Context: an optimization exercise on an open-source flow, tuned for small area. The choices shown serve that exercise and are no tape-out recipe. Where RTL was checked, it was by simulation tests only, not by an equivalence proof against the original. The series may have gaps, and a smaller design here may also do less where the tests do not look. Function not checked in run 10: the RTL went through the layout flow alone. The clock cells of run 7 come from the design's own scripts or RTL, not from TritonCTS. The clock input has no modelled driver; a real chip could not lean on it and would need a root buffer or a full tree.

`flow/config.mk`:
```
export PLATFORM = sky130hd
export DESIGN_NAME = display_driver
export DESIGN_NICKNAME = display_driver
export VERILOG_FILES = /design/flow/design.v
export SDC_FILE = /design/flow/constraint.sdc
export NUM_CORES = 4
export LEC_CHECK = 0
export CAP_MARGIN = 20
export CORE_MARGIN = 2
export CORE_UTILIZATION = 40
export SLEW_MARGIN = 20
```
`flow/constraint.sdc`:
```
create_clock -name core_clock -period 10.0 [get_ports {clk}]
set_input_delay 2.0000 -clock core_clock [delete_from_list [all_inputs] [get_ports {clk}]]
set_output_delay 2.0000 -clock core_clock [all_outputs]
set_load 0.01 [all_outputs]
```
`flow/design.v`:
```
module seven_seg( output a, b, c, d, e, f, g, input d3, d2, d1, d0 );
    wire e9 = d3 & d2 & d1 & ~d0;
    wire x3 = d3, x2 = d2 & ~e9, x1 = d1 & ~e9, x0 = d0 | e9;
    assign a = ~x2 & ~x0 | ~x3 & x1 | ~x3 & x2 & x0 | x3 & ~x2;
    assign b = ~x2 | ~x1 & ~x0 | ~x3 & x1 & x0;
    assign c = ~x1 | ~x3 & x0 | ~x3 & x2;
    assign d = ~x2 & ~x0 | ~x2 & x1 | x1 & ~x0 | x2 & ~x1 & x0;
    assign e = ~x2 & ~x0 | x1 & ~x0;
    assign f = ~x1 & ~x0 | x2 & ~x1 | x2 & ~x0 | x3 & ~x2;
    assign g = ~x2 & x1 | x2 & ~x1 | x2 & ~x0 | x3 & ~x2;
endmodule
module display_driver(
    a_l, b_l, c_l, d_l, e_l, f_l, g_l, dp_l, dig1, dig2, dig3, dig4, led,
    clk, rst, en
    );
    output  a_l, b_l, c_l, d_l, e_l, f_l, g_l, dp_l, dig1, dig2, dig3, dig4;
    output  [3:0] led;
    input   clk, rst, en;
    reg [6:0] p;
    reg [3:0] d0, d1, d2, d3;
    reg [3:0] cnt;
    reg [1:0] s;
    reg [3:0] digit;
    wire wrap  = p == 7'd0;
    wire first = d0 == 4'hF;
    wire z0 = d0 == 4'd0;
    wire z1 = d1 == 4'd0;
    wire z2 = d2 == 4'd0;
    wire lead1 = d1[3] & d1[2] & d1[1];
    wire lead2 = d2[3] & d2[2] & d2[1];
    wire lead3 = d3[3] & d3[2] & d3[1];
    wire all9 = d1 == 4'd9 && d2 == 4'd9 && d3 == 4'd9;
    function [3:0] inc;
        input [3:0] d;
        inc = (d == 4'd9) ? 4'd0 : d + 4'd1;
    endfunction
    always @(posedge clk or negedge rst)
        if (!rst) p <= 7'd0;
        else p <= (p == 7'd99) ? 7'd0 : p + 7'd1;
    always @(posedge clk or negedge rst)
        if (!rst) begin
            d0 <= 4'hF; d1 <= 4'hF; d2 <= 4'hF; d3 <= 4'hF;
        end else begin
            if (p == 7'd14)
                d0 <= (d0 == 4'd9 || first) ? 4'd0 : d0 + 4'd1;
            if (p == 7'd27 && z0) begin
                if (all9) begin
                    d1 <= 4'hE; d2 <= 4'hE; d3 <= 4'hE;
                end else if (!lead1)
                    d1 <= inc(d1);
                else if (cnt[1])
                    d1 <= 4'd1;
            end
            if (p == 7'd40 && z0 && z1)
                d2 <= lead2 ? 4'd1 : inc(d2);
            if (p == 7'd53 && z0 && z1 && z2)
                d3 <= lead3 ? 4'd1 : inc(d3);
        end
    always @(posedge clk or negedge rst)
        if (!rst) cnt <= 4'd0;
        else if (wrap && !first) cnt <= cnt + 4'd1;
    wire d1odd = d1[0] & ~(d1[3] & d1[2]);
    always @(posedge clk or negedge rst)
        if (!rst) s <= 2'd0;
        else if (wrap && en && (first || (d0 == 4'd9 && d1odd))) s <= s + 2'd1;
    always @(posedge clk)
        if (en)
            case (s)
                2'd0: digit <= d0;
                2'd1: digit <= d1;
                2'd2: digit <= d2;
                default: digit <= d3;
            endcase
        else
            digit <= 4'hF;
    wire a, b, c, d, e, f, g;
    seven_seg M1(a, b, c, d, e, f, g, digit[3], digit[2], digit[1], digit[0]);
    assign {a_l, b_l, c_l, d_l, e_l, f_l, g_l} = ~{a, b, c, d, e, f, g};
    assign dp_l = 1'b1;
    assign dig4 = s != 2'd0;
    assign dig3 = s != 2'd1;
    assign dig2 = s != 2'd2;
    assign dig1 = s != 2'd3;
    assign led = ~cnt;
endmodule
```
`flow/run.sh`:
```
#!/bin/bash
# synth_recipe.tcl (not shown) runs the flow's synth.tcl, then flattens the netlist and writes it again
# the make line also repeats each setting of config.mk as NAME=value (left out here)
make -C /OpenROAD-flow-scripts/flow DESIGN_CONFIG=/design/flow/config.mk WORK_HOME=/design/flow/orfs CLKGATE_MAP_FILE= SYNTH_SCRIPT=/design/flow/synth_recipe.tcl finish
```
run_1/met1.png
Supply wires on this layer in grey.
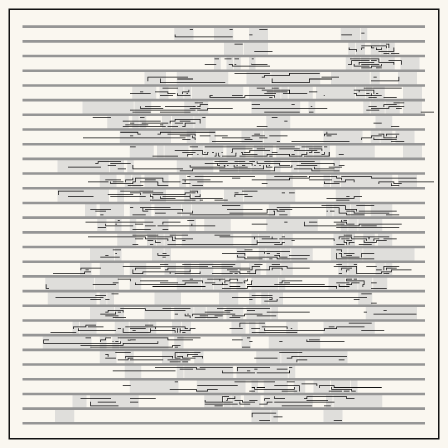
- share of all routed wire: 49%
- longest straight run: 18.9 µm
- nets with wire on the layer: 247
- main direction: horizontal
Via Count: 1759
met1 usage: 19.4%
drt total wl: 4390 µm

run_1/met2.png
Scale bar: 20 µm.
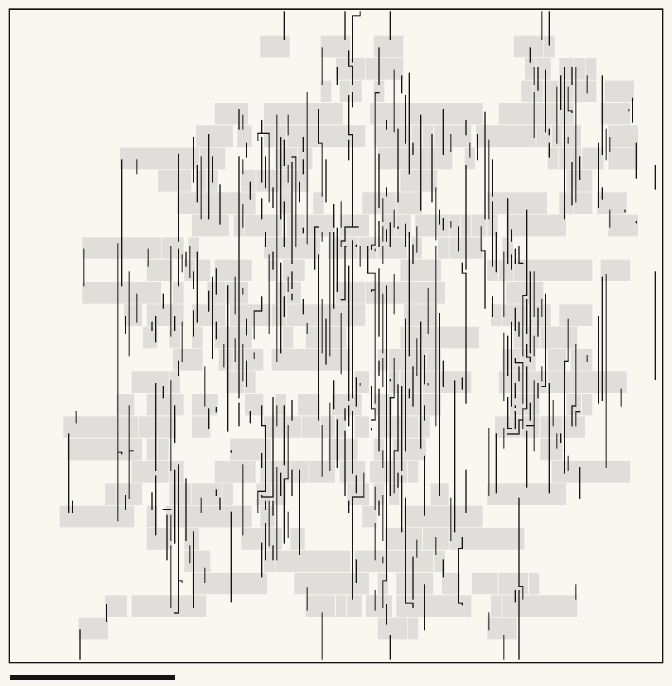
- wire length on this layer: 2020 µm
- longest straight run: 35.9 µm
- main direction: vertical
- nets with wire on the layer: 215
- share of all routed wire: 46%
met2 global-route usage: 24.6%

run_1/met3.png
Scale bar: 20 µm.
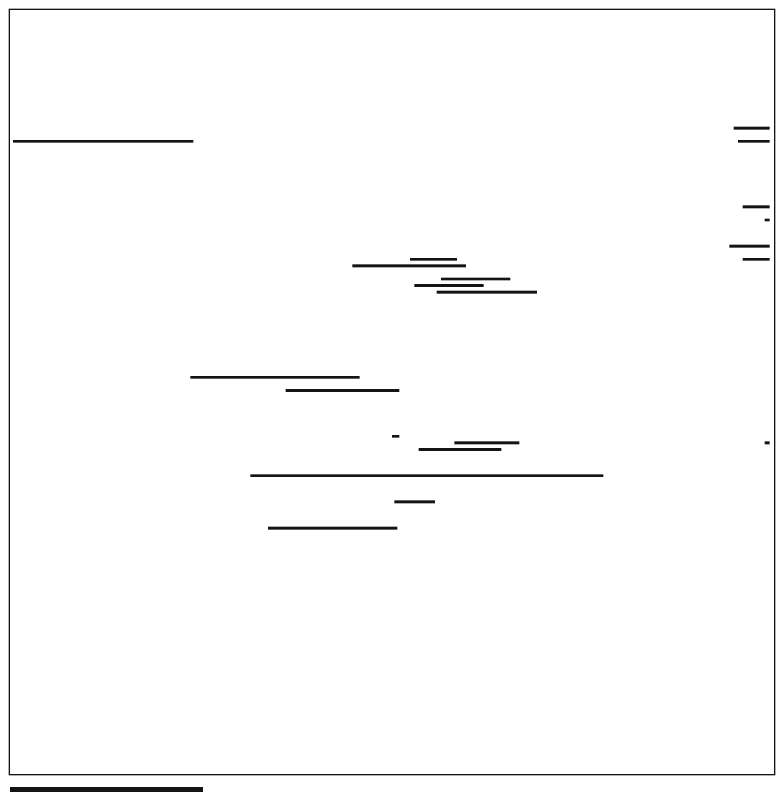
- share of all routed wire: 3.9%
- nets with wire on the layer: 17
- main direction: horizontal
- longest straight run: 36.3 µm
- wire length on this layer: 171 µm
routing usage on met3: 3.75%

==> metrics.md, run 1 <==
| Metric | Value |
|---|---|
| Setup CP Type | `register to primary output` |
| CTS Hold Buffers Added | `0` |
| Post-synth EDFFs | `0` |
| Adder-cell share of the synthesized area | `11.6%` |
| Initial Utilization | `41.4%` |
| Post-synthesis mux area share | `4.92%` |
| Number of flip-flops in the largest register | `7` |
| Layout cells sized above 1 | `14.6%` |
| Setup WS pre-CTS | `6.56 ns` |
| Outcome | `no timing/DRC/antenna violations` |
| Resize count post-CTS | `0` |
| Reg2reg end | `d3[0]$_DFFE_PN1P_` |
| Grt peak-use layer | `met2` |
| CP startpoint | `digit[3]$_SDFF_PN1_` |
| CP Data Arrival Time | `1.70 ns` |
| Count of non-CTS buffers in the layout | `18` |
| Clock-cell share | `3.54%` |
| DRT iter0 DRCs | `114` |
| CTS root buf | `clkbuf_8` |
| Min cycle time layout | `3.70 ns` |
| Final setup TNS | `0 ns` |
| CP top delay family | `buffers and inverters` |
| Worst-Skew Late Latency | `0.28 ns` |
| Port bufs | `17` |
| # H-tree levels | `2` |
| Routed length per instance | `13.2 µm` |
| Postcts setup bufs | `0` |
## run 1: worst min path at each step
| stage | cells past startpoint | to | start |
|---|---|---|---|
| after floorplan | 1 | cnt[3]$_DFFE_PN0P_ | cnt[3]$_DFFE_PN0P_ |
| after global placement | 1 | cnt[3]$_DFFE_PN0P_ | cnt[3]$_DFFE_PN0P_ |
| after detailed placement | 1 | cnt[3]$_DFFE_PN0P_ | cnt[3]$_DFFE_PN0P_ |
| after CTS | 1 | cnt[3]$_DFFE_PN0P_ | cnt[3]$_DFFE_PN0P_ |
| after global routing | 1 | cnt[3]$_DFFE_PN0P_ | cnt[3]$_DFFE_PN0P_ |
| final | 1 | cnt[3]$_DFFE_PN0P_ | cnt[3]$_DFFE_PN0P_ |
==> run 1 -> run 2 <==
--- a/flow/config.mk
+++ b/flow/config.mk
@@ -6,4 +6,5 @@
 export NUM_CORES = 4
 export LEC_CHECK = 0
+export ABC_AREA = 1
 export CAP_MARGIN = 20
 export CORE_MARGIN = 2
run_2/met1.png
Supply wires on this layer in grey.
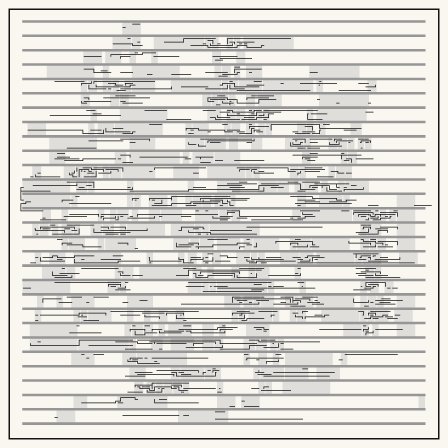
- nets with wire on the layer: 305
- wire length on this layer: 2240 µm
- share of all routed wire: 46%
- main direction: horizontal
met1 usage: 21.1%
drt total wl: 4830 µm
Via Count: 1919

==> metrics.md, run 2 <==
| Metric | Value |
|---|---|
| Hold slack | `0.515 ns (was 0.477 ns)` |
| Count of non-CTS buffers in the layout | `18 (unchanged)` |
| Port bufs | `17 (unchanged)` |
| Resize count post-CTS | `0 (unchanged)` |
| Final setup TNS | `0 ns (unchanged)` |
| Fill cells | `596 (was 539)` |
| Post-synth EDFFs | `0 (unchanged)` |
| Grt peak-use layer | `met2 (unchanged)` |
| CP top delay family | `buffers and inverters (unchanged)` |
| CTS Hold Buffers Added | `0 (unchanged)` |
| Synth cell types | `44 (was 54)` |
| Initial Utilization | `40.8% (was 41.4%)` |
| Worst-Skew Late Latency | `0.28 ns (about the same)` |
| Outcome | `no timing/DRC/antenna violations (unchanged)` |
| Setup WS pre-CTS | `6.48 ns (was 6.56 ns)` |
| # H-tree levels | `2 (unchanged)` |
| Post-synthesis mux area share | `0% (was 4.92%)` |
| Setup CP Type | `register to primary output (unchanged)` |
| Layout cells sized above 1 | `15.7% (was 14.6%)` |
| Adder-cell share of the synthesized area | `11.1% (was 11.6%)` |
| DRT iter0 DRCs | `78 (was 114)` |
| Fraction of area in multi-input gates | `49.3% (was 49.8%)` |
| Min cycle time layout | `3.82 ns (was 3.70 ns)` |
| Clock-cell share | `3.05% (was 3.54%)` |
| CTS root buf | `clkbuf_8 (unchanged)` |
run_2/final_congestion.png
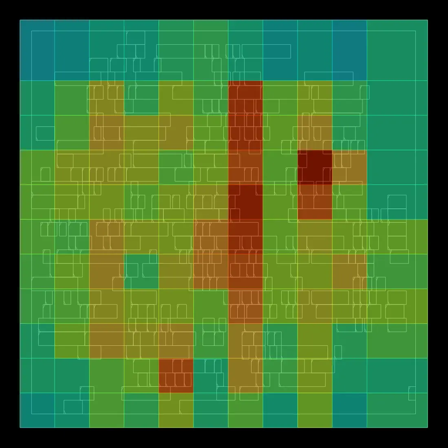
routing usage on met3: 3.22%
total track usage: 17.0%
routed length per instance: 12.1 µm
met2 global-route usage: 29.4%

-- run 2: path summary, 6_finish.rpt --
| kind | startpoint | endpoint | slack [ns] | depth (start not counted) |
|---|---|---|---|---|
| hold reg to reg | p[0]$_DFF_PN0_ | p[0]$_DFF_PN0_ | 0.51 | 1 |
| max in group asynchronous | rst | d1[3]$_DFFE_PN1P_ | 7.58 | 2 |
| setup / recovery | digit[2]$_SDFF_PN1_ | g_l | 6.18 | 6 |
| setup reg to reg | d3[0]$_DFFE_PN1P_ | d3[1]$_DFFE_PN1P_ | 8.34 | 9 |
| hold / removal | p[0]$_DFF_PN0_ | p[0]$_DFF_PN0_ | 0.51 | 1 |
| min in group asynchronous | rst | p[0]$_DFF_PN0_ | 2.10 | 2 |
==> run 2 -> run 3 <==
--- a/flow/config.mk
+++ b/flow/config.mk
@@ -6,7 +6,9 @@
 export NUM_CORES = 4
 export LEC_CHECK = 0
-export ABC_AREA = 1
 export CAP_MARGIN = 20
 export CORE_MARGIN = 2
 export CORE_UTILIZATION = 40
+export CTS_BUF_LIST = sky130_fd_sc_hd__clkbuf_4 sky130_fd_sc_hd__clkbuf_8
+export CTS_CLUSTER_DIAMETER = 200
+export CTS_CLUSTER_SIZE = 40
 export SLEW_MARGIN = 20
run_3/met2.png
Scale bar: 20 µm.
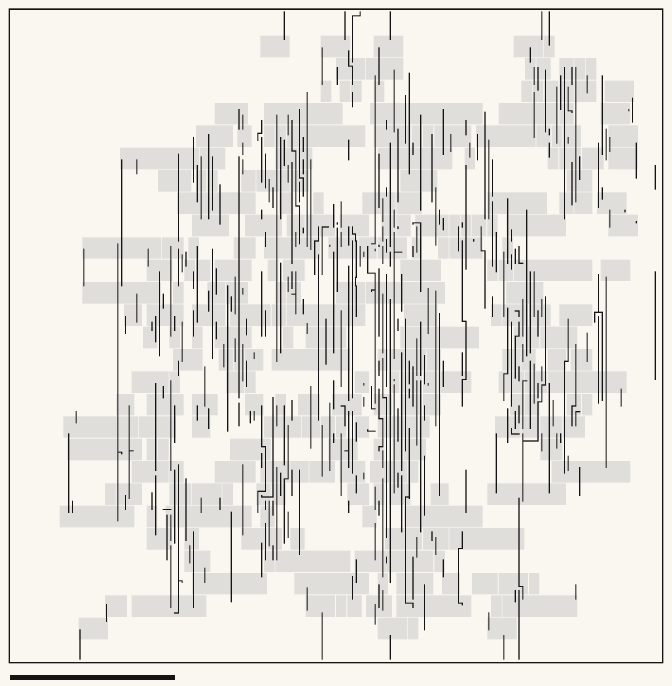
- nets with wire on the layer: 216
- longest straight run: 34.3 µm
- main direction: vertical
- share of all routed wire: 46%
- wire length on this layer: 2040 µm
Via Count: 1764
met2 global-route usage: 24.6%
drt total wl: 4410 µm

==> metrics.md, run 3 <==
| Metric | Value |
|---|---|
| Outcome | `no timing/DRC/antenna violations (unchanged)` |
| Post-synthesis xor/xnor area fraction | `3.09% (was 3.32%)` |
| DRC | `0 (unchanged)` |
| Die area | `0.00628 mm² (was 0.00657 mm²)` |
| # H-tree levels | `2 (unchanged)` |
| Mapped Area | `0.00226 mm² (was 0.00237 mm²)` |
| Vias per inst | `5.30 (was 4.80)` |
| Fill cells | `538 (was 596)` |
| DRT iter0 DRCs | `110 (was 78)` |
| Adder-cell share of the synthesized area | `11.6% (was 11.1%)` |
| Clock-cell share | `3.82% (was 3.05%)` |
| Largest family of logic cells by synthesized area | `simple AND/OR/NAND/NOR gates (unchanged)` |
| Fraction of area in multi-input gates | `49.7% (was 49.3%)` |
| Setup CP Type | `register to primary output (unchanged)` |
| Resize count post-CTS | `0 (unchanged)` |
| Syn Nets | `273 (was 326)` |
| Total track usage | `14.8% (was 17.0%)` |
| Worst Hold Launch | `cnt[3]$_DFFE_PN0P_ (was p[0]$_DFF_PN0_)` |
| Worst-Skew Late Latency | `0.28 ns (about the same)` |
| Synth cell types | `54 (was 44)` |
| Most common cell after layout, fill and taps aside | `nand2_1 (unchanged)` |
| Setup WS post-layout | `6.30 ns (was 6.18 ns)` |
| Syn Area/Cell | `9.10 µm² (was 7.86 µm²)` |
| Multi-input logic cell count | `177 (was 215)` |
| Setup WS pre-CTS | `6.56 ns (was 6.48 ns)` |
| Number of flip-flops in the largest register | `7 (unchanged)` |
| Design Area, Final | `0.00255 mm² (was 0.00271 mm²)` |
| Sequential cell area share | `32.4% (was 30.5%)` |
| Post-synthesis mux area share | `4.92% (was 0%)` |
| CP Cell Sequence | `nand2b_1 -> a21o_1 -> a21boi_0 -> clkdlybuf4s50_1 (was inv_1 -> nor2_1 -> a21oi_1 -> a21o_1 -> inv_1 -> clkdlybuf4s50_1)` |
| Routed length per instance | `13.2 µm (was 12.1 µm)` |
| CP Data Arrival Time | `1.70 ns (was 1.82 ns)` |
| Count of non-CTS buffers in the layout | `18 (unchanged)` |
| Layout cells sized above 1 | `15.3% (was 15.7%)` |
| Final setup TNS | `0 ns (unchanged)` |
| Min cycle time layout | `3.70 ns (was 3.82 ns)` |
| Post-synth EDFFs | `0 (unchanged)` |
| Sequential share of the synthesized area | `36.5% (was 34.8%)` |
| CP startpoint | `digit[3]$_SDFF_PN1_ (was digit[2]$_SDFF_PN1_)` |
| Vias in the first global route | `1621 (was 1925)` |
| Tapcells | `72 (was 75)` |
| CP top delay family | `buffers and inverters (unchanged)` |
| CTS Hold Buffers Added | `0 (unchanged)` |
| Postcts setup bufs | `0 (unchanged)` |
| Largest class | `multi-input combinational cells (unchanged)` |
| Hold Path Class | `register to register (unchanged)` |
| Initial antenna violation count | `0 (unchanged)` |
| Critical R2R Launch | `d1[0]$_DFFE_PN1P_ (was d3[0]$_DFFE_PN1P_)` |
| Synth Area in Simple Gates | `21.8% (was 30.5%)` |
| Hold slack | `0.477 ns (was 0.515 ns)` |
| Fmax | `0.270 GHz (was 0.261 GHz)` |
| CP peak stage delay | `0.56 ns (was 0.52 ns)` |
| Row count | `27 (was 28)` |
| CTS tree | `done (unchanged)` |
| CTS root buf | `clkbuf_8 (unchanged)` |
| Port bufs | `17 (unchanged)` |
| Max-cap violations | `0 (unchanged)` |
run_3/density.png
8 x 8 tiles, from dark purple (low) to yellow (high), 0 to 100% covered.
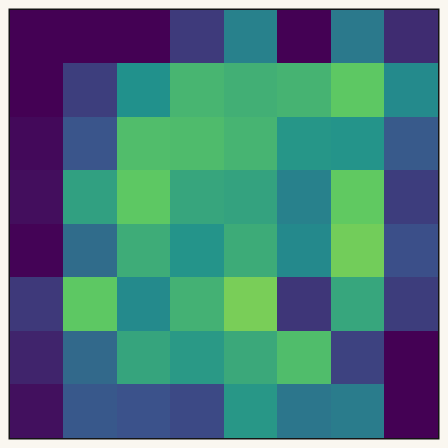
- emptiest ninth of the die: north-west
- nearly empty tiles: 13%
- densest ninth of the die: centre
- fullest tile: 79%
Core Area: 0.00547 mm²
Initial Utilization: 41.4%

[run 3: worst paths after layout]
| kind | endpoint | slack (ns) | depth (start not counted) |
|---|---|---|---|
| max | d_l | 6.30 | 4 |
| min | cnt[3]$_DFFE_PN0P_ | 0.48 | 1 |
| max reg2reg | d3[0]$_DFFE_PN1P_ | 7.97 | 5 |
| min reg2reg | cnt[3]$_DFFE_PN0P_ | 0.48 | 1 |
| max in group asynchronous | d1[3]$_DFFE_PN1P_ | 7.57 | 2 |
| min in group asynchronous | cnt[1]$_DFFE_PN0P_ | 2.11 | 2 |
[run 3: routing by layer]
metal  global-route usage, %  part of all wire [%]  vias up  wire length, µm
met5                       0                     0        -                0
met4                    3.62                  0.54        0               24
met3                    3.75                   3.9        2              171
met2                    24.6                    46       38             2040
met1                    19.4                    49      829             2170
li1                        -                     -      895                -
==> run 3 -> run 4 <==
==> flow/design.v (replaced) <==
module seven_seg( output a, b, c, d, e, f, g, input d3, d2, d1, d0 );
    assign a = ~d2 & ~d0 | d3 & ~d1 | d2 & ~d1 & d0 | ~d3 & d1;
    assign b = ~d2 | ~d3 & d1 & d0 | ~d1 & ~d0;
    assign c = ~(d3 & d1 | ~d2 & d1 & ~d0);
    assign d = ~d2 & ~d0 | ~d3 & d1 & ~d0 | ~d2 & d1 | d2 & ~d1 & d0;
    assign e = ~d3 & d1 & ~d0 | ~d2 & ~d0;
    assign f = ~d3 & d2 & ~d0 | d3 & ~d1 | d2 & ~d1 | ~d1 & ~d0;
    assign g = ~(d3 & d1 | d2 & d1 & d0 | ~d3 & ~d2 & ~d1);
endmodule
module display_driver(
    a_l, b_l, c_l, d_l, e_l, f_l, g_l, dp_l, dig1, dig2, dig3, dig4, led,
    clk, rst, en
    );
    output  a_l, b_l, c_l, d_l, e_l, f_l, g_l, dp_l, dig1, dig2, dig3, dig4;
    output  [3:0] led;
    input   clk, rst, en;
    reg [6:0] p;
    reg [3:0] d0, d1, d2, d3;
    reg [3:0] cnt;
    reg [1:0] s;
    reg [3:0] digit;
    wire wrap = ~p[1] &  p[2] & ~p[4] & p[5] & ~p[6];
    wire t14  = ~p[0] & ~p[2] & ~p[4] & ~p[5] & ~p[6];
    wire t27  = ~p[0] &  p[2] & ~p[3] & p[5] & ~p[6];
    wire t40  = ~p[0] &  p[1] & ~p[2] & p[3] & p[5] & ~p[6];
    wire t53  =  p[2] & ~p[3] & ~p[4] & p[5] & ~p[6];
    wire fb   = p[0] ^ p[1] ^ p[2] ^ p[6] ^ (p[1] & ~p[2] & ~p[3] & p[4] & ~p[5]);
    always @(posedge clk or negedge rst)
        if (!rst) p <= 7'b0101100;
        else p <= {p[5:0], fb};
    wire first = d0[3] & d0[1];              
    wire z0 = d0 == 4'd0;
    wire z1 = d1 == 4'd0;
    wire z2 = d2 == 4'd0;
    wire lead1 = d1[3] & d1[2];              
    wire nine1 = d1[3] & d1[0];
    wire nine2 = d2[3] & d2[0];
    wire nine3 = d3[3] & d3[0];
    function [3:0] tog;
        input [3:0] d;
        tog = {d[2] & d[1] & d[0] | d[3] & (d[2] | d[1] | d[0]),
               d[1] & d[0] | d[3] & d[2],
               d[3] ? d[1] : d[0],
               1'b1};
    endfunction
    wire w1  = t27 & z0;
    wire wr  = w1 & nine1 & nine2 & nine3;   
    wire e0  = t14;
    wire e1  = w1 & ~wr & (cnt[1] | ~lead1);
    wire e2  = t40 & z0 & z1;
    wire e3  = t53 & z0 & z1 & z2;
    always @(posedge clk or negedge rst)
        if (!rst) begin
            d0 <= 4'hF; d1 <= 4'hE; d2 <= 4'hE; d3 <= 4'hE;
        end else begin
            d0 <= d0 ^ ({4{e0}} & tog(d0));
            d1 <= d1 ^ ({4{e1}} & tog(d1)) ^ {1'b0, wr, 1'b0, wr};
            d2 <= d2 ^ ({4{e2}} & tog(d2)) ^ {1'b0, wr, 1'b0, wr};
            d3 <= d3 ^ ({4{e3}} & tog(d3)) ^ {1'b0, wr, 1'b0, wr};
        end
    wire ci = wrap & ~first;
    always @(posedge clk or negedge rst)
        if (!rst) cnt <= 4'd0;
        else cnt <= cnt ^ {ci & cnt[2] & cnt[1] & cnt[0], ci & cnt[1] & cnt[0], ci & cnt[0], ci};
    wire rot = wrap & en & d0[3] & d0[0] & (d0[1] | d1[0]);
    always @(posedge clk or negedge rst)
        if (!rst) s <= 2'd0;
        else s <= s ^ {rot & s[0], rot};
    always @(posedge clk)
        if (en)
            case (s)
                2'd0: digit <= d0;
                2'd1: digit <= d1;
                2'd2: digit <= d2;
                default: digit <= d3;
            endcase
        else
            digit <= 4'hF;
    wire a, b, c, d, e, f, g;
    seven_seg M1(a, b, c, d, e, f, g, digit[3], digit[2], digit[1], digit[0]);
    assign {a_l, b_l, c_l, d_l, e_l, f_l, g_l} = ~{a, b, c, d, e, f, g};
    assign dp_l = 1'b1;
    assign dig4 = s != 2'd0;
    assign dig3 = s != 2'd1;
    assign dig2 = s != 2'd2;
    assign dig1 = s != 2'd3;
    assign led = ~cnt;
endmodule
--- a/flow/config.mk
+++ b/flow/config.mk
@@ -9,6 +9,3 @@
 export CORE_MARGIN = 2
 export CORE_UTILIZATION = 40
-export CTS_BUF_LIST = sky130_fd_sc_hd__clkbuf_4 sky130_fd_sc_hd__clkbuf_8
-export CTS_CLUSTER_DIAMETER = 200
-export CTS_CLUSTER_SIZE = 40
 export SLEW_MARGIN = 20
run_4/density.png
7 x 7 tiles, from dark purple (low) to yellow (high), 0 to 100% covered.
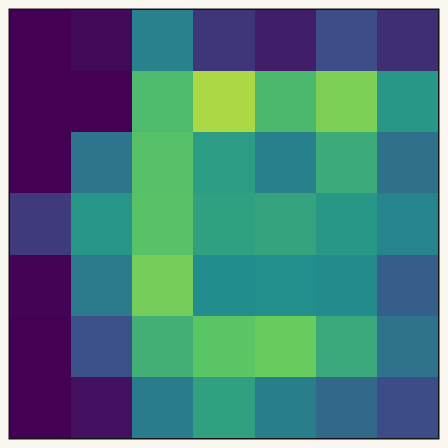
- mean over tiles: 40%
- emptiest ninth of the die: north-west
- nearly empty tiles: 14%
- tiles over 75% full: 8.2%
- fullest tile: 87%
Initial Utilization: 42.1%
fin util: 48.6%
Core Area: 0.00444 mm²

==> metrics.md, run 4 <==
| Metric | Value |
|---|---|
| Routed length per instance | `15.0 µm (was 13.2 µm)` |
| DRT iter0 DRCs | `53 (was 110)` |
| # H-tree levels | `2 (unchanged)` |
| CP peak stage delay | `0.57 ns (was 0.56 ns)` |
| CP top delay family | `buffers and inverters (unchanged)` |
| Number of flip-flops in the largest register | `7 (unchanged)` |
| Port bufs | `17 (unchanged)` |
| Fill cells | `428 (was 538)` |
| Sequential share of the synthesized area | `44.1% (was 36.5%)` |
| Syn Area/Cell | `9.91 µm² (was 9.10 µm²)` |
| Hold path cells | `0 (was 1)` |
| Post-synth EDFFs | `0 (unchanged)` |
| Met2 global-route usage | `26.7% (was 24.6%)` |
| Met3 routed WL | `153 µm (was 171 µm)` |
| Layout cells sized above 1 | `19.8% (was 15.3%)` |
| Met1 usage | `21.8% (was 19.4%)` |
| CP max stage cell | `clkdlybuf4s50_1 (unchanged)` |
| CTS Hold Buffers Added | `0 (unchanged)` |
| Mapped Area | `0.00187 mm² (was 0.00226 mm²)` |
| Last element of the critical path | `d_l (unchanged)` |
| FF-to-FF setup slack | `7.83 ns (was 7.97 ns)` |
| Vias in the first global route | `1403 (was 1621)` |
| CP startpoint | `digit[3]$_SDFF_PN1_ (unchanged)` |
| Final setup TNS | `0 ns (unchanged)` |
| Setup WS pre-CTS | `6.64 ns (was 6.56 ns)` |
| DRC | `0 (unchanged)` |
| Hold Path Class | `register to register (unchanged)` |
| Reg2reg end | `d3[3]$_DFF_PN1_ (was d3[0]$_DFFE_PN1P_)` |
| Synth cell types | `52 (was 54)` |
| Setup CP Type | `register to primary output (unchanged)` |
| Setup WS post-layout | `6.34 ns (was 6.30 ns)` |
| Highest Signal Layer | `met4 (unchanged)` |
| Max-cap violations | `0 (unchanged)` |
| ANT cells | `0 (unchanged)` |
| Grt peak-use layer | `met2 (unchanged)` |
| CTS tree | `done (unchanged)` |
| Min cycle time layout | `3.66 ns (was 3.70 ns)` |
| Met2 WL | `1820 µm (was 2040 µm)` |
| Initial antenna violation count | `0 (unchanged)` |
| Metal-1 WL | `1780 µm (was 2170 µm)` |
| Worst slew pin tran | `0.509 ns` |
| CTS root buf | `clkbuf_8 (unchanged)` |
| Fmax | `0.273 GHz (was 0.270 GHz)` |
| Row count | `24 (was 27)` |
| Critical R2R Launch | `p[5]$_DFF_PN1_ (was d1[0]$_DFFE_PN1P_)` |
| Crit path depth | `3 (was 4)` |
| Die area | `0.00525 mm² (was 0.00628 mm²)` |
| Outcome | `no timing/DRC/antenna violations (unchanged)` |
| Area contributors post-synth | `dfstp_2, dfrtp_1, dfxtp_1 (was dfstp_2, dfrtp_1, ha_1)` |
| Design Area, Final | `0.00216 mm² (was 0.00255 mm²)` |
| Worst Hold Launch | `p[2]$_DFF_PN1_ (was cnt[3]$_DFFE_PN0P_)` |
| Drt total wl | `3820 µm (was 4410 µm)` |
| Vias per inst | `5.61 (was 5.30)` |
| Worst-Skew Late Latency | `0.29 ns (was 0.28 ns)` |
run_4/met3.png
Scale bar: 20 µm.
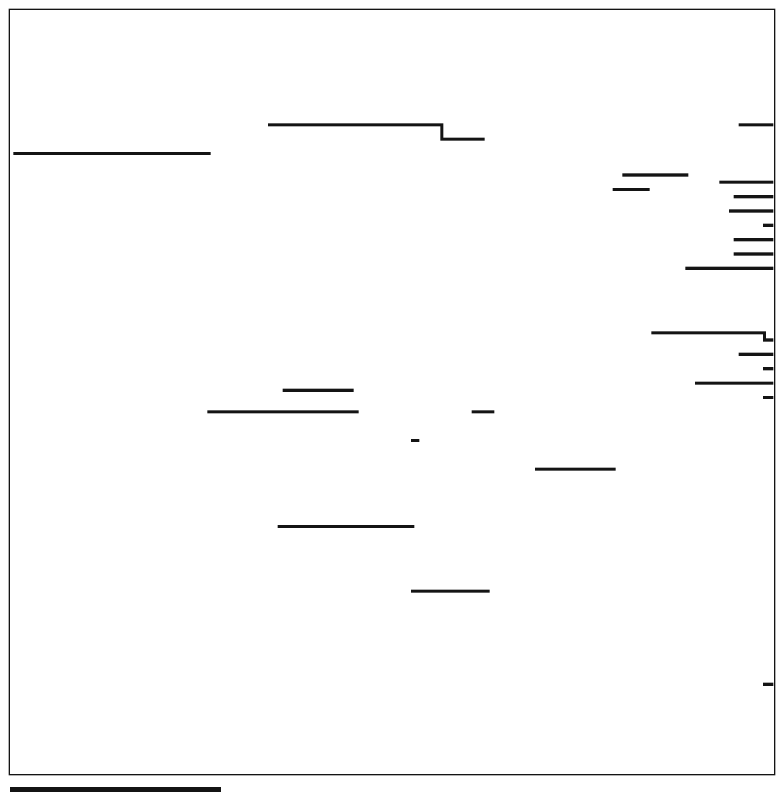
- nets with wire on the layer: 21
- share of all routed wire: 4.0%
routing usage on met3: 4.17%
Via Count: 1424

[run 4: cell count changes after synthesis, moves of 4 or more]
cell and delta:
nor2_1 +4, ha_1 -18, o31ai_1 +4, nand3_1 -8, a21oi_1 -5, inv_1 -16
mux2_2 -9, a222oi_1 -4, nand2b_1 +6, o21ai_0 +5, nand2_1 -16
[run 4: area by class of cell]
type	instances	area, µm²	share of cell area (%)
inverter	9	33.8	1.56
sequential	33	826	38.2
multi-input combinational	134	957	44.3
timing repair buffer	18	178	8.22
clock inverter	1	5.00	0.232
clock buffer	7	96.3	4.46
tap	52	65.1	3.01
[run 4: logic make-up (layout without fill, tap and decap cells)]
kind of cell               Yosys count  in the layout  share of synthesized area, %
DFF                                 33             33                          44.1
other                                1              1                         0.200
muxes                                6              6                          6.08
buffers and inverters               22             35                          4.81
adders and majority gates            3              3                          2.00
AOI/OAI and AO/OA                   47             47                          17.5
and+or+nand+nor                     68             68                          21.1
xor gates and xnor gates             9              9                          4.21
==> run 4 -> run 5 <==
==> flow/design.v (replaced) <==
module seven_seg( output a, b, c, d, e, f, g, input d3, d2, d1, d0 );
    assign a = ~d2 & ~d0 | d3 & ~d1 | d2 & ~d1 & d0 | ~d3 & d1;
    assign b = ~d2 | ~d3 & d1 & d0 | ~d1 & ~d0;
    assign c = ~(d3 & d1 | ~d2 & d1 & ~d0);
    assign d = ~d2 & ~d0 | ~d3 & d1 & ~d0 | ~d2 & d1 | d2 & ~d1 & d0;
    assign e = ~d3 & d1 & ~d0 | ~d2 & ~d0;
    assign f = ~d3 & d2 & ~d0 | d3 & ~d1 | d2 & ~d1 | ~d1 & ~d0;
    assign g = ~(d3 & d1 | d2 & d1 & d0 | ~d3 & ~d2 & ~d1);
endmodule
module display_driver(
    a_l, b_l, c_l, d_l, e_l, f_l, g_l, dp_l, dig1, dig2, dig3, dig4, led,
    clk, rst, en
    );
    output  a_l, b_l, c_l, d_l, e_l, f_l, g_l, dp_l, dig1, dig2, dig3, dig4;
    output  [3:0] led;
    input   clk, rst, en;
    reg [1:0] q;
    reg [4:0] m;
    reg [3:0] r0, r1, r2, r3;
    reg [3:0] cnt;
    reg [1:0] s;
    reg [3:0] digit;
    wire q0 = ~q[1] & ~q[0];
    wire q1 = ~q[1] &  q[0];
    wire q2 =  q[1] &  q[0];
    wire q3 =  q[1] & ~q[0];
    wire wrap = q2 & m[0] & m[1] & m[4];     
    wire w0   = q0 & m[0] & m[1] & m[3];     
    wire w1   = q1 & m[0] & m[2] & m[3];     
    wire w2   = q2 & m[1] & m[2] & m[4];     
    wire w3   = q3 & m[1] & m[3] & m[4];     
    wire fb   = m[0] ^ m[2] ^ m[3] ^ m[4] ^ (m[0] & m[2] & m[3]);
    always @(posedge clk or negedge rst)
        if (!rst) begin
            q <= 2'b11;
            m <= 5'b10011;
        end else begin
            q <= {q[0], ~q[1]};
            m <= {m[3:0], fb};
        end
    function lead;                           
        input [3:0] d;
        lead = d[3] & d[2];
    endfunction
    function nine;
        input [3:0] d;
        nine = d[3] & d[0];
    endfunction
    function [3:0] tog;
        input [3:0] d;
        tog = {d[2] & d[1] & d[0] | d[3] & (d[2] | d[1] | d[0]),
               d[1] & d[0] | d[3] & d[2],
               d[3] ? d[1] : d[0],
               1'b1};
    endfunction
    wire za = r0 == 4'd0;
    wire zb = r1 == 4'd0;
    wire zc = r2 == 4'd0;
    wire carry = w0 | za & (w1 | zb & (w2 | zc & w3));
    wire wr   = w1 & za & nine(r3) & nine(r1) & nine(r2);
    wire blk  = w1 & lead(r3) & ~cnt[1];
    wire prop = ~q0 & lead(r0) & ~lead(r3);
    wire inc  = carry & ~wr & ~blk;
    always @(posedge clk or negedge rst)
        if (!rst) begin
            r0 <= 4'hE; r1 <= 4'hF; r2 <= 4'hE; r3 <= 4'hE;
        end else begin
            r0 <= (wr | prop) ? 4'hC : r3 ^ ({4{inc}} & tog(r3));
            r1 <= r0;
            r2 <= r1;
            r3 <= r2;
        end
    wire first = r1[3] & r1[1];
    wire ci = wrap & ~first;
    always @(posedge clk or negedge rst)
        if (!rst) cnt <= 4'd0;
        else cnt <= cnt ^ {ci & cnt[2] & cnt[1] & cnt[0], ci & cnt[1] & cnt[0], ci & cnt[0], ci};
    wire rot = wrap & en & r1[3] & r1[0] & (r1[1] | r0[0]);
    always @(posedge clk or negedge rst)
        if (!rst) s <= 2'd0;
        else s <= s ^ {rot & s[0], rot};
    wire [1:0] qn = {q[1], q[1] ^ q[0]};
    wire [1:0] sel = qn - 2'd1 - s;
    always @(posedge clk)
        if (en)
            case (sel)
                2'd0: digit <= r0;
                2'd1: digit <= r1;
                2'd2: digit <= r2;
                default: digit <= r3;
            endcase
        else
            digit <= 4'hF;
    wire a, b, c, d, e, f, g;
    seven_seg M1(a, b, c, d, e, f, g, digit[3], digit[2], digit[1], digit[0]);
    assign {a_l, b_l, c_l, d_l, e_l, f_l, g_l} = ~{a, b, c, d, e, f, g};
    assign dp_l = 1'b1;
    assign dig4 = s != 2'd0;
    assign dig3 = s != 2'd1;
    assign dig2 = s != 2'd2;
    assign dig1 = s != 2'd3;
    assign led = ~cnt;
endmodule
run_5/final_congestion.png
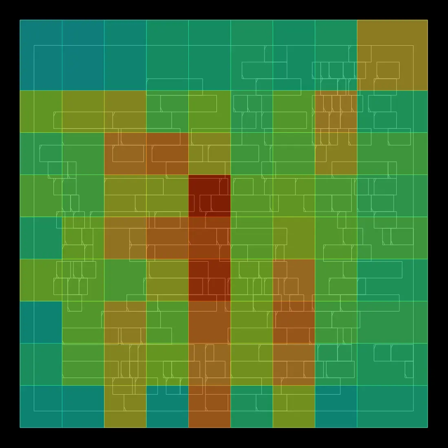
routing usage on met3: 5.07%
fin util: 50.7%
routed length per instance: 13.9 µm

==> metrics.md, run 5 <==
| Metric | Value |
|---|---|
| Outcome | `no timing/DRC/antenna violations (unchanged)` |
| Hold Path Class | `register to register (unchanged)` |
| Reg2reg end | `digit[1]$_SDFF_PN1_ (was d3[3]$_DFF_PN1_)` |
| Grt peak-use layer | `met2 (unchanged)` |
| Critical R2R Launch | `q[1]$_DFF_PN1_ (was p[5]$_DFF_PN1_)` |
| Number of flip-flops in the largest register | `5 (was 7)` |
| Area contributors post-synth | `dfstp_2, dfrtp_1, ha_1 (was dfstp_2, dfrtp_1, dfxtp_1)` |
| FF-to-FF setup slack | `7.42 ns (was 7.83 ns)` |
| Mapped Area | `0.00157 mm² (was 0.00187 mm²)` |
| Last element of the critical path | `d_l (unchanged)` |
| # H-tree levels | `2 (unchanged)` |
| CTS root buf | `clkbuf_8 (unchanged)` |
| Met2 WL | `1330 µm (was 1820 µm)` |
| CP startpoint | `digit[3]$_SDFF_PN1_ (unchanged)` |
| Crit path depth | `3 (unchanged)` |
| Worst slew pin tran | `0.604 ns (was 0.509 ns)` |
| Vias per inst | `5.13 (was 5.61)` |
| Met3 routed WL | `124 µm (was 153 µm)` |
| Synth cell types | `40 (was 52)` |
| ANT cells | `0 (unchanged)` |
| Initial Utilization | `42.4% (was 42.1%)` |
| Met2 global-route usage | `23.9% (was 26.7%)` |
| Most common cell after layout, fill and taps aside | `dfstp_2 (was clkdlybuf4s50_1)` |
run_5/met1.png
Supply wires on this layer in grey.
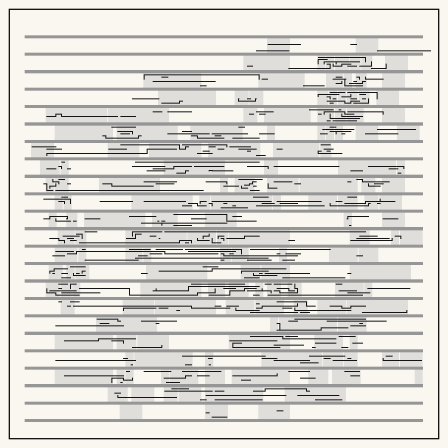
- wire length on this layer: 1400 µm
- share of all routed wire: 48%
- main direction: horizontal
- nets with wire on the layer: 150
drt total wl: 2900 µm
met1 usage: 19.9%
Via Count: 1068

## run 5: worst reg2reg max path, stage by stage, from the launching register on
cell and delay, ns:
dfstp_2 0.56, inv_1 0.08, ha_1 0.28, ha_1 0.19, xor2_1 0.15, xnor2_1 0.50
mux4_2 0.58, nand2b_1 0.15
## run 5: stage by stage
step / setup WS [ns] / cell area, µm²
finish: 6.34 / 1890
global route: 6.21 / 1890
CTS: 6.32 / 1890
detailed placement: 6.64 / 1800
global placement: 6.71 / 1800
floorplan: 7.07 / 1570
## run 5: logic make-up after synthesis
logic type	Yosys count	synth area share (%)
compound gates	21	9.22
xor+xnor	9	5.01
fa+ha+maj	8	6.36
buf+inv	12	3.18
flops	33	52.6
mux	4	5.96
other cells	1	0.238
simple gates	49	17.4
## run 5: final cells by class
class	instances	share of cell area (%)
Clock buffer	8	4.78
Inverter	9	1.79
Multi-Input combinational cell	92	36.9
Sequential cell	33	43.9
Tap cell	48	3.19
Timing Repair Buffer	18	9.42
==> run 5 -> run 6 <==
==> flow/flow/run.sh (new file) <==
#!/bin/bash
# Standard ORFS flow with smaller port buffers and a smaller clock tree.
export BUFFER_PORTS_ARGS="-buffer_cell sky130_fd_sc_hd__buf_1"
export CTS_ARGS="-sink_clustering_enable -repair_clock_nets -sink_clustering_size 40 -sink_clustering_max_diameter 500 -buf_list sky130_fd_sc_hd__clkbuf_8 -dont_use_dummy_load"
bash standard.sh > standard.log 2>&1
==> flow/standard.sh (new file) <==
#!/bin/bash
# synth_recipe.tcl (not shown) runs the flow's synth.tcl, then flattens the netlist and writes it again
# the make line also repeats each setting of config.mk as NAME=value (left out here)
make -C /OpenROAD-flow-scripts/flow DESIGN_CONFIG=/design/flow/config.mk WORK_HOME=/design/flow/orfs CLKGATE_MAP_FILE= SYNTH_SCRIPT=/design/flow/synth_recipe.tcl "${@:-finish}"
removed: flow/run.sh
run_6/met3.png
Scale bar: 20 µm.
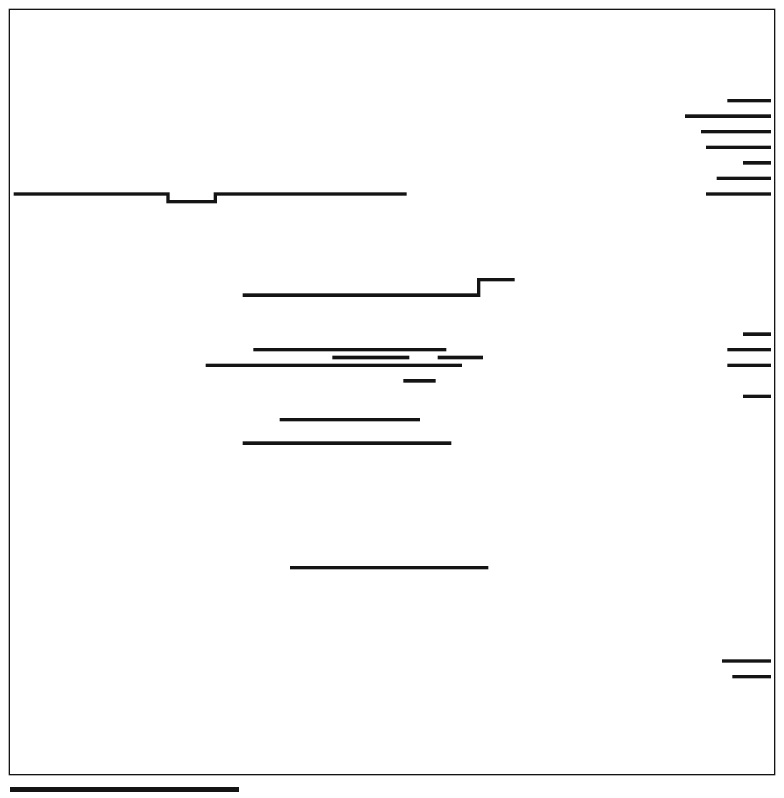
- main direction: horizontal
- longest straight run: 22.1 µm
- share of all routed wire: 7.2%
- nets with wire on the layer: 20
Via Count: 1085
drt total wl: 2910 µm
routing usage on met3: 6.59%

==> metrics.md, run 6 <==
| Metric | Value |
|---|---|
| ANT cells | `0 (unchanged)` |
| Port bufs | `17 (unchanged)` |
| Post-DP Area | `0.00169 mm² (was 0.00180 mm²)` |
| Initial antenna violation count | `0 (unchanged)` |
| Post-synth EDFFs | `0 (unchanged)` |
| Vias per inst | `5.29 (was 5.13)` |
| CTS tree | `done (unchanged)` |
| Syn Area/Cell | `11.5 µm² (unchanged)` |
| Outcome | `no timing/DRC/antenna violations (unchanged)` |
| Met2 global-route usage | `23.0% (was 23.9%)` |
| Max-cap violations | `0 (unchanged)` |
| Area contributors post-synth | `dfstp_2, dfrtp_1, ha_1 (unchanged)` |
| Hold Path Class | `register to register (unchanged)` |
| CP max stage cell | `dfxtp_1 (was clkdlybuf4s50_1)` |
| CP Data Arrival Time | `1.24 ns (was 1.66 ns)` |
| Worst-Skew Late Latency | `0.28 ns (about the same)` |
| Vias in the first global route | `1028 (was 1041)` |
| Setup WS pre-CTS | `7.04 ns (was 6.64 ns)` |
| CTS root buf | `clkbuf_8 (unchanged)` |
| Metal-1 WL | `1410 µm (was 1400 µm)` |
| Routed length per instance | `14.2 µm (was 13.9 µm)` |
| Worst reg2reg path depth | `7 (unchanged)` |
| Die area | `0.00445 mm² (unchanged)` |
| Fmax | `0.308 GHz (was 0.273 GHz)` |
| DRT iter0 DRCs | `35 (was 42)` |
| Crit path depth | `3 (unchanged)` |
| Number of flip-flops in the largest register | `5 (unchanged)` |
| Initial Utilization | `42.4% (unchanged)` |
| Final setup TNS | `0 ns (unchanged)` |
| Critical R2R Launch | `q[1]$_DFF_PN1_ (unchanged)` |
| Design Area, Final | `0.00176 mm² (was 0.00189 mm²)` |
| Reg2reg end | `digit[1]$_SDFF_PN1_ (unchanged)` |
| Grt peak-use layer | `met2 (unchanged)` |
| Postcts setup bufs | `0 (unchanged)` |
| Hold slack | `0.378 ns (was 0.380 ns)` |
| Met2 WL | `1270 µm (was 1330 µm)` |
| # H-tree levels | `2 (unchanged)` |
| Met3 routed WL | `210 µm (was 124 µm)` |
| Synth cell types | `40 (unchanged)` |
| Min cycle time layout | `3.24 ns (was 3.66 ns)` |
| Resize count post-CTS | `0 (unchanged)` |
| Fin util | `47.3% (was 50.7%)` |
| CTS Hold Buffers Added | `0 (unchanged)` |
| Highest Signal Layer | `met4 (unchanged)` |
run_6/met1.png
Supply wires on this layer in grey.
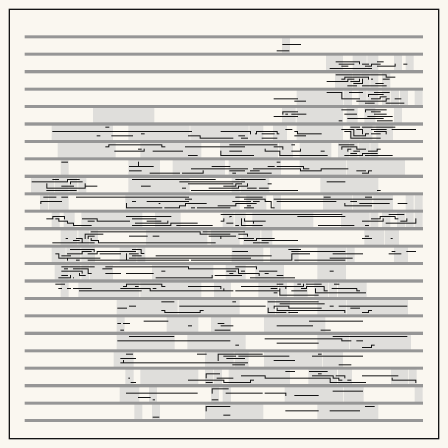
- main direction: horizontal
- share of all routed wire: 48%
- wire length on this layer: 1410 µm
- longest straight run: 21.6 µm
- nets with wire on the layer: 147
met1 usage: 19.7%

run 6: cell counts after synthesis:
Identical to the previous run, type by type.
run 6: layout make-up:
cell class	instances	area [µm²]	area share, %
clock buffer	5	68.8	3.91
inverter	9	33.8	1.92
multi-input combinational	92	696	39.6
tap	48	60.1	3.42
timing repair buffer	18	71.3	4.06
sequential	33	828	47.1
run 6: how the worst min path moves through the flow:
stage,start,endpoint
floorplan,r1[2]$_DFF_PN1_,r2[2]$_DFF_PN1_
detailed placement,r2[1]$_DFF_PN1_,r3[1]$_DFF_PN1_
finish,r2[1]$_DFF_PN1_,r3[1]$_DFF_PN1_
global route,r2[2]$_DFF_PN1_,r3[2]$_DFF_PN1_
global placement,r1[2]$_DFF_PN1_,r2[2]$_DFF_PN1_
CTS,r2[1]$_DFF_PN1_,r3[1]$_DFF_PN1_
run 6: cells by family after synthesis:
kind of cell / count (synthesis) / synth area share (%)
AND/OR/NAND/NOR: 49 / 17.4
flip-flops: 33 / 52.6
AO/OA/AOI/OAI: 21 / 9.22
buffers and inverters: 12 / 3.18
XOR/XNOR: 9 / 5.01
adder cells (fa/ha/maj): 8 / 6.36
multiplexers: 4 / 5.96
other: 1 / 0.238
==> run 6 -> run 7 <==
==> flow/flow/run.sh (replaced) <==
#!/bin/bash
# Standard ORFS flow (standard.sh) with buf_1 port buffers; after CTS
# the clock tree is collapsed into one root buffer driving every register.
export BUFFER_PORTS_ARGS="-buffer_cell sky130_fd_sc_hd__buf_1"
export CTS_ARGS="-sink_clustering_enable -repair_clock_nets -buf_list sky130_fd_sc_hd__clkbuf_4 -root_buf sky130_fd_sc_hd__clkbuf_16 -dont_use_dummy_load"
export POST_CTS_TCL="$(pwd)/flow/post_cts.tcl"
export CLK_ROOT_CELL=sky130_fd_sc_hd__clkbuf_16
bash standard.sh > standard.log 2>&1
==> flow/flow/collapse.tcl (new file) <==
# Collapse the clock tree built by CTS into its root buffer, which then drives
# every clock sink directly.
set block [ord::get_db_block]
set root [$block findInst clkbuf_0_clk]
set rootnet [[$root findITerm X] getNet]
foreach inst [$block getInsts] {
  if {$inst == $root} { continue }
  set m [[$inst getMaster] getName]
  if {![string match sky130_fd_sc_hd__clkbuf_* $m]} { continue }
  set a [$inst findITerm A]
  if {[$a getNet] != $rootnet} { continue }
  set onet [[$inst findITerm X] getNet]
  foreach it [$onet getITerms] {
    if {[$it getInst] == $inst} { continue }
    $it disconnect
    $it connect $rootnet
  }
  $a disconnect
  [$inst findITerm X] disconnect
  odb::dbInst_destroy $inst
  odb::dbNet_destroy $onet
}
if {[info exists ::env(CLK_ROOT_CELL)]} {
  replace_cell [$root getName] $::env(CLK_ROOT_CELL)
}
==> flow/flow/post_cts.tcl (new file) <==
source [file join [file dirname [info script]] collapse.tcl]
detailed_placement
check_placement -verbose
estimate_parasitics -placement
--- a/flow/config.mk
+++ b/flow/config.mk
@@ -8,4 +8,4 @@
 export CAP_MARGIN = 20
 export CORE_MARGIN = 2
-export CORE_UTILIZATION = 40
+export CORE_UTILIZATION = 70
 export SLEW_MARGIN = 20
run_7/met1.png
Supply wires on this layer in grey.
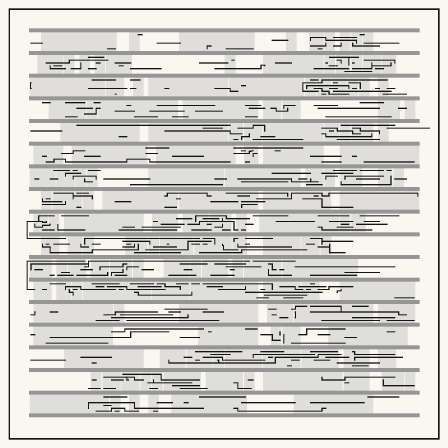
- nets with wire on the layer: 150
- main direction: horizontal
Via Count: 1201
met1 usage: 43.4%
drt total wl: 3310 µm

==> metrics.md, run 7 <==
| Metric | Value |
|---|---|
| Area contributors post-synth | `dfstp_2, dfrtp_1, ha_1 (unchanged)` |
| Fmax | `0.310 GHz (was 0.308 GHz)` |
| Sequential cell area share | `49.0% (was 47.1%)` |
| Last element of the critical path | `d_l (unchanged)` |
| Post-synth EDFFs | `0 (unchanged)` |
| Number of flip-flops in the largest register | `5 (unchanged)` |
| Multi-input logic cell count | `92 (unchanged)` |
| Fraction of area in multi-input gates | `41.2% (was 39.6%)` |
| Fin util | `77.9% (was 47.3%)` |
| Row count | `17 (was 22)` |
| Flip-flop and latch area | `828 µm² (unchanged)` |
| Outcome | `no timing/DRC/antenna violations (unchanged)` |
| Tapcells | `28 (was 48)` |
| Total track usage | `31.4% (was 15.3%)` |
| Critical R2R Launch | `q[0]$_DFF_PN1_ (was q[1]$_DFF_PN1_)` |
| Vias in the first global route | `1074 (was 1028)` |
| Seq cells | `33 (unchanged)` |
| Syn Nets | `148 (unchanged)` |
| CP peak stage delay | `0.49 ns (was 0.42 ns)` |
| ANT cells | `0 (unchanged)` |
| DRT iter0 DRCs | `68 (was 35)` |
| Count of non-CTS buffers in the layout | `18 (unchanged)` |
| Design Area, Final | `0.00169 mm² (was 0.00176 mm²)` |
| Worst-Skew Late Latency | `0.18 ns (was 0.28 ns)` |
| Synth cell types | `40 (unchanged)` |
| Post-DP Area | `0.00166 mm² (was 0.00169 mm²)` |
| CP max stage cell | `dfxtp_1 (unchanged)` |
| Hold Path Class | `register to register (unchanged)` |
| Vias per inst | `6.64 (was 5.29)` |
| Worst reg2reg path depth | `7 (unchanged)` |
| CP Data Arrival Time | `1.22 ns (was 1.24 ns)` |
| Clock buf count | `1 (was 5)` |
| Most common cell after layout, fill and taps aside | `dfstp_2 (unchanged)` |
| Setup CP Type | `register to primary output (unchanged)` |
| Max-cap violations | `0 (unchanged)` |
| Port bufs | `17 (unchanged)` |
| Reg2reg end | `digit[1]$_SDFF_PN1_ (unchanged)` |
| Worst slew pin tran | `0.536 ns (was 0.544 ns)` |
| Routed length per instance | `18.3 µm (was 14.2 µm)` |
| Setup WS post-layout | `6.78 ns (was 6.76 ns)` |
| Sequential share of the synthesized area | `52.6% (unchanged)` |
| Buffer share of cell area | `4.22% (was 4.06%)` |
| Inverters | `9 (unchanged)` |
run_7/met4.png
Supply wires on this layer in grey.
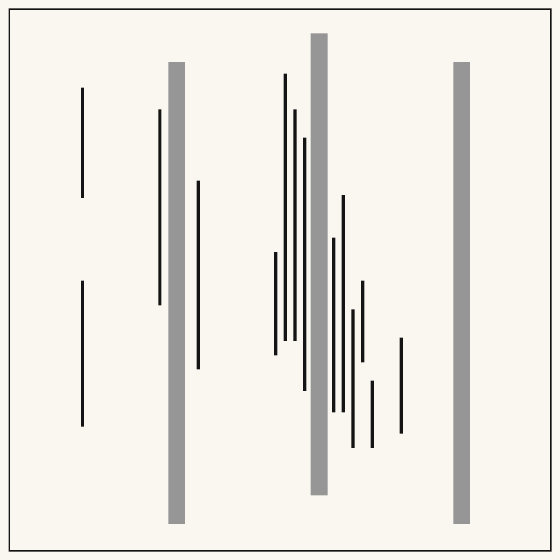
- wire length on this layer: 212 µm
- main direction: vertical
- share of all routed wire: 6.4%
- longest straight run: 25.2 µm

run 7: cell counts after synthesis:
Identical to the previous run, type by type.
run 7: critical path, delay by kind of cell, from the launching register on:
| kind | cells | cell delay, ns |
|---|---|---|
| AOI/OAI and AO/OA | 2 | 0.38 |
| DFF | 1 | 0.49 |
| buffers and inverters | 1 | 0.17 |
run 7: kinds of logic (layout without fill, tap and decap cells):
family / count (synthesis) / after routing / synth area share (%)
buffers and inverters: 12 / 28 / 3.18
flip-flops: 33 / 33 / 52.6
AND/OR/NAND/NOR: 49 / 49 / 17.4
AO/OA/AOI/OAI: 21 / 21 / 9.22
XOR/XNOR: 9 / 9 / 5.01
adder cells (fa/ha/maj): 8 / 8 / 6.36
other: 1 / 1 / 0.238
multiplexers: 4 / 4 / 5.96
run 7: layer usage:
layer / up-vias / GRT usage [%] / part of all wire, %
met3: 30 / 4.68 / 9.9
met2: 98 / 50.4 / 46
met5: - / 0 / 0
met4: 0 / 11.8 / 6.4
li1: 511 / - / -
met1: 562 / 43.4 / 37
==> run 7 -> run 8 <==
==> flow/flow/run.sh (replaced) <==
#!/bin/bash
# The standard ORFS flow (standard.sh) with these changes:
#  - synthesis: the standard flow's synthesis script, but without Yosys's half/full-adder
#    extraction (ADDER_MAP_FILE empty) and with ABC mapping by an
#    area-oriented script (flow/abc.script); registers are mapped exactly as
#    in the standard synthesis;
#  - port buffers are buf_1 instead of clkdlybuf4s50_1;
#  - after CTS the clock tree is two clkbuf_8 fed by the clock port, each
#    driving half of the registers (flow/clock_tree.tcl).
# make's output goes to standard.log; each tool writes its own log under
# orfs/logs/.
set -e
here=$(pwd)
{ head -n 1 synth_recipe.tcl
  cat <<'EOT'
proc abc {args} {
  set i [lsearch $args -script]
  if {$i >= 0} { lset args [expr {$i + 1}] $::env(FLOW_ABC_SCRIPT) }
  yosys abc {*}$args
}
EOT
  tail -n +2 synth_recipe.tcl; } > flow_synth.tcl
export FLOW_ABC_SCRIPT="$here/flow/abc.script"
export BUFFER_PORTS_ARGS="-buffer_cell sky130_fd_sc_hd__buf_1"
export CTS_ARGS="-sink_clustering_enable -repair_clock_nets -buf_list sky130_fd_sc_hd__clkbuf_4 -dont_use_dummy_load"
export POST_CTS_TCL="$here/flow/post_cts.tcl"
export CLK_LEAF_CELL=sky130_fd_sc_hd__clkbuf_8
bash standard.sh SYNTH_SCRIPT="$here/flow_synth.tcl" ADDER_MAP_FILE= finish > standard.log 2>&1
==> flow/flow/abc.script (new file) <==
strash
ifraig
dc2
&get -n
&st
&dch -f
&nf -R 2000 -E 100
&put
topo
dnsize -c
==> flow/flow/clock_tree.tcl (new file) <==
# Rebuild the clock tree that CTS made (one root buffer feeding four leaf
# buffers) as two leaf buffers fed straight from the clock port, each
# driving the registers of two of the former leaves.
set block [ord::get_db_block]
set root [$block findInst clkbuf_0_clk]
set clknet [[$root findITerm A] getNet]
set rootnet [[$root findITerm X] getNet]
set leaves {}
foreach it [$rootnet getITerms] {
  set inst [$it getInst]
  if {$inst == $root} { continue }
  lappend leaves [list [lindex [$inst getLocation] 1] $inst]
}
set leaves [lsort -integer -index 0 $leaves]
if {[llength $leaves] != 4} { error "expected 4 leaf clock buffers, found [llength $leaves]" }
foreach {pa pb} {0 1 2 3} {
  set a [lindex $leaves $pa 1]
  set b [lindex $leaves $pb 1]
  set anet [[$a findITerm X] getNet]
  set bnet [[$b findITerm X] getNet]
  foreach it [$bnet getITerms] {
    if {[$it getInst] == $b} { continue }
    $it disconnect
    $it connect $anet
  }
  [$b findITerm A] disconnect
  [$b findITerm X] disconnect
  odb::dbInst_destroy $b
  odb::dbNet_destroy $bnet
  [$a findITerm A] disconnect
  [$a findITerm A] connect $clknet
  replace_cell [$a getName] $::env(CLK_LEAF_CELL)
}
[$root findITerm A] disconnect
[$root findITerm X] disconnect
odb::dbInst_destroy $root
odb::dbNet_destroy $rootnet
==> flow/flow/post_cts.tcl (replaced) <==
# Replace the clock tree that CTS built by two leaf buffers fed from the
# clock port, then re-legalise the placement.
source [file join [file dirname [info script]] clock_tree.tcl]
detailed_placement
check_placement -verbose
estimate_parasitics -placement
--- a/flow/config.mk
+++ b/flow/config.mk
@@ -8,4 +8,4 @@
 export CAP_MARGIN = 20
 export CORE_MARGIN = 2
-export CORE_UTILIZATION = 70
+export CORE_UTILIZATION = 40
 export SLEW_MARGIN = 20
removed: flow/flow/collapse.tcl
run_8/density.png
6 x 6 tiles, from dark purple (low) to yellow (high), 0 to 100% covered.
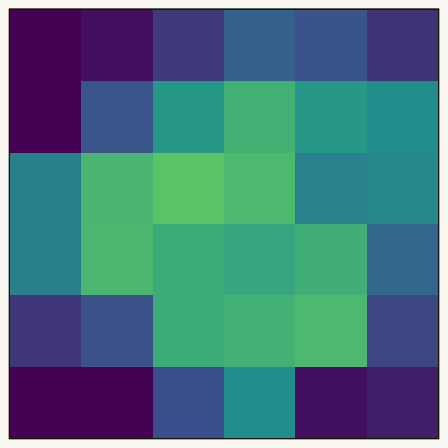
- fullest tile: 73%
- mean over tiles: 37%
- emptiest ninth of the die: north-west
- nearly empty tiles: 11%
Initial Utilization: 42.1%
fin util: 46.5%
Core Area: 0.00339 mm²

==> metrics.md, run 8 <==
| Metric | Value |
|---|---|
| Hold worst-path end | `r2[2]$_DFF_PN1_ (unchanged)` |
| Layout cells sized above 1 | `13.5% (was 19.6%)` |
| Routed length per instance | `14.0 µm (was 18.3 µm)` |
| Most common cell after layout, fill and taps aside | `dfstp_2 (unchanged)` |
| Final setup TNS | `0 ns (unchanged)` |
| Multi-input logic area | `566 µm² (was 696 µm²)` |
| Largest family of logic cells by synthesized area | `simple AND/OR/NAND/NOR gates (unchanged)` |
| Synth Area in Simple Gates | `20.1% (was 17.4%)` |
| Worst-Skew Late Latency | `0.16 ns (was 0.18 ns)` |
| Multi-input logic cell count | `96 (was 92)` |
| Mapped Area | `0.00143 mm² (was 0.00157 mm²)` |
| Number of flip-flops in the largest register | `5 (unchanged)` |
| Post-synth EDFFs | `0 (unchanged)` |
| Total track usage | `15.9% (was 31.4%)` |
| Port bufs | `17 (unchanged)` |
| DRT iter0 DRCs | `61 (was 68)` |
| CP Cell Sequence | `nor2b_1 -> o21ai_0 -> o31ai_1 -> a21oi_1 -> buf_1 (was o21ai_0 -> a211oi_1 -> buf_1)` |
| Count of non-CTS buffers in the layout | `18 (unchanged)` |
| Post-synthesis xor/xnor area fraction | `6.75% (was 5.01%)` |
| Die area | `0.00406 mm² (was 0.00264 mm²)` |
| Adder-cell share of the synthesized area | `0% (was 6.36%)` |
| Post-DP Area | `0.00155 mm² (was 0.00166 mm²)` |
| Reg2reg end | `r0[3]$_DFF_PN1_ (was digit[1]$_SDFF_PN1_)` |
| FF-to-FF setup slack | `7.29 ns (was 7.40 ns)` |
| Clock buf count | `2 (was 1)` |
| Hold slack | `0.376 ns (was 0.390 ns)` |
| Fraction of area in multi-input gates | `35.9% (was 41.2%)` |
| Seq cells | `33 (unchanged)` |
| Sequential cell area share | `52.5% (was 49.0%)` |
| Design Area, Final | `0.00158 mm² (was 0.00169 mm²)` |
| ANT cells | `0 (unchanged)` |
| Post-synthesis mux area share | `0.701% (was 5.96%)` |
| Vias in the first global route | `1110 (was 1074)` |
| Clock-cell share | `1.75% (was 1.48%)` |
| Vias per inst | `5.38 (was 6.64)` |
| Hold path cells | `0 (unchanged)` |
| Inverters | `7 (was 9)` |
| CP max stage cell | `dfxtp_1 (unchanged)` |
| CP startpoint | `digit[1]$_SDFF_PN1_ (was digit[3]$_SDFF_PN1_)` |
| Syn Nets | `140 (was 148)` |
| Fill cells | `327 (was 132)` |
| Setup WS pre-CTS | `6.84 ns (was 7.05 ns)` |
| Fmax | `0.298 GHz (was 0.310 GHz)` |
| Critical R2R Launch | `r2[2]$_DFF_PN1_ (was q[0]$_DFF_PN1_)` |
| Setup WS post-layout | `6.64 ns (was 6.78 ns)` |
| Worst Hold Launch | `r1[2]$_DFF_PN1_ (unchanged)` |
| CP Data Arrival Time | `1.36 ns (was 1.22 ns)` |
| DRC | `0 (unchanged)` |
| Last element of the critical path | `d_l (unchanged)` |
| Outcome | `no timing/DRC/antenna violations (unchanged)` |
| Largest class | `sequential cells (unchanged)` |
run_8/met1.png
Supply wires on this layer in grey.
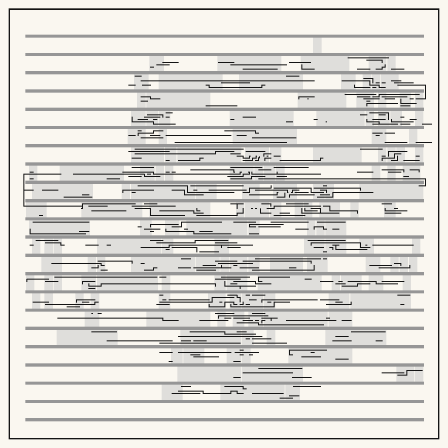
- nets with wire on the layer: 140
- share of all routed wire: 46%
drt total wl: 2830 µm
Via Count: 1086

run 8: layer usage:
layer  share of wire (%)  routed length, µm  GRT usage, %
met3                 4.6                131          2.99
met4                0.95                 27          3.26
met2                  48               1370          27.4
met1                  46               1300          21.0
met5                   0                  0             0
run 8: cells by family after synthesis:
kind of cell / count (synthesis)
AND/OR/NAND/NOR: 58
flip-flops: 33
AO/OA/AOI/OAI: 25
XOR/XNOR: 11
buffers and inverters: 8
multiplexers: 1
other: 1
run 8: critical path, delay by kind of cell (launching register included):
kind / cells / cell delay [ns]
AO/OA/AOI/OAI: 3 / 0.47
flip-flops: 1 / 0.39
AND/OR/NAND/NOR: 1 / 0.18
buffers and inverters: 1 / 0.16
==> run 8 -> run 9 <==
--- a/flow/design.v
+++ b/flow/design.v
@@ -18,11 +18,11 @@
     reg [4:0] m;
     reg [3:0] r0, r1, r2, r3;
-    reg [3:0] cnt;
+    reg [3:0] led;                           
     reg [1:0] s;
     reg [3:0] digit;
     wire q0 = ~q[1] & ~q[0];
     wire q1 = ~q[1] &  q[0];
-    wire q2 =  q[1] &  q[0];
-    wire q3 =  q[1] & ~q[0];
+    wire q2 =  q[1] & ~q[0];
+    wire q3 =  q[1] &  q[0];
     wire wrap = q2 & m[0] & m[1] & m[4];     
     wire w0   = q0 & m[0] & m[1] & m[3];     
@@ -33,8 +33,8 @@
     always @(posedge clk or negedge rst)
         if (!rst) begin
-            q <= 2'b11;
+            q <= 2'b10;
             m <= 5'b10011;
         end else begin
-            q <= {q[0], ~q[1]};
+            q <= q + 2'd1;
             m <= {m[3:0], fb};
         end
@@ -59,5 +59,5 @@
     wire carry = w0 | za & (w1 | zb & (w2 | zc & w3));
     wire wr   = w1 & za & nine(r3) & nine(r1) & nine(r2);
-    wire blk  = w1 & lead(r3) & ~cnt[1];
+    wire blk  = w1 & lead(r3) & led[1];
     wire prop = ~q0 & lead(r0) & ~lead(r3);
     wire inc  = carry & ~wr & ~blk;
@@ -74,12 +74,11 @@
     wire ci = wrap & ~first;
     always @(posedge clk or negedge rst)
-        if (!rst) cnt <= 4'd0;
-        else cnt <= cnt ^ {ci & cnt[2] & cnt[1] & cnt[0], ci & cnt[1] & cnt[0], ci & cnt[0], ci};
+        if (!rst) led <= 4'hF;
+        else led <= led ^ {ci & ~led[2] & ~led[1] & ~led[0], ci & ~led[1] & ~led[0], ci & ~led[0], ci};
     wire rot = wrap & en & r1[3] & r1[0] & (r1[1] | r0[0]);
     always @(posedge clk or negedge rst)
         if (!rst) s <= 2'd0;
         else s <= s ^ {rot & s[0], rot};
-    wire [1:0] qn = {q[1], q[1] ^ q[0]};
-    wire [1:0] sel = qn - 2'd1 - s;
+    wire [1:0] sel = q + ~s;
     always @(posedge clk)
         if (en)
@@ -100,4 +99,3 @@
     assign dig2 = s != 2'd2;
     assign dig1 = s != 2'd3;
-    assign led = ~cnt;
 endmodule
==> flow/flow/post_cts.tcl (replaced) <==
# Replace the clock tree that CTS built by two leaf buffers fed from the
# clock port; make every buffer that drives an output port a buf_1 (the
# tie cell of the constant output dp_l gets a buf_4 from synthesis); then
# re-legalise the placement.
source [file join [file dirname [info script]] clock_tree.tcl]
foreach bt [[ord::get_db_block] getBTerms] {
  if {[$bt getIoType] ne "OUTPUT"} { continue }
  foreach it [[$bt getNet] getITerms] {
    set inst [$it getInst]
    set m [[$inst getMaster] getName]
    if {[$it isOutputSignal] && [regexp {^sky130_fd_sc_hd__buf_[0-9]+$} $m] && $m ne "sky130_fd_sc_hd__buf_1"} {
      replace_cell [$inst getName] sky130_fd_sc_hd__buf_1
    }
  }
}
detailed_placement
check_placement -verbose
estimate_parasitics -placement
run_9/met3.png
Scale bar: 20 µm.
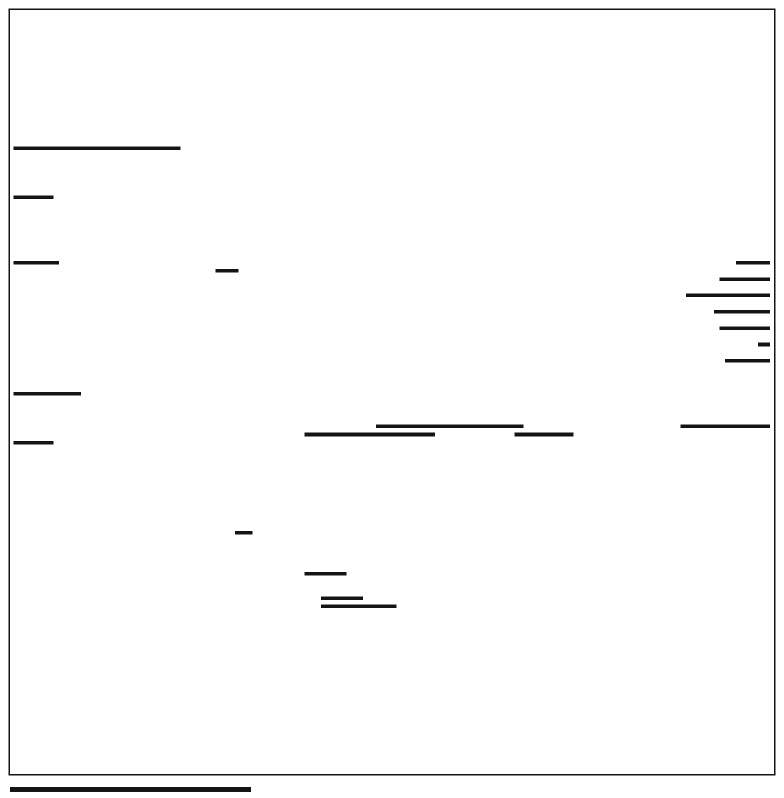
- share of all routed wire: 3.7%
- nets with wire on the layer: 19
- longest straight run: 13.6 µm
routing usage on met3: 1.25%
drt total wl: 2770 µm
Via Count: 1071

==> metrics.md, run 9 <==
| Metric | Value |
|---|---|
| Seq cells | `33 (unchanged)` |
| CP Buf/Inv Count | `1 (unchanged)` |
| Post-DP Area | `0.00154 mm² (was 0.00155 mm²)` |
| Fraction of area in multi-input gates | `35.9% (about the same)` |
| Highest Signal Layer | `met4 (unchanged)` |
| Syn Nets | `138 (was 140)` |
| Hold path cells | `0 (unchanged)` |
| Layout cells sized above 1 | `15.6% (was 13.5%)` |
| Hold Path Class | `register to register (unchanged)` |
| Mapped Area | `0.00142 mm² (was 0.00143 mm²)` |
| Outcome | `no timing/DRC/antenna violations (unchanged)` |
| Row count | `21 (unchanged)` |
| CP max stage cell | `dfxtp_1 (unchanged)` |
| Setup CP Type | `register to primary output (unchanged)` |
| CP peak stage delay | `0.38 ns (was 0.39 ns)` |
| Synth cell types | `32 (was 34)` |
| CP Data Arrival Time | `1.36 ns (about the same)` |
| Multi-input logic cell count | `97 (was 96)` |
| Number of flip-flops in the largest register | `5 (unchanged)` |
| Met2 WL | `1350 µm (was 1370 µm)` |
| Metal-1 WL | `1290 µm (was 1300 µm)` |
| Flip-flop and latch area | `832 µm² (was 828 µm²)` |
| Setup WS post-layout | `6.64 ns (about the same)` |
| Routed length per instance | `13.8 µm (was 14.0 µm)` |
| Met1 usage | `20.7% (was 21.0%)` |
| Core Area | `0.00336 mm² (was 0.00339 mm²)` |
| Count of non-CTS buffers in the layout | `18 (unchanged)` |
| Fin util | `46.5% (about the same)` |
| Total track usage | `15.1% (was 15.9%)` |
| Area contributors post-synth | `dfstp_2, dfrtp_1, dfxtp_1 (unchanged)` |
| Syn Area/Cell | `10.5 µm² (was 10.4 µm²)` |
| CP top delay family | `compound AO/OA/AOI/OAI gates (unchanged)` |
run_9/met2.png
Scale bar: 20 µm.
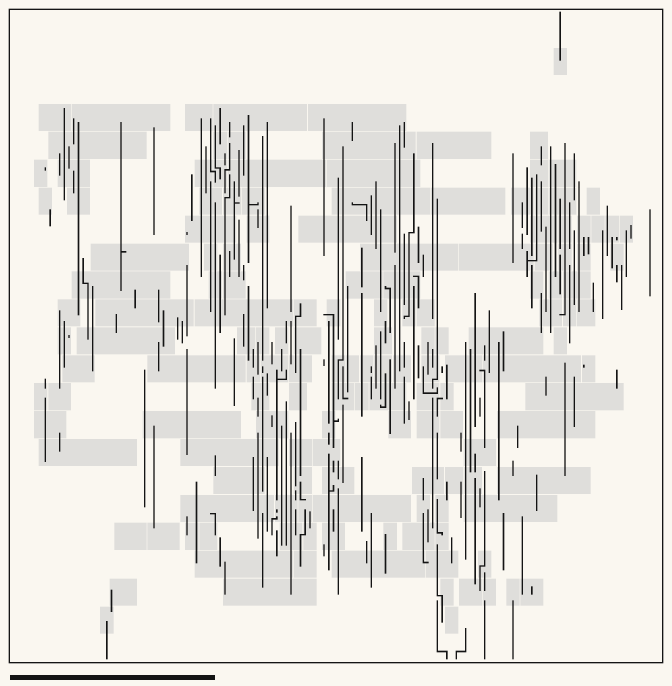
- longest straight run: 23.8 µm
- share of all routed wire: 49%
- wire length on this layer: 1350 µm
- main direction: vertical
met2 global-route usage: 25.4%

run 9: cell count changes in the layout (fill, tap and decap cells not counted), sizes merged, moves of 2 or more:
cell,previous run,this run
nor2b,1,6
a221o,0,3
a222oi,4,1
clkinv,7,4
dfrtp,11,8
dfstp,18,21
nand4,0,3
nor3,5,2
and3,4,2
nand2,12,14
nor2,17,15
o21ai,4,6
run 9: path summary, 6_finish.rpt:
kind | start | endpoint | slack [ns]
worst max-delay path | digit[1]$_SDFF_PN1_ | d_l | 6.64
worst min-delay path | r2[1]$_DFF_PN1_ | r3[1]$_DFF_PN1_ | 0.38
worst max register to register | q[0]$_DFF_PN0_ | r0[3]$_DFF_PN1_ | 7.82
worst min register to register | r2[1]$_DFF_PN1_ | r3[1]$_DFF_PN1_ | 0.38
max in group asynchronous | rst | r3[3]$_DFF_PN1_ | 7.87
min in group asynchronous | rst | r3[0]$_DFF_PN0_ | 1.82
run 9: kinds of logic after synthesis:
family                    share of synthesized area (%)
AOI/OAI and AO/OA                                  12.8
xor gates and xnor gates                           6.18
buffers and inverters                              1.59
DFF                                                58.7
other                                             0.265
and+or+nand+nor                                    20.4
--- run 10 (changed files replaced; the others as in run 9) ---
removed: flow/flow/run.sh
removed: flow/flow/abc.script
removed: flow/flow/clock_tree.tcl
removed: flow/flow/post_cts.tcl
removed: flow/standard.sh
==> flow/design.v <==
`timescale 1ns / 1ps
module seven_seg( output a, b, c, d, e, f, g, input d3, d2, d1, d0 );
    assign a = ~d2 & ~d0 | ~d3 & d1 | ~d3 & d2 & d0 | d3 & ~d2;
    assign b = ~d2 | ~d1 & ~d0 | ~d3 & d1 & d0;
    assign c = ~d1 | ~d3 & d0 | ~d3 & d2;
    assign d = ~d2 & ~d0 | ~d2 & d1 | d1 & ~d0 | d2 & ~d1 & d0;
    assign e = ~d2 & ~d0 | d1 & ~d0;
    assign f = ~d1 & ~d0 | d2 & ~d1 | d2 & ~d0 | d3 & ~d2;
    assign g = ~d2 & d1 | d2 & ~d1 | d2 & ~d0 | d3 & ~d2;
endmodule
`timescale 1ns / 1ps
module seg_multiplexer( digit, clk, enable, A, B, C, D, select );
    output  reg [3:0]digit;
    input   clk;
    input   enable;
    input   [3:0]A;
    input   [3:0]B;
    input   [3:0]C;
    input   [3:0]D;
    input   [3:0]select;
    always @( posedge clk )
    if( enable )
    begin
        case( select )
            4'h1:  digit <= A;
            4'h2:  digit <= B;
            4'h4:  digit <= C;
            4'h8:  digit <= D;
        endcase
    end
    else
    begin
        digit <= 4'hF;
    end
endmodule
`timescale 1ns / 1ps
module timer #(parameter size = 24)( tmr_count, flag, wrap, clk, ce, rst, tmr_period, tmr_compare );
    output  reg [size-1:0]tmr_count;
    output  flag;
    output  wrap;
    input   clk, ce, rst;
    input   [size-1:0]tmr_period;
    input   [size-1:0]tmr_compare;
    reg     [size-1:0]tmr_load;
    reg     [size-1:0]tmr_cmp;
    always@( posedge clk or negedge rst )
    begin
        if( rst == 0 )
        begin
            tmr_count <= 0;
            tmr_load  <= 0;
            tmr_cmp   <= 0;
        end
        else if( ce )
        begin
            if( wrap )
            begin
                tmr_count <= 0;
                tmr_load  <= tmr_period;
                tmr_cmp   <= tmr_compare;
            end
            else
            begin
                tmr_count <= tmr_count + 1;
            end
        end
    end
    assign flag = tmr_cmp > tmr_count;
    assign wrap = tmr_count == tmr_load;
endmodule
`timescale 1ns / 1ps
module rotate #(parameter size = 4)(
    output  reg[size-1:0] out,
    input   clk,
    input   rst,
    input   en,
    input   direction,
    input   [size-1:0] load
    );
    always @( posedge clk or negedge rst )
    begin
        if( rst == 0 )
            out <= load;
        else if( en )
        begin
            if( direction )
                out <= {out[size-2:0],out[size-1]};
            else
                out <= {out[0],out[size-1:1]};
        end
    end
endmodule
`timescale 1ns / 1ps
module divide10( quotient, remainder, ready, clk, rst, start, value );
    output  reg [9:0]   quotient;
    output      [3:0]   remainder;
    output              ready;
    input               clk, rst, start;
    input   [13:0]      value;
    reg     [13:0]  dividend;
    reg     [13:0]  divisor;
    reg             run;
    wire            fit;
    assign ready = divisor[0];
    assign fit   = dividend >= divisor;
    assign remainder = dividend[3:0];
    always @( posedge clk or negedge rst ) begin
        if( ~rst ) begin
            quotient <= 0;
            dividend <= 0;
            divisor <= 0;
            run <= 0;
        end
        else if( run ) begin
            if( ~ready ) begin
                quotient <= {quotient[8:0], fit};
                divisor <= divisor >> 1;
                if( fit ) begin
                    dividend <= dividend - divisor;
                end
            end
            else begin
                run <= 0;
            end
        end
        else if( start ) begin
            quotient <= 0;
            dividend <= value;
            divisor <= 14'h2800;
            run <= 1;
        end
    end
endmodule
`timescale 1ns / 1ps
module bcd4digit( ready, A, B, C, D, clk, rst, value, start );
    parameter   S_IDLE      = 2'b00,
                S_LOAD_V    = 2'b01,
                S_DIVIDE    = 2'b11,
                S_LOAD_Q    = 2'b10;
    output          ready;
    output  [3:0]   A;
    output  [3:0]   B;
    output  [3:0]   C;
    output  [3:0]   D;
    input           clk;
    input           rst;
    input   [13:0]  value;
    input           start;
    reg     [1:0]   state;
    reg     [3:0]   digits [0:3];
    reg     [1:0]   dig_sel;
    reg             start_div;
    wire    [9:0]   quotient;
    wire    [3:0]   remainder;
    wire            div_ready;
    wire    [13:0]  div_value;
    wire            done;
    assign ready = state == S_IDLE;
    assign A = digits[0];
    assign B = digits[1];
    assign C = digits[2];
    assign D = digits[3];
    assign div_value = ~state[1] ? value : {4'h0, quotient};
    divide10 M1(quotient, remainder, div_ready, clk, rst, start_div, div_value);
    assign done = quotient == 10'h0 && div_ready;
    always @( posedge clk or negedge rst ) begin
        if( ~rst ) begin
            state <= S_IDLE;
            digits[0] <= 4'hF;
            digits[1] <= 4'hF;
            digits[2] <= 4'hF;
            digits[3] <= 4'hF;
            dig_sel <= 0;
            start_div <= 0;
        end
        else begin
            case( state )
                S_IDLE:
                    if( start ) begin
                        state <= S_LOAD_V;
                        start_div <= 1;
                    end
                S_LOAD_V:
                    if( 1 ) begin
                        state <= S_DIVIDE;
                        start_div <= 0;
                    end
                S_LOAD_Q:
                    if( 1 ) begin
                        state <= S_DIVIDE;
                        start_div <= 0;
                    end
                S_DIVIDE:
                    if( div_ready ) begin
                        digits[dig_sel] <= remainder;
                        dig_sel <= dig_sel + 1;
                        if( done ) begin
                            state <= S_IDLE;
                            dig_sel <= 0;
                        end
                        else begin
                            state <= S_LOAD_Q;
                            start_div <= 1;
                        end
                    end
            endcase
        end
    end
endmodule
`timescale 1ns / 1ps
module display_driver( 
    a_l, b_l, c_l, d_l, e_l, f_l, g_l, dp_l, dig1, dig2, dig3, dig4, led,
    clk, rst, en
    );
    output  a_l, b_l, c_l, d_l, e_l, f_l, g_l, dp_l, dig1, dig2, dig3, dig4;
    output  [3:0] led;
    input   clk, rst, en;
    wire    dp = 1'b0;
    wire    a, b, c, d, e, f, g;
    wire    d1, d2, d3, d4;
    not(a_l, a);
    not(b_l, b);
    not(c_l, c);
    not(d_l, d);
    not(e_l, e);
    not(f_l, f);
    not(g_l, g);
    not(dp_l, dp);
    not(dig1, d1);
    not(dig2, d2);
    not(dig3, d3);
    not(dig4, d4);
    wire [3:0] digit;
    seven_seg M1(a, b, c, d, e, f, g, digit[3], digit[2], digit[1], digit[0]);
    wire [3:0] A;
    wire [3:0] B;
    wire [3:0] C;
    wire [3:0] D;
    seg_multiplexer M2(digit, clk, en, A, B, C, D, {d1,d2,d3,d4});
    wire [13:0] value;
    not(led[3], value[3]);
    not(led[2], value[2]);
    not(led[1], value[1]);
    not(led[0], value[0]);
    wire plse, plse_rise;
    wire [15:0] nc1;
    timer #(16) M3(nc1, plse, plse_rise, clk, 1'b1, rst, 16'h7CF, 16'h3E8);
    rotate M4({d1,d2,d3,d4}, clk, rst, en & plse_rise, 1'b1, 4'b1);
    wire rdy, incr, incr_rise, tick, nc3;
    bcd4digit M5(rdy, A, B, C, D, clk, rst, value, incr);
    wire [19:0] nc2;
    timer #(20) M6(nc2, incr, incr_rise, clk, 1'b1, rst, 20'd99, 20'd1);
    timer #(14) M7(value, tick, nc3, clk, incr_rise, rst, 14'd9999, 14'd1);
endmodule
==> flow/run.sh <==
#!/bin/bash
# synth_recipe.tcl (not shown) runs the flow's synth.tcl, then flattens the netlist and writes it again
# the make line also repeats each setting of config.mk as NAME=value (left out here)
make -C /OpenROAD-flow-scripts/flow DESIGN_CONFIG=/design/flow/config.mk WORK_HOME=/design/flow/orfs CLKGATE_MAP_FILE= SYNTH_SCRIPT=/design/flow/synth_recipe.tcl finish
run_10/final_congestion.png
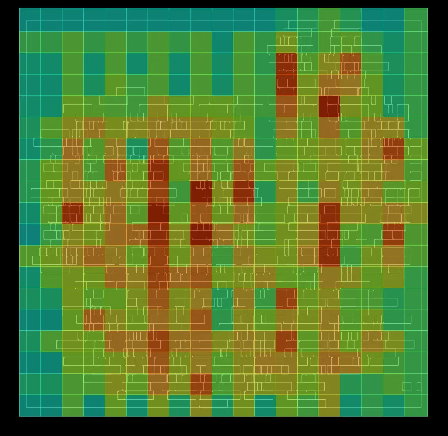
total track usage: 16.9%
met2 global-route usage: 27.6%
fin util: 47.0%
routing usage on met3: 4.27%

==> metrics.md, run 10 <==
| Metric | Value |
|---|---|
| Outcome | `no timing/DRC/antenna violations (unchanged)` |
| # H-tree levels | `4` |
| CP peak stage delay | `0.57 ns (was 0.38 ns)` |
| Count of non-CTS buffers in the layout | `19 (was 18)` |
| Last element of the critical path | `g_l (was d_l)` |
| Critical R2R Launch | `M5.M1.divisor[0]$_DFFE_PN0P_ (was q[0]$_DFF_PN0_)` |
| CP startpoint | `M2.digit[1]$_SDFFE_PN1P_ (was digit[1]$_SDFF_PN1_)` |
| Sequential share of the synthesized area | `46.4% (was 58.7%)` |
| Setup WS post-layout | `5.95 ns (was 6.64 ns)` |
| Clock buf count | `20 (was 2)` |
| Final setup TNS | `0 ns (unchanged)` |
| Largest class | `multi-input combinational cells (was sequential cells)` |
| Inverters | `42 (was 4)` |
| Min cycle time layout | `4.05 ns (was 3.36 ns)` |
| Flip-flop and latch area | `0.00303 mm² (was 832 µm²)` |
| Vias in the first global route | `4996 (was 1057)` |
| Multi-input logic cell count | `482 (was 97)` |
| Port bufs | `17 (unchanged)` |
| Setup WS pre-CTS | `6.38 ns (was 6.83 ns)` |
| Initial antenna violation count | `0 (unchanged)` |
| Number of flip-flops in the largest register | `20 (was 5)` |
| Mapped Area | `0.00654 mm² (was 0.00142 mm²)` |
| Die area | `0.0174 mm² (was 0.00403 mm²)` |
| Initial Utilization | `41.0% (was 42.1%)` |
| Layout cells sized above 1 | `12.6% (was 15.6%)` |
| Row count | `46 (was 21)` |
| ANT cells | `0 (unchanged)` |
| Clock-cell share | `8.14% (was 1.76%)` |
| DRC | `0 (unchanged)` |
| Synth cell types | `74 (was 32)` |
| Post-synth EDFFs | `0 (unchanged)` |
| CTS Hold Buffers Added | `0` |
| Fmax | `0.247 GHz (was 0.298 GHz)` |
| Buffer share of cell area | `2.44% (was 4.56%)` |
| Worst slew pin tran | `1.07 ns` |
| CTS root buf | `clkbuf_16` |
run_10/met3.png
Scale bar: 50 µm.
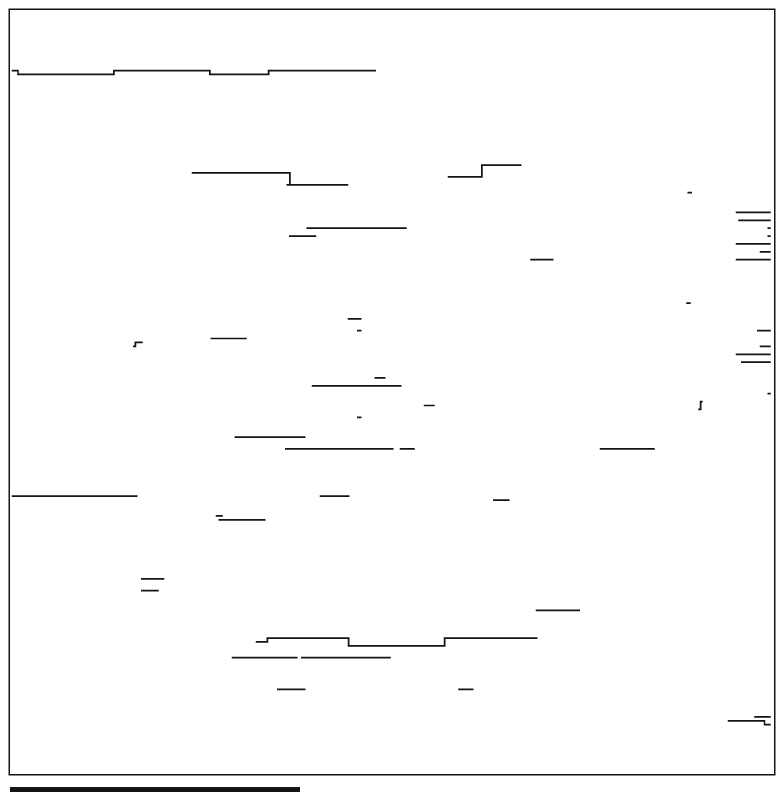
- wire length on this layer: 392 µm
- main direction: horizontal
- longest straight run: 21.4 µm
drt total wl: 13600 µm
Via Count: 4867

==> run 10: cell types whose count changed in the layout (fill, tap and decap cells not counted), sizes merged, moves of 19 or more <==
cell,before,now
ha,0,28
inv,0,43
nand2,14,73
nor2,15,55
dfrtp,8,100
a21oi,7,26
o21ai,6,43
xnor2,7,29
==> run 10: cell families (layout without fill, tap and decap cells) <==
kind of cell	count (synthesis)	in the layout	share of synthesized area, %
compound gates	142	142	15.1
xor+xnor	46	46	6.16
fa+ha+maj	29	29	5.67
buf+inv	63	93	3.94
flops	121	121	46.4
mux	26	26	4.27
other cells	1	1	0.0574
simple gates	238	238	18.5
==> run 10: metal layers <==
layer	part of all wire [%]	global-route usage (%)	vias up
li1	-	-	2396
met1	47	22.1	2384
met2	48	27.6	73
met3	2.9	4.27	14
met4	1.4	5.74	0
met5	0	0	-
==> run 10: metrics by stage <==
stage	utilization (%)	hold slack (ns)
finish	47.0	0.478
global route	47.0	0.496
CTS	47.0	0.482
detailed placement	43.2	0.468
global placement	43.2	0.460
floorplan	-	0.443

==> screenshots <==
Signal wires on met1.
Supply wires on this layer in grey.
(a)
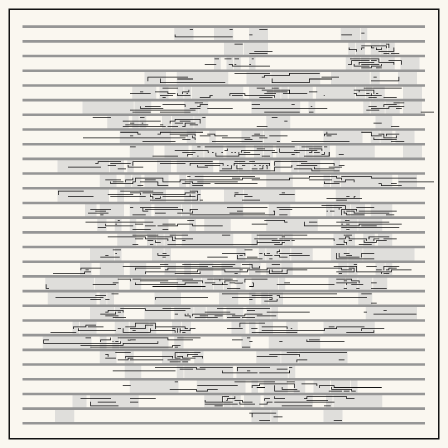
(b)
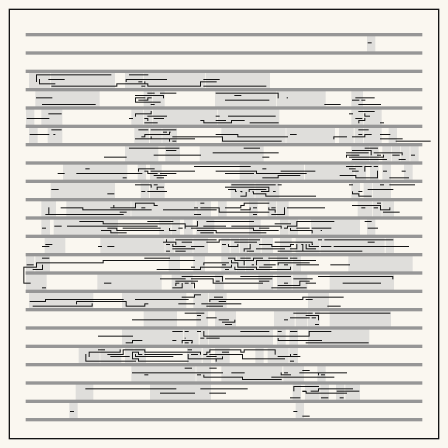
(c)
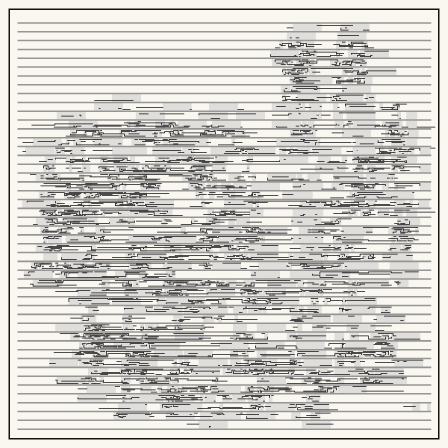
(d)
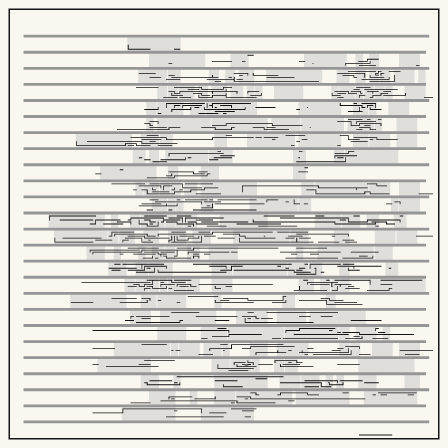
(b) comes from run 9.
(a) comes from run 3.
(c) comes from run 10.
(d) comes from run 4.


==> gallery <==
Track usage over the die.
Plate I
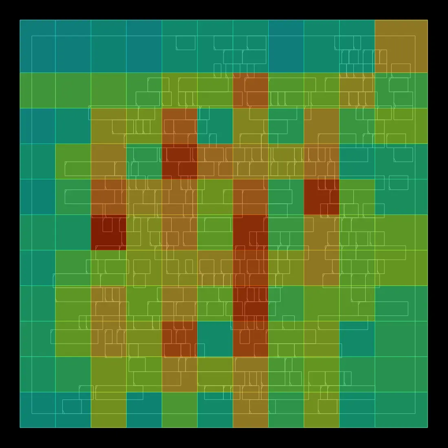
Plate II
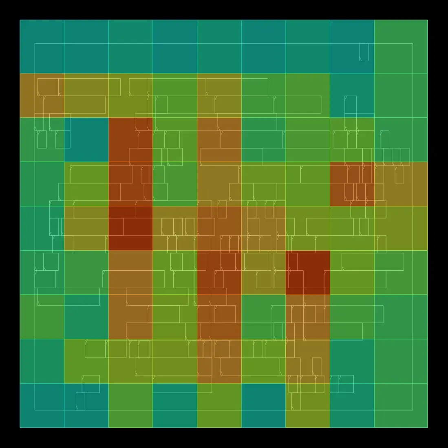
Plate III
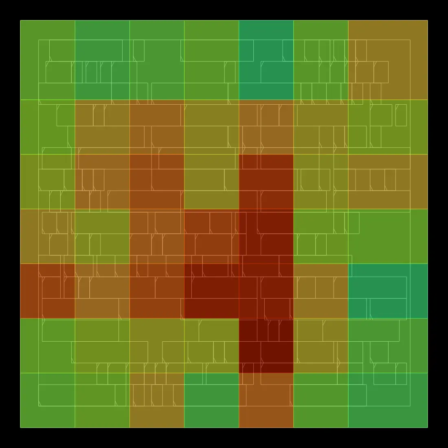
Plate IV
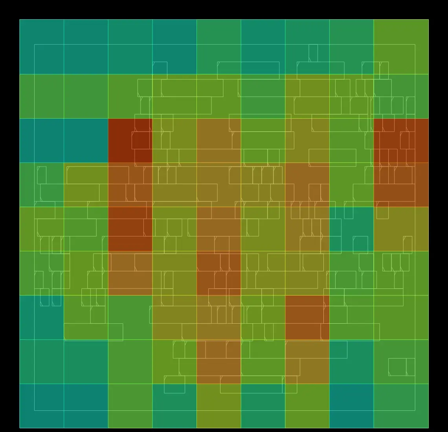
Run 7 is Plate III.
Run 8 is Plate IV.
Run 9 is Plate II.
Run 1 is Plate I.
The one with the highest utilization is Plate III.
The one with the most wire per cell is Plate III.

afterwards: timing with drivers on the ports:
The results above use ideal ports. As a check the final layouts listed here were re-extracted and re-timed, cells and wires unchanged.
Step 1, drivers: a clkbuf_16 drives clk and a buf_2 each remaining input, both assumed.
Step 2 adds t to the input delays and takes it off the output delays; t is the mean of the earliest and latest rising clock arrival at the registers after step 1. Input paths then give back, and output paths get back, about the clock's delay inside the block.
a / b / c = ideal ports / drivers / drivers and shift; a / b = the first two.
run | t, ns | setup slack, ns | hold slack, ns | worst setup path at the end | latest minus earliest clock arrival (ns)
run 1 | 0.303 | 6.298 / 6.271 / 6.544 | 0.477 / 0.477 / 0.477 | input to register | 0.008 / 0.007
run 2 | 0.305 | 6.176 / 6.152 / 6.457 | 0.515 / 0.515 / 0.515 | register to output | 0.005 / 0.005
run 3 | 0.301 | 6.300 / 6.272 / 6.542 | 0.477 / 0.477 / 0.477 | input to register | 0.006 / 0.005
run 4 | 0.311 | 6.340 / 6.313 / 6.625 | 0.413 / 0.413 / 0.413 | register to output | 0.009 / 0.009
run 5 | 0.305 | 6.340 / 6.316 / 6.621 | 0.380 / 0.380 / 0.380 | register to output | 0.007 / 0.008
run 6 | 0.303 | 6.755 / 6.729 / 7.032 | 0.378 / 0.378 / 0.378 | register to output | 0.008 / 0.008
run 7 | 0.201 | 6.779 / 6.751 / 6.952 | 0.390 / 0.390 / 0.390 | register to output | 0.009 / 0.009
run 8 | 0.188 | 6.644 / 6.609 / 6.797 | 0.376 / 0.376 / 0.376 | register to output | 0.010 / 0.010
run 9 | 0.182 | 6.643 / 6.612 / 6.795 | 0.384 / 0.384 / 0.384 | register to output | 0.015 / 0.015
run 10 | 0.454 | 5.951 / 5.911 / 6.365 | 0.478 / 0.478 / 0.478 | register to output | 0.009 / 0.009
After both steps every run listed still meets setup and hold.
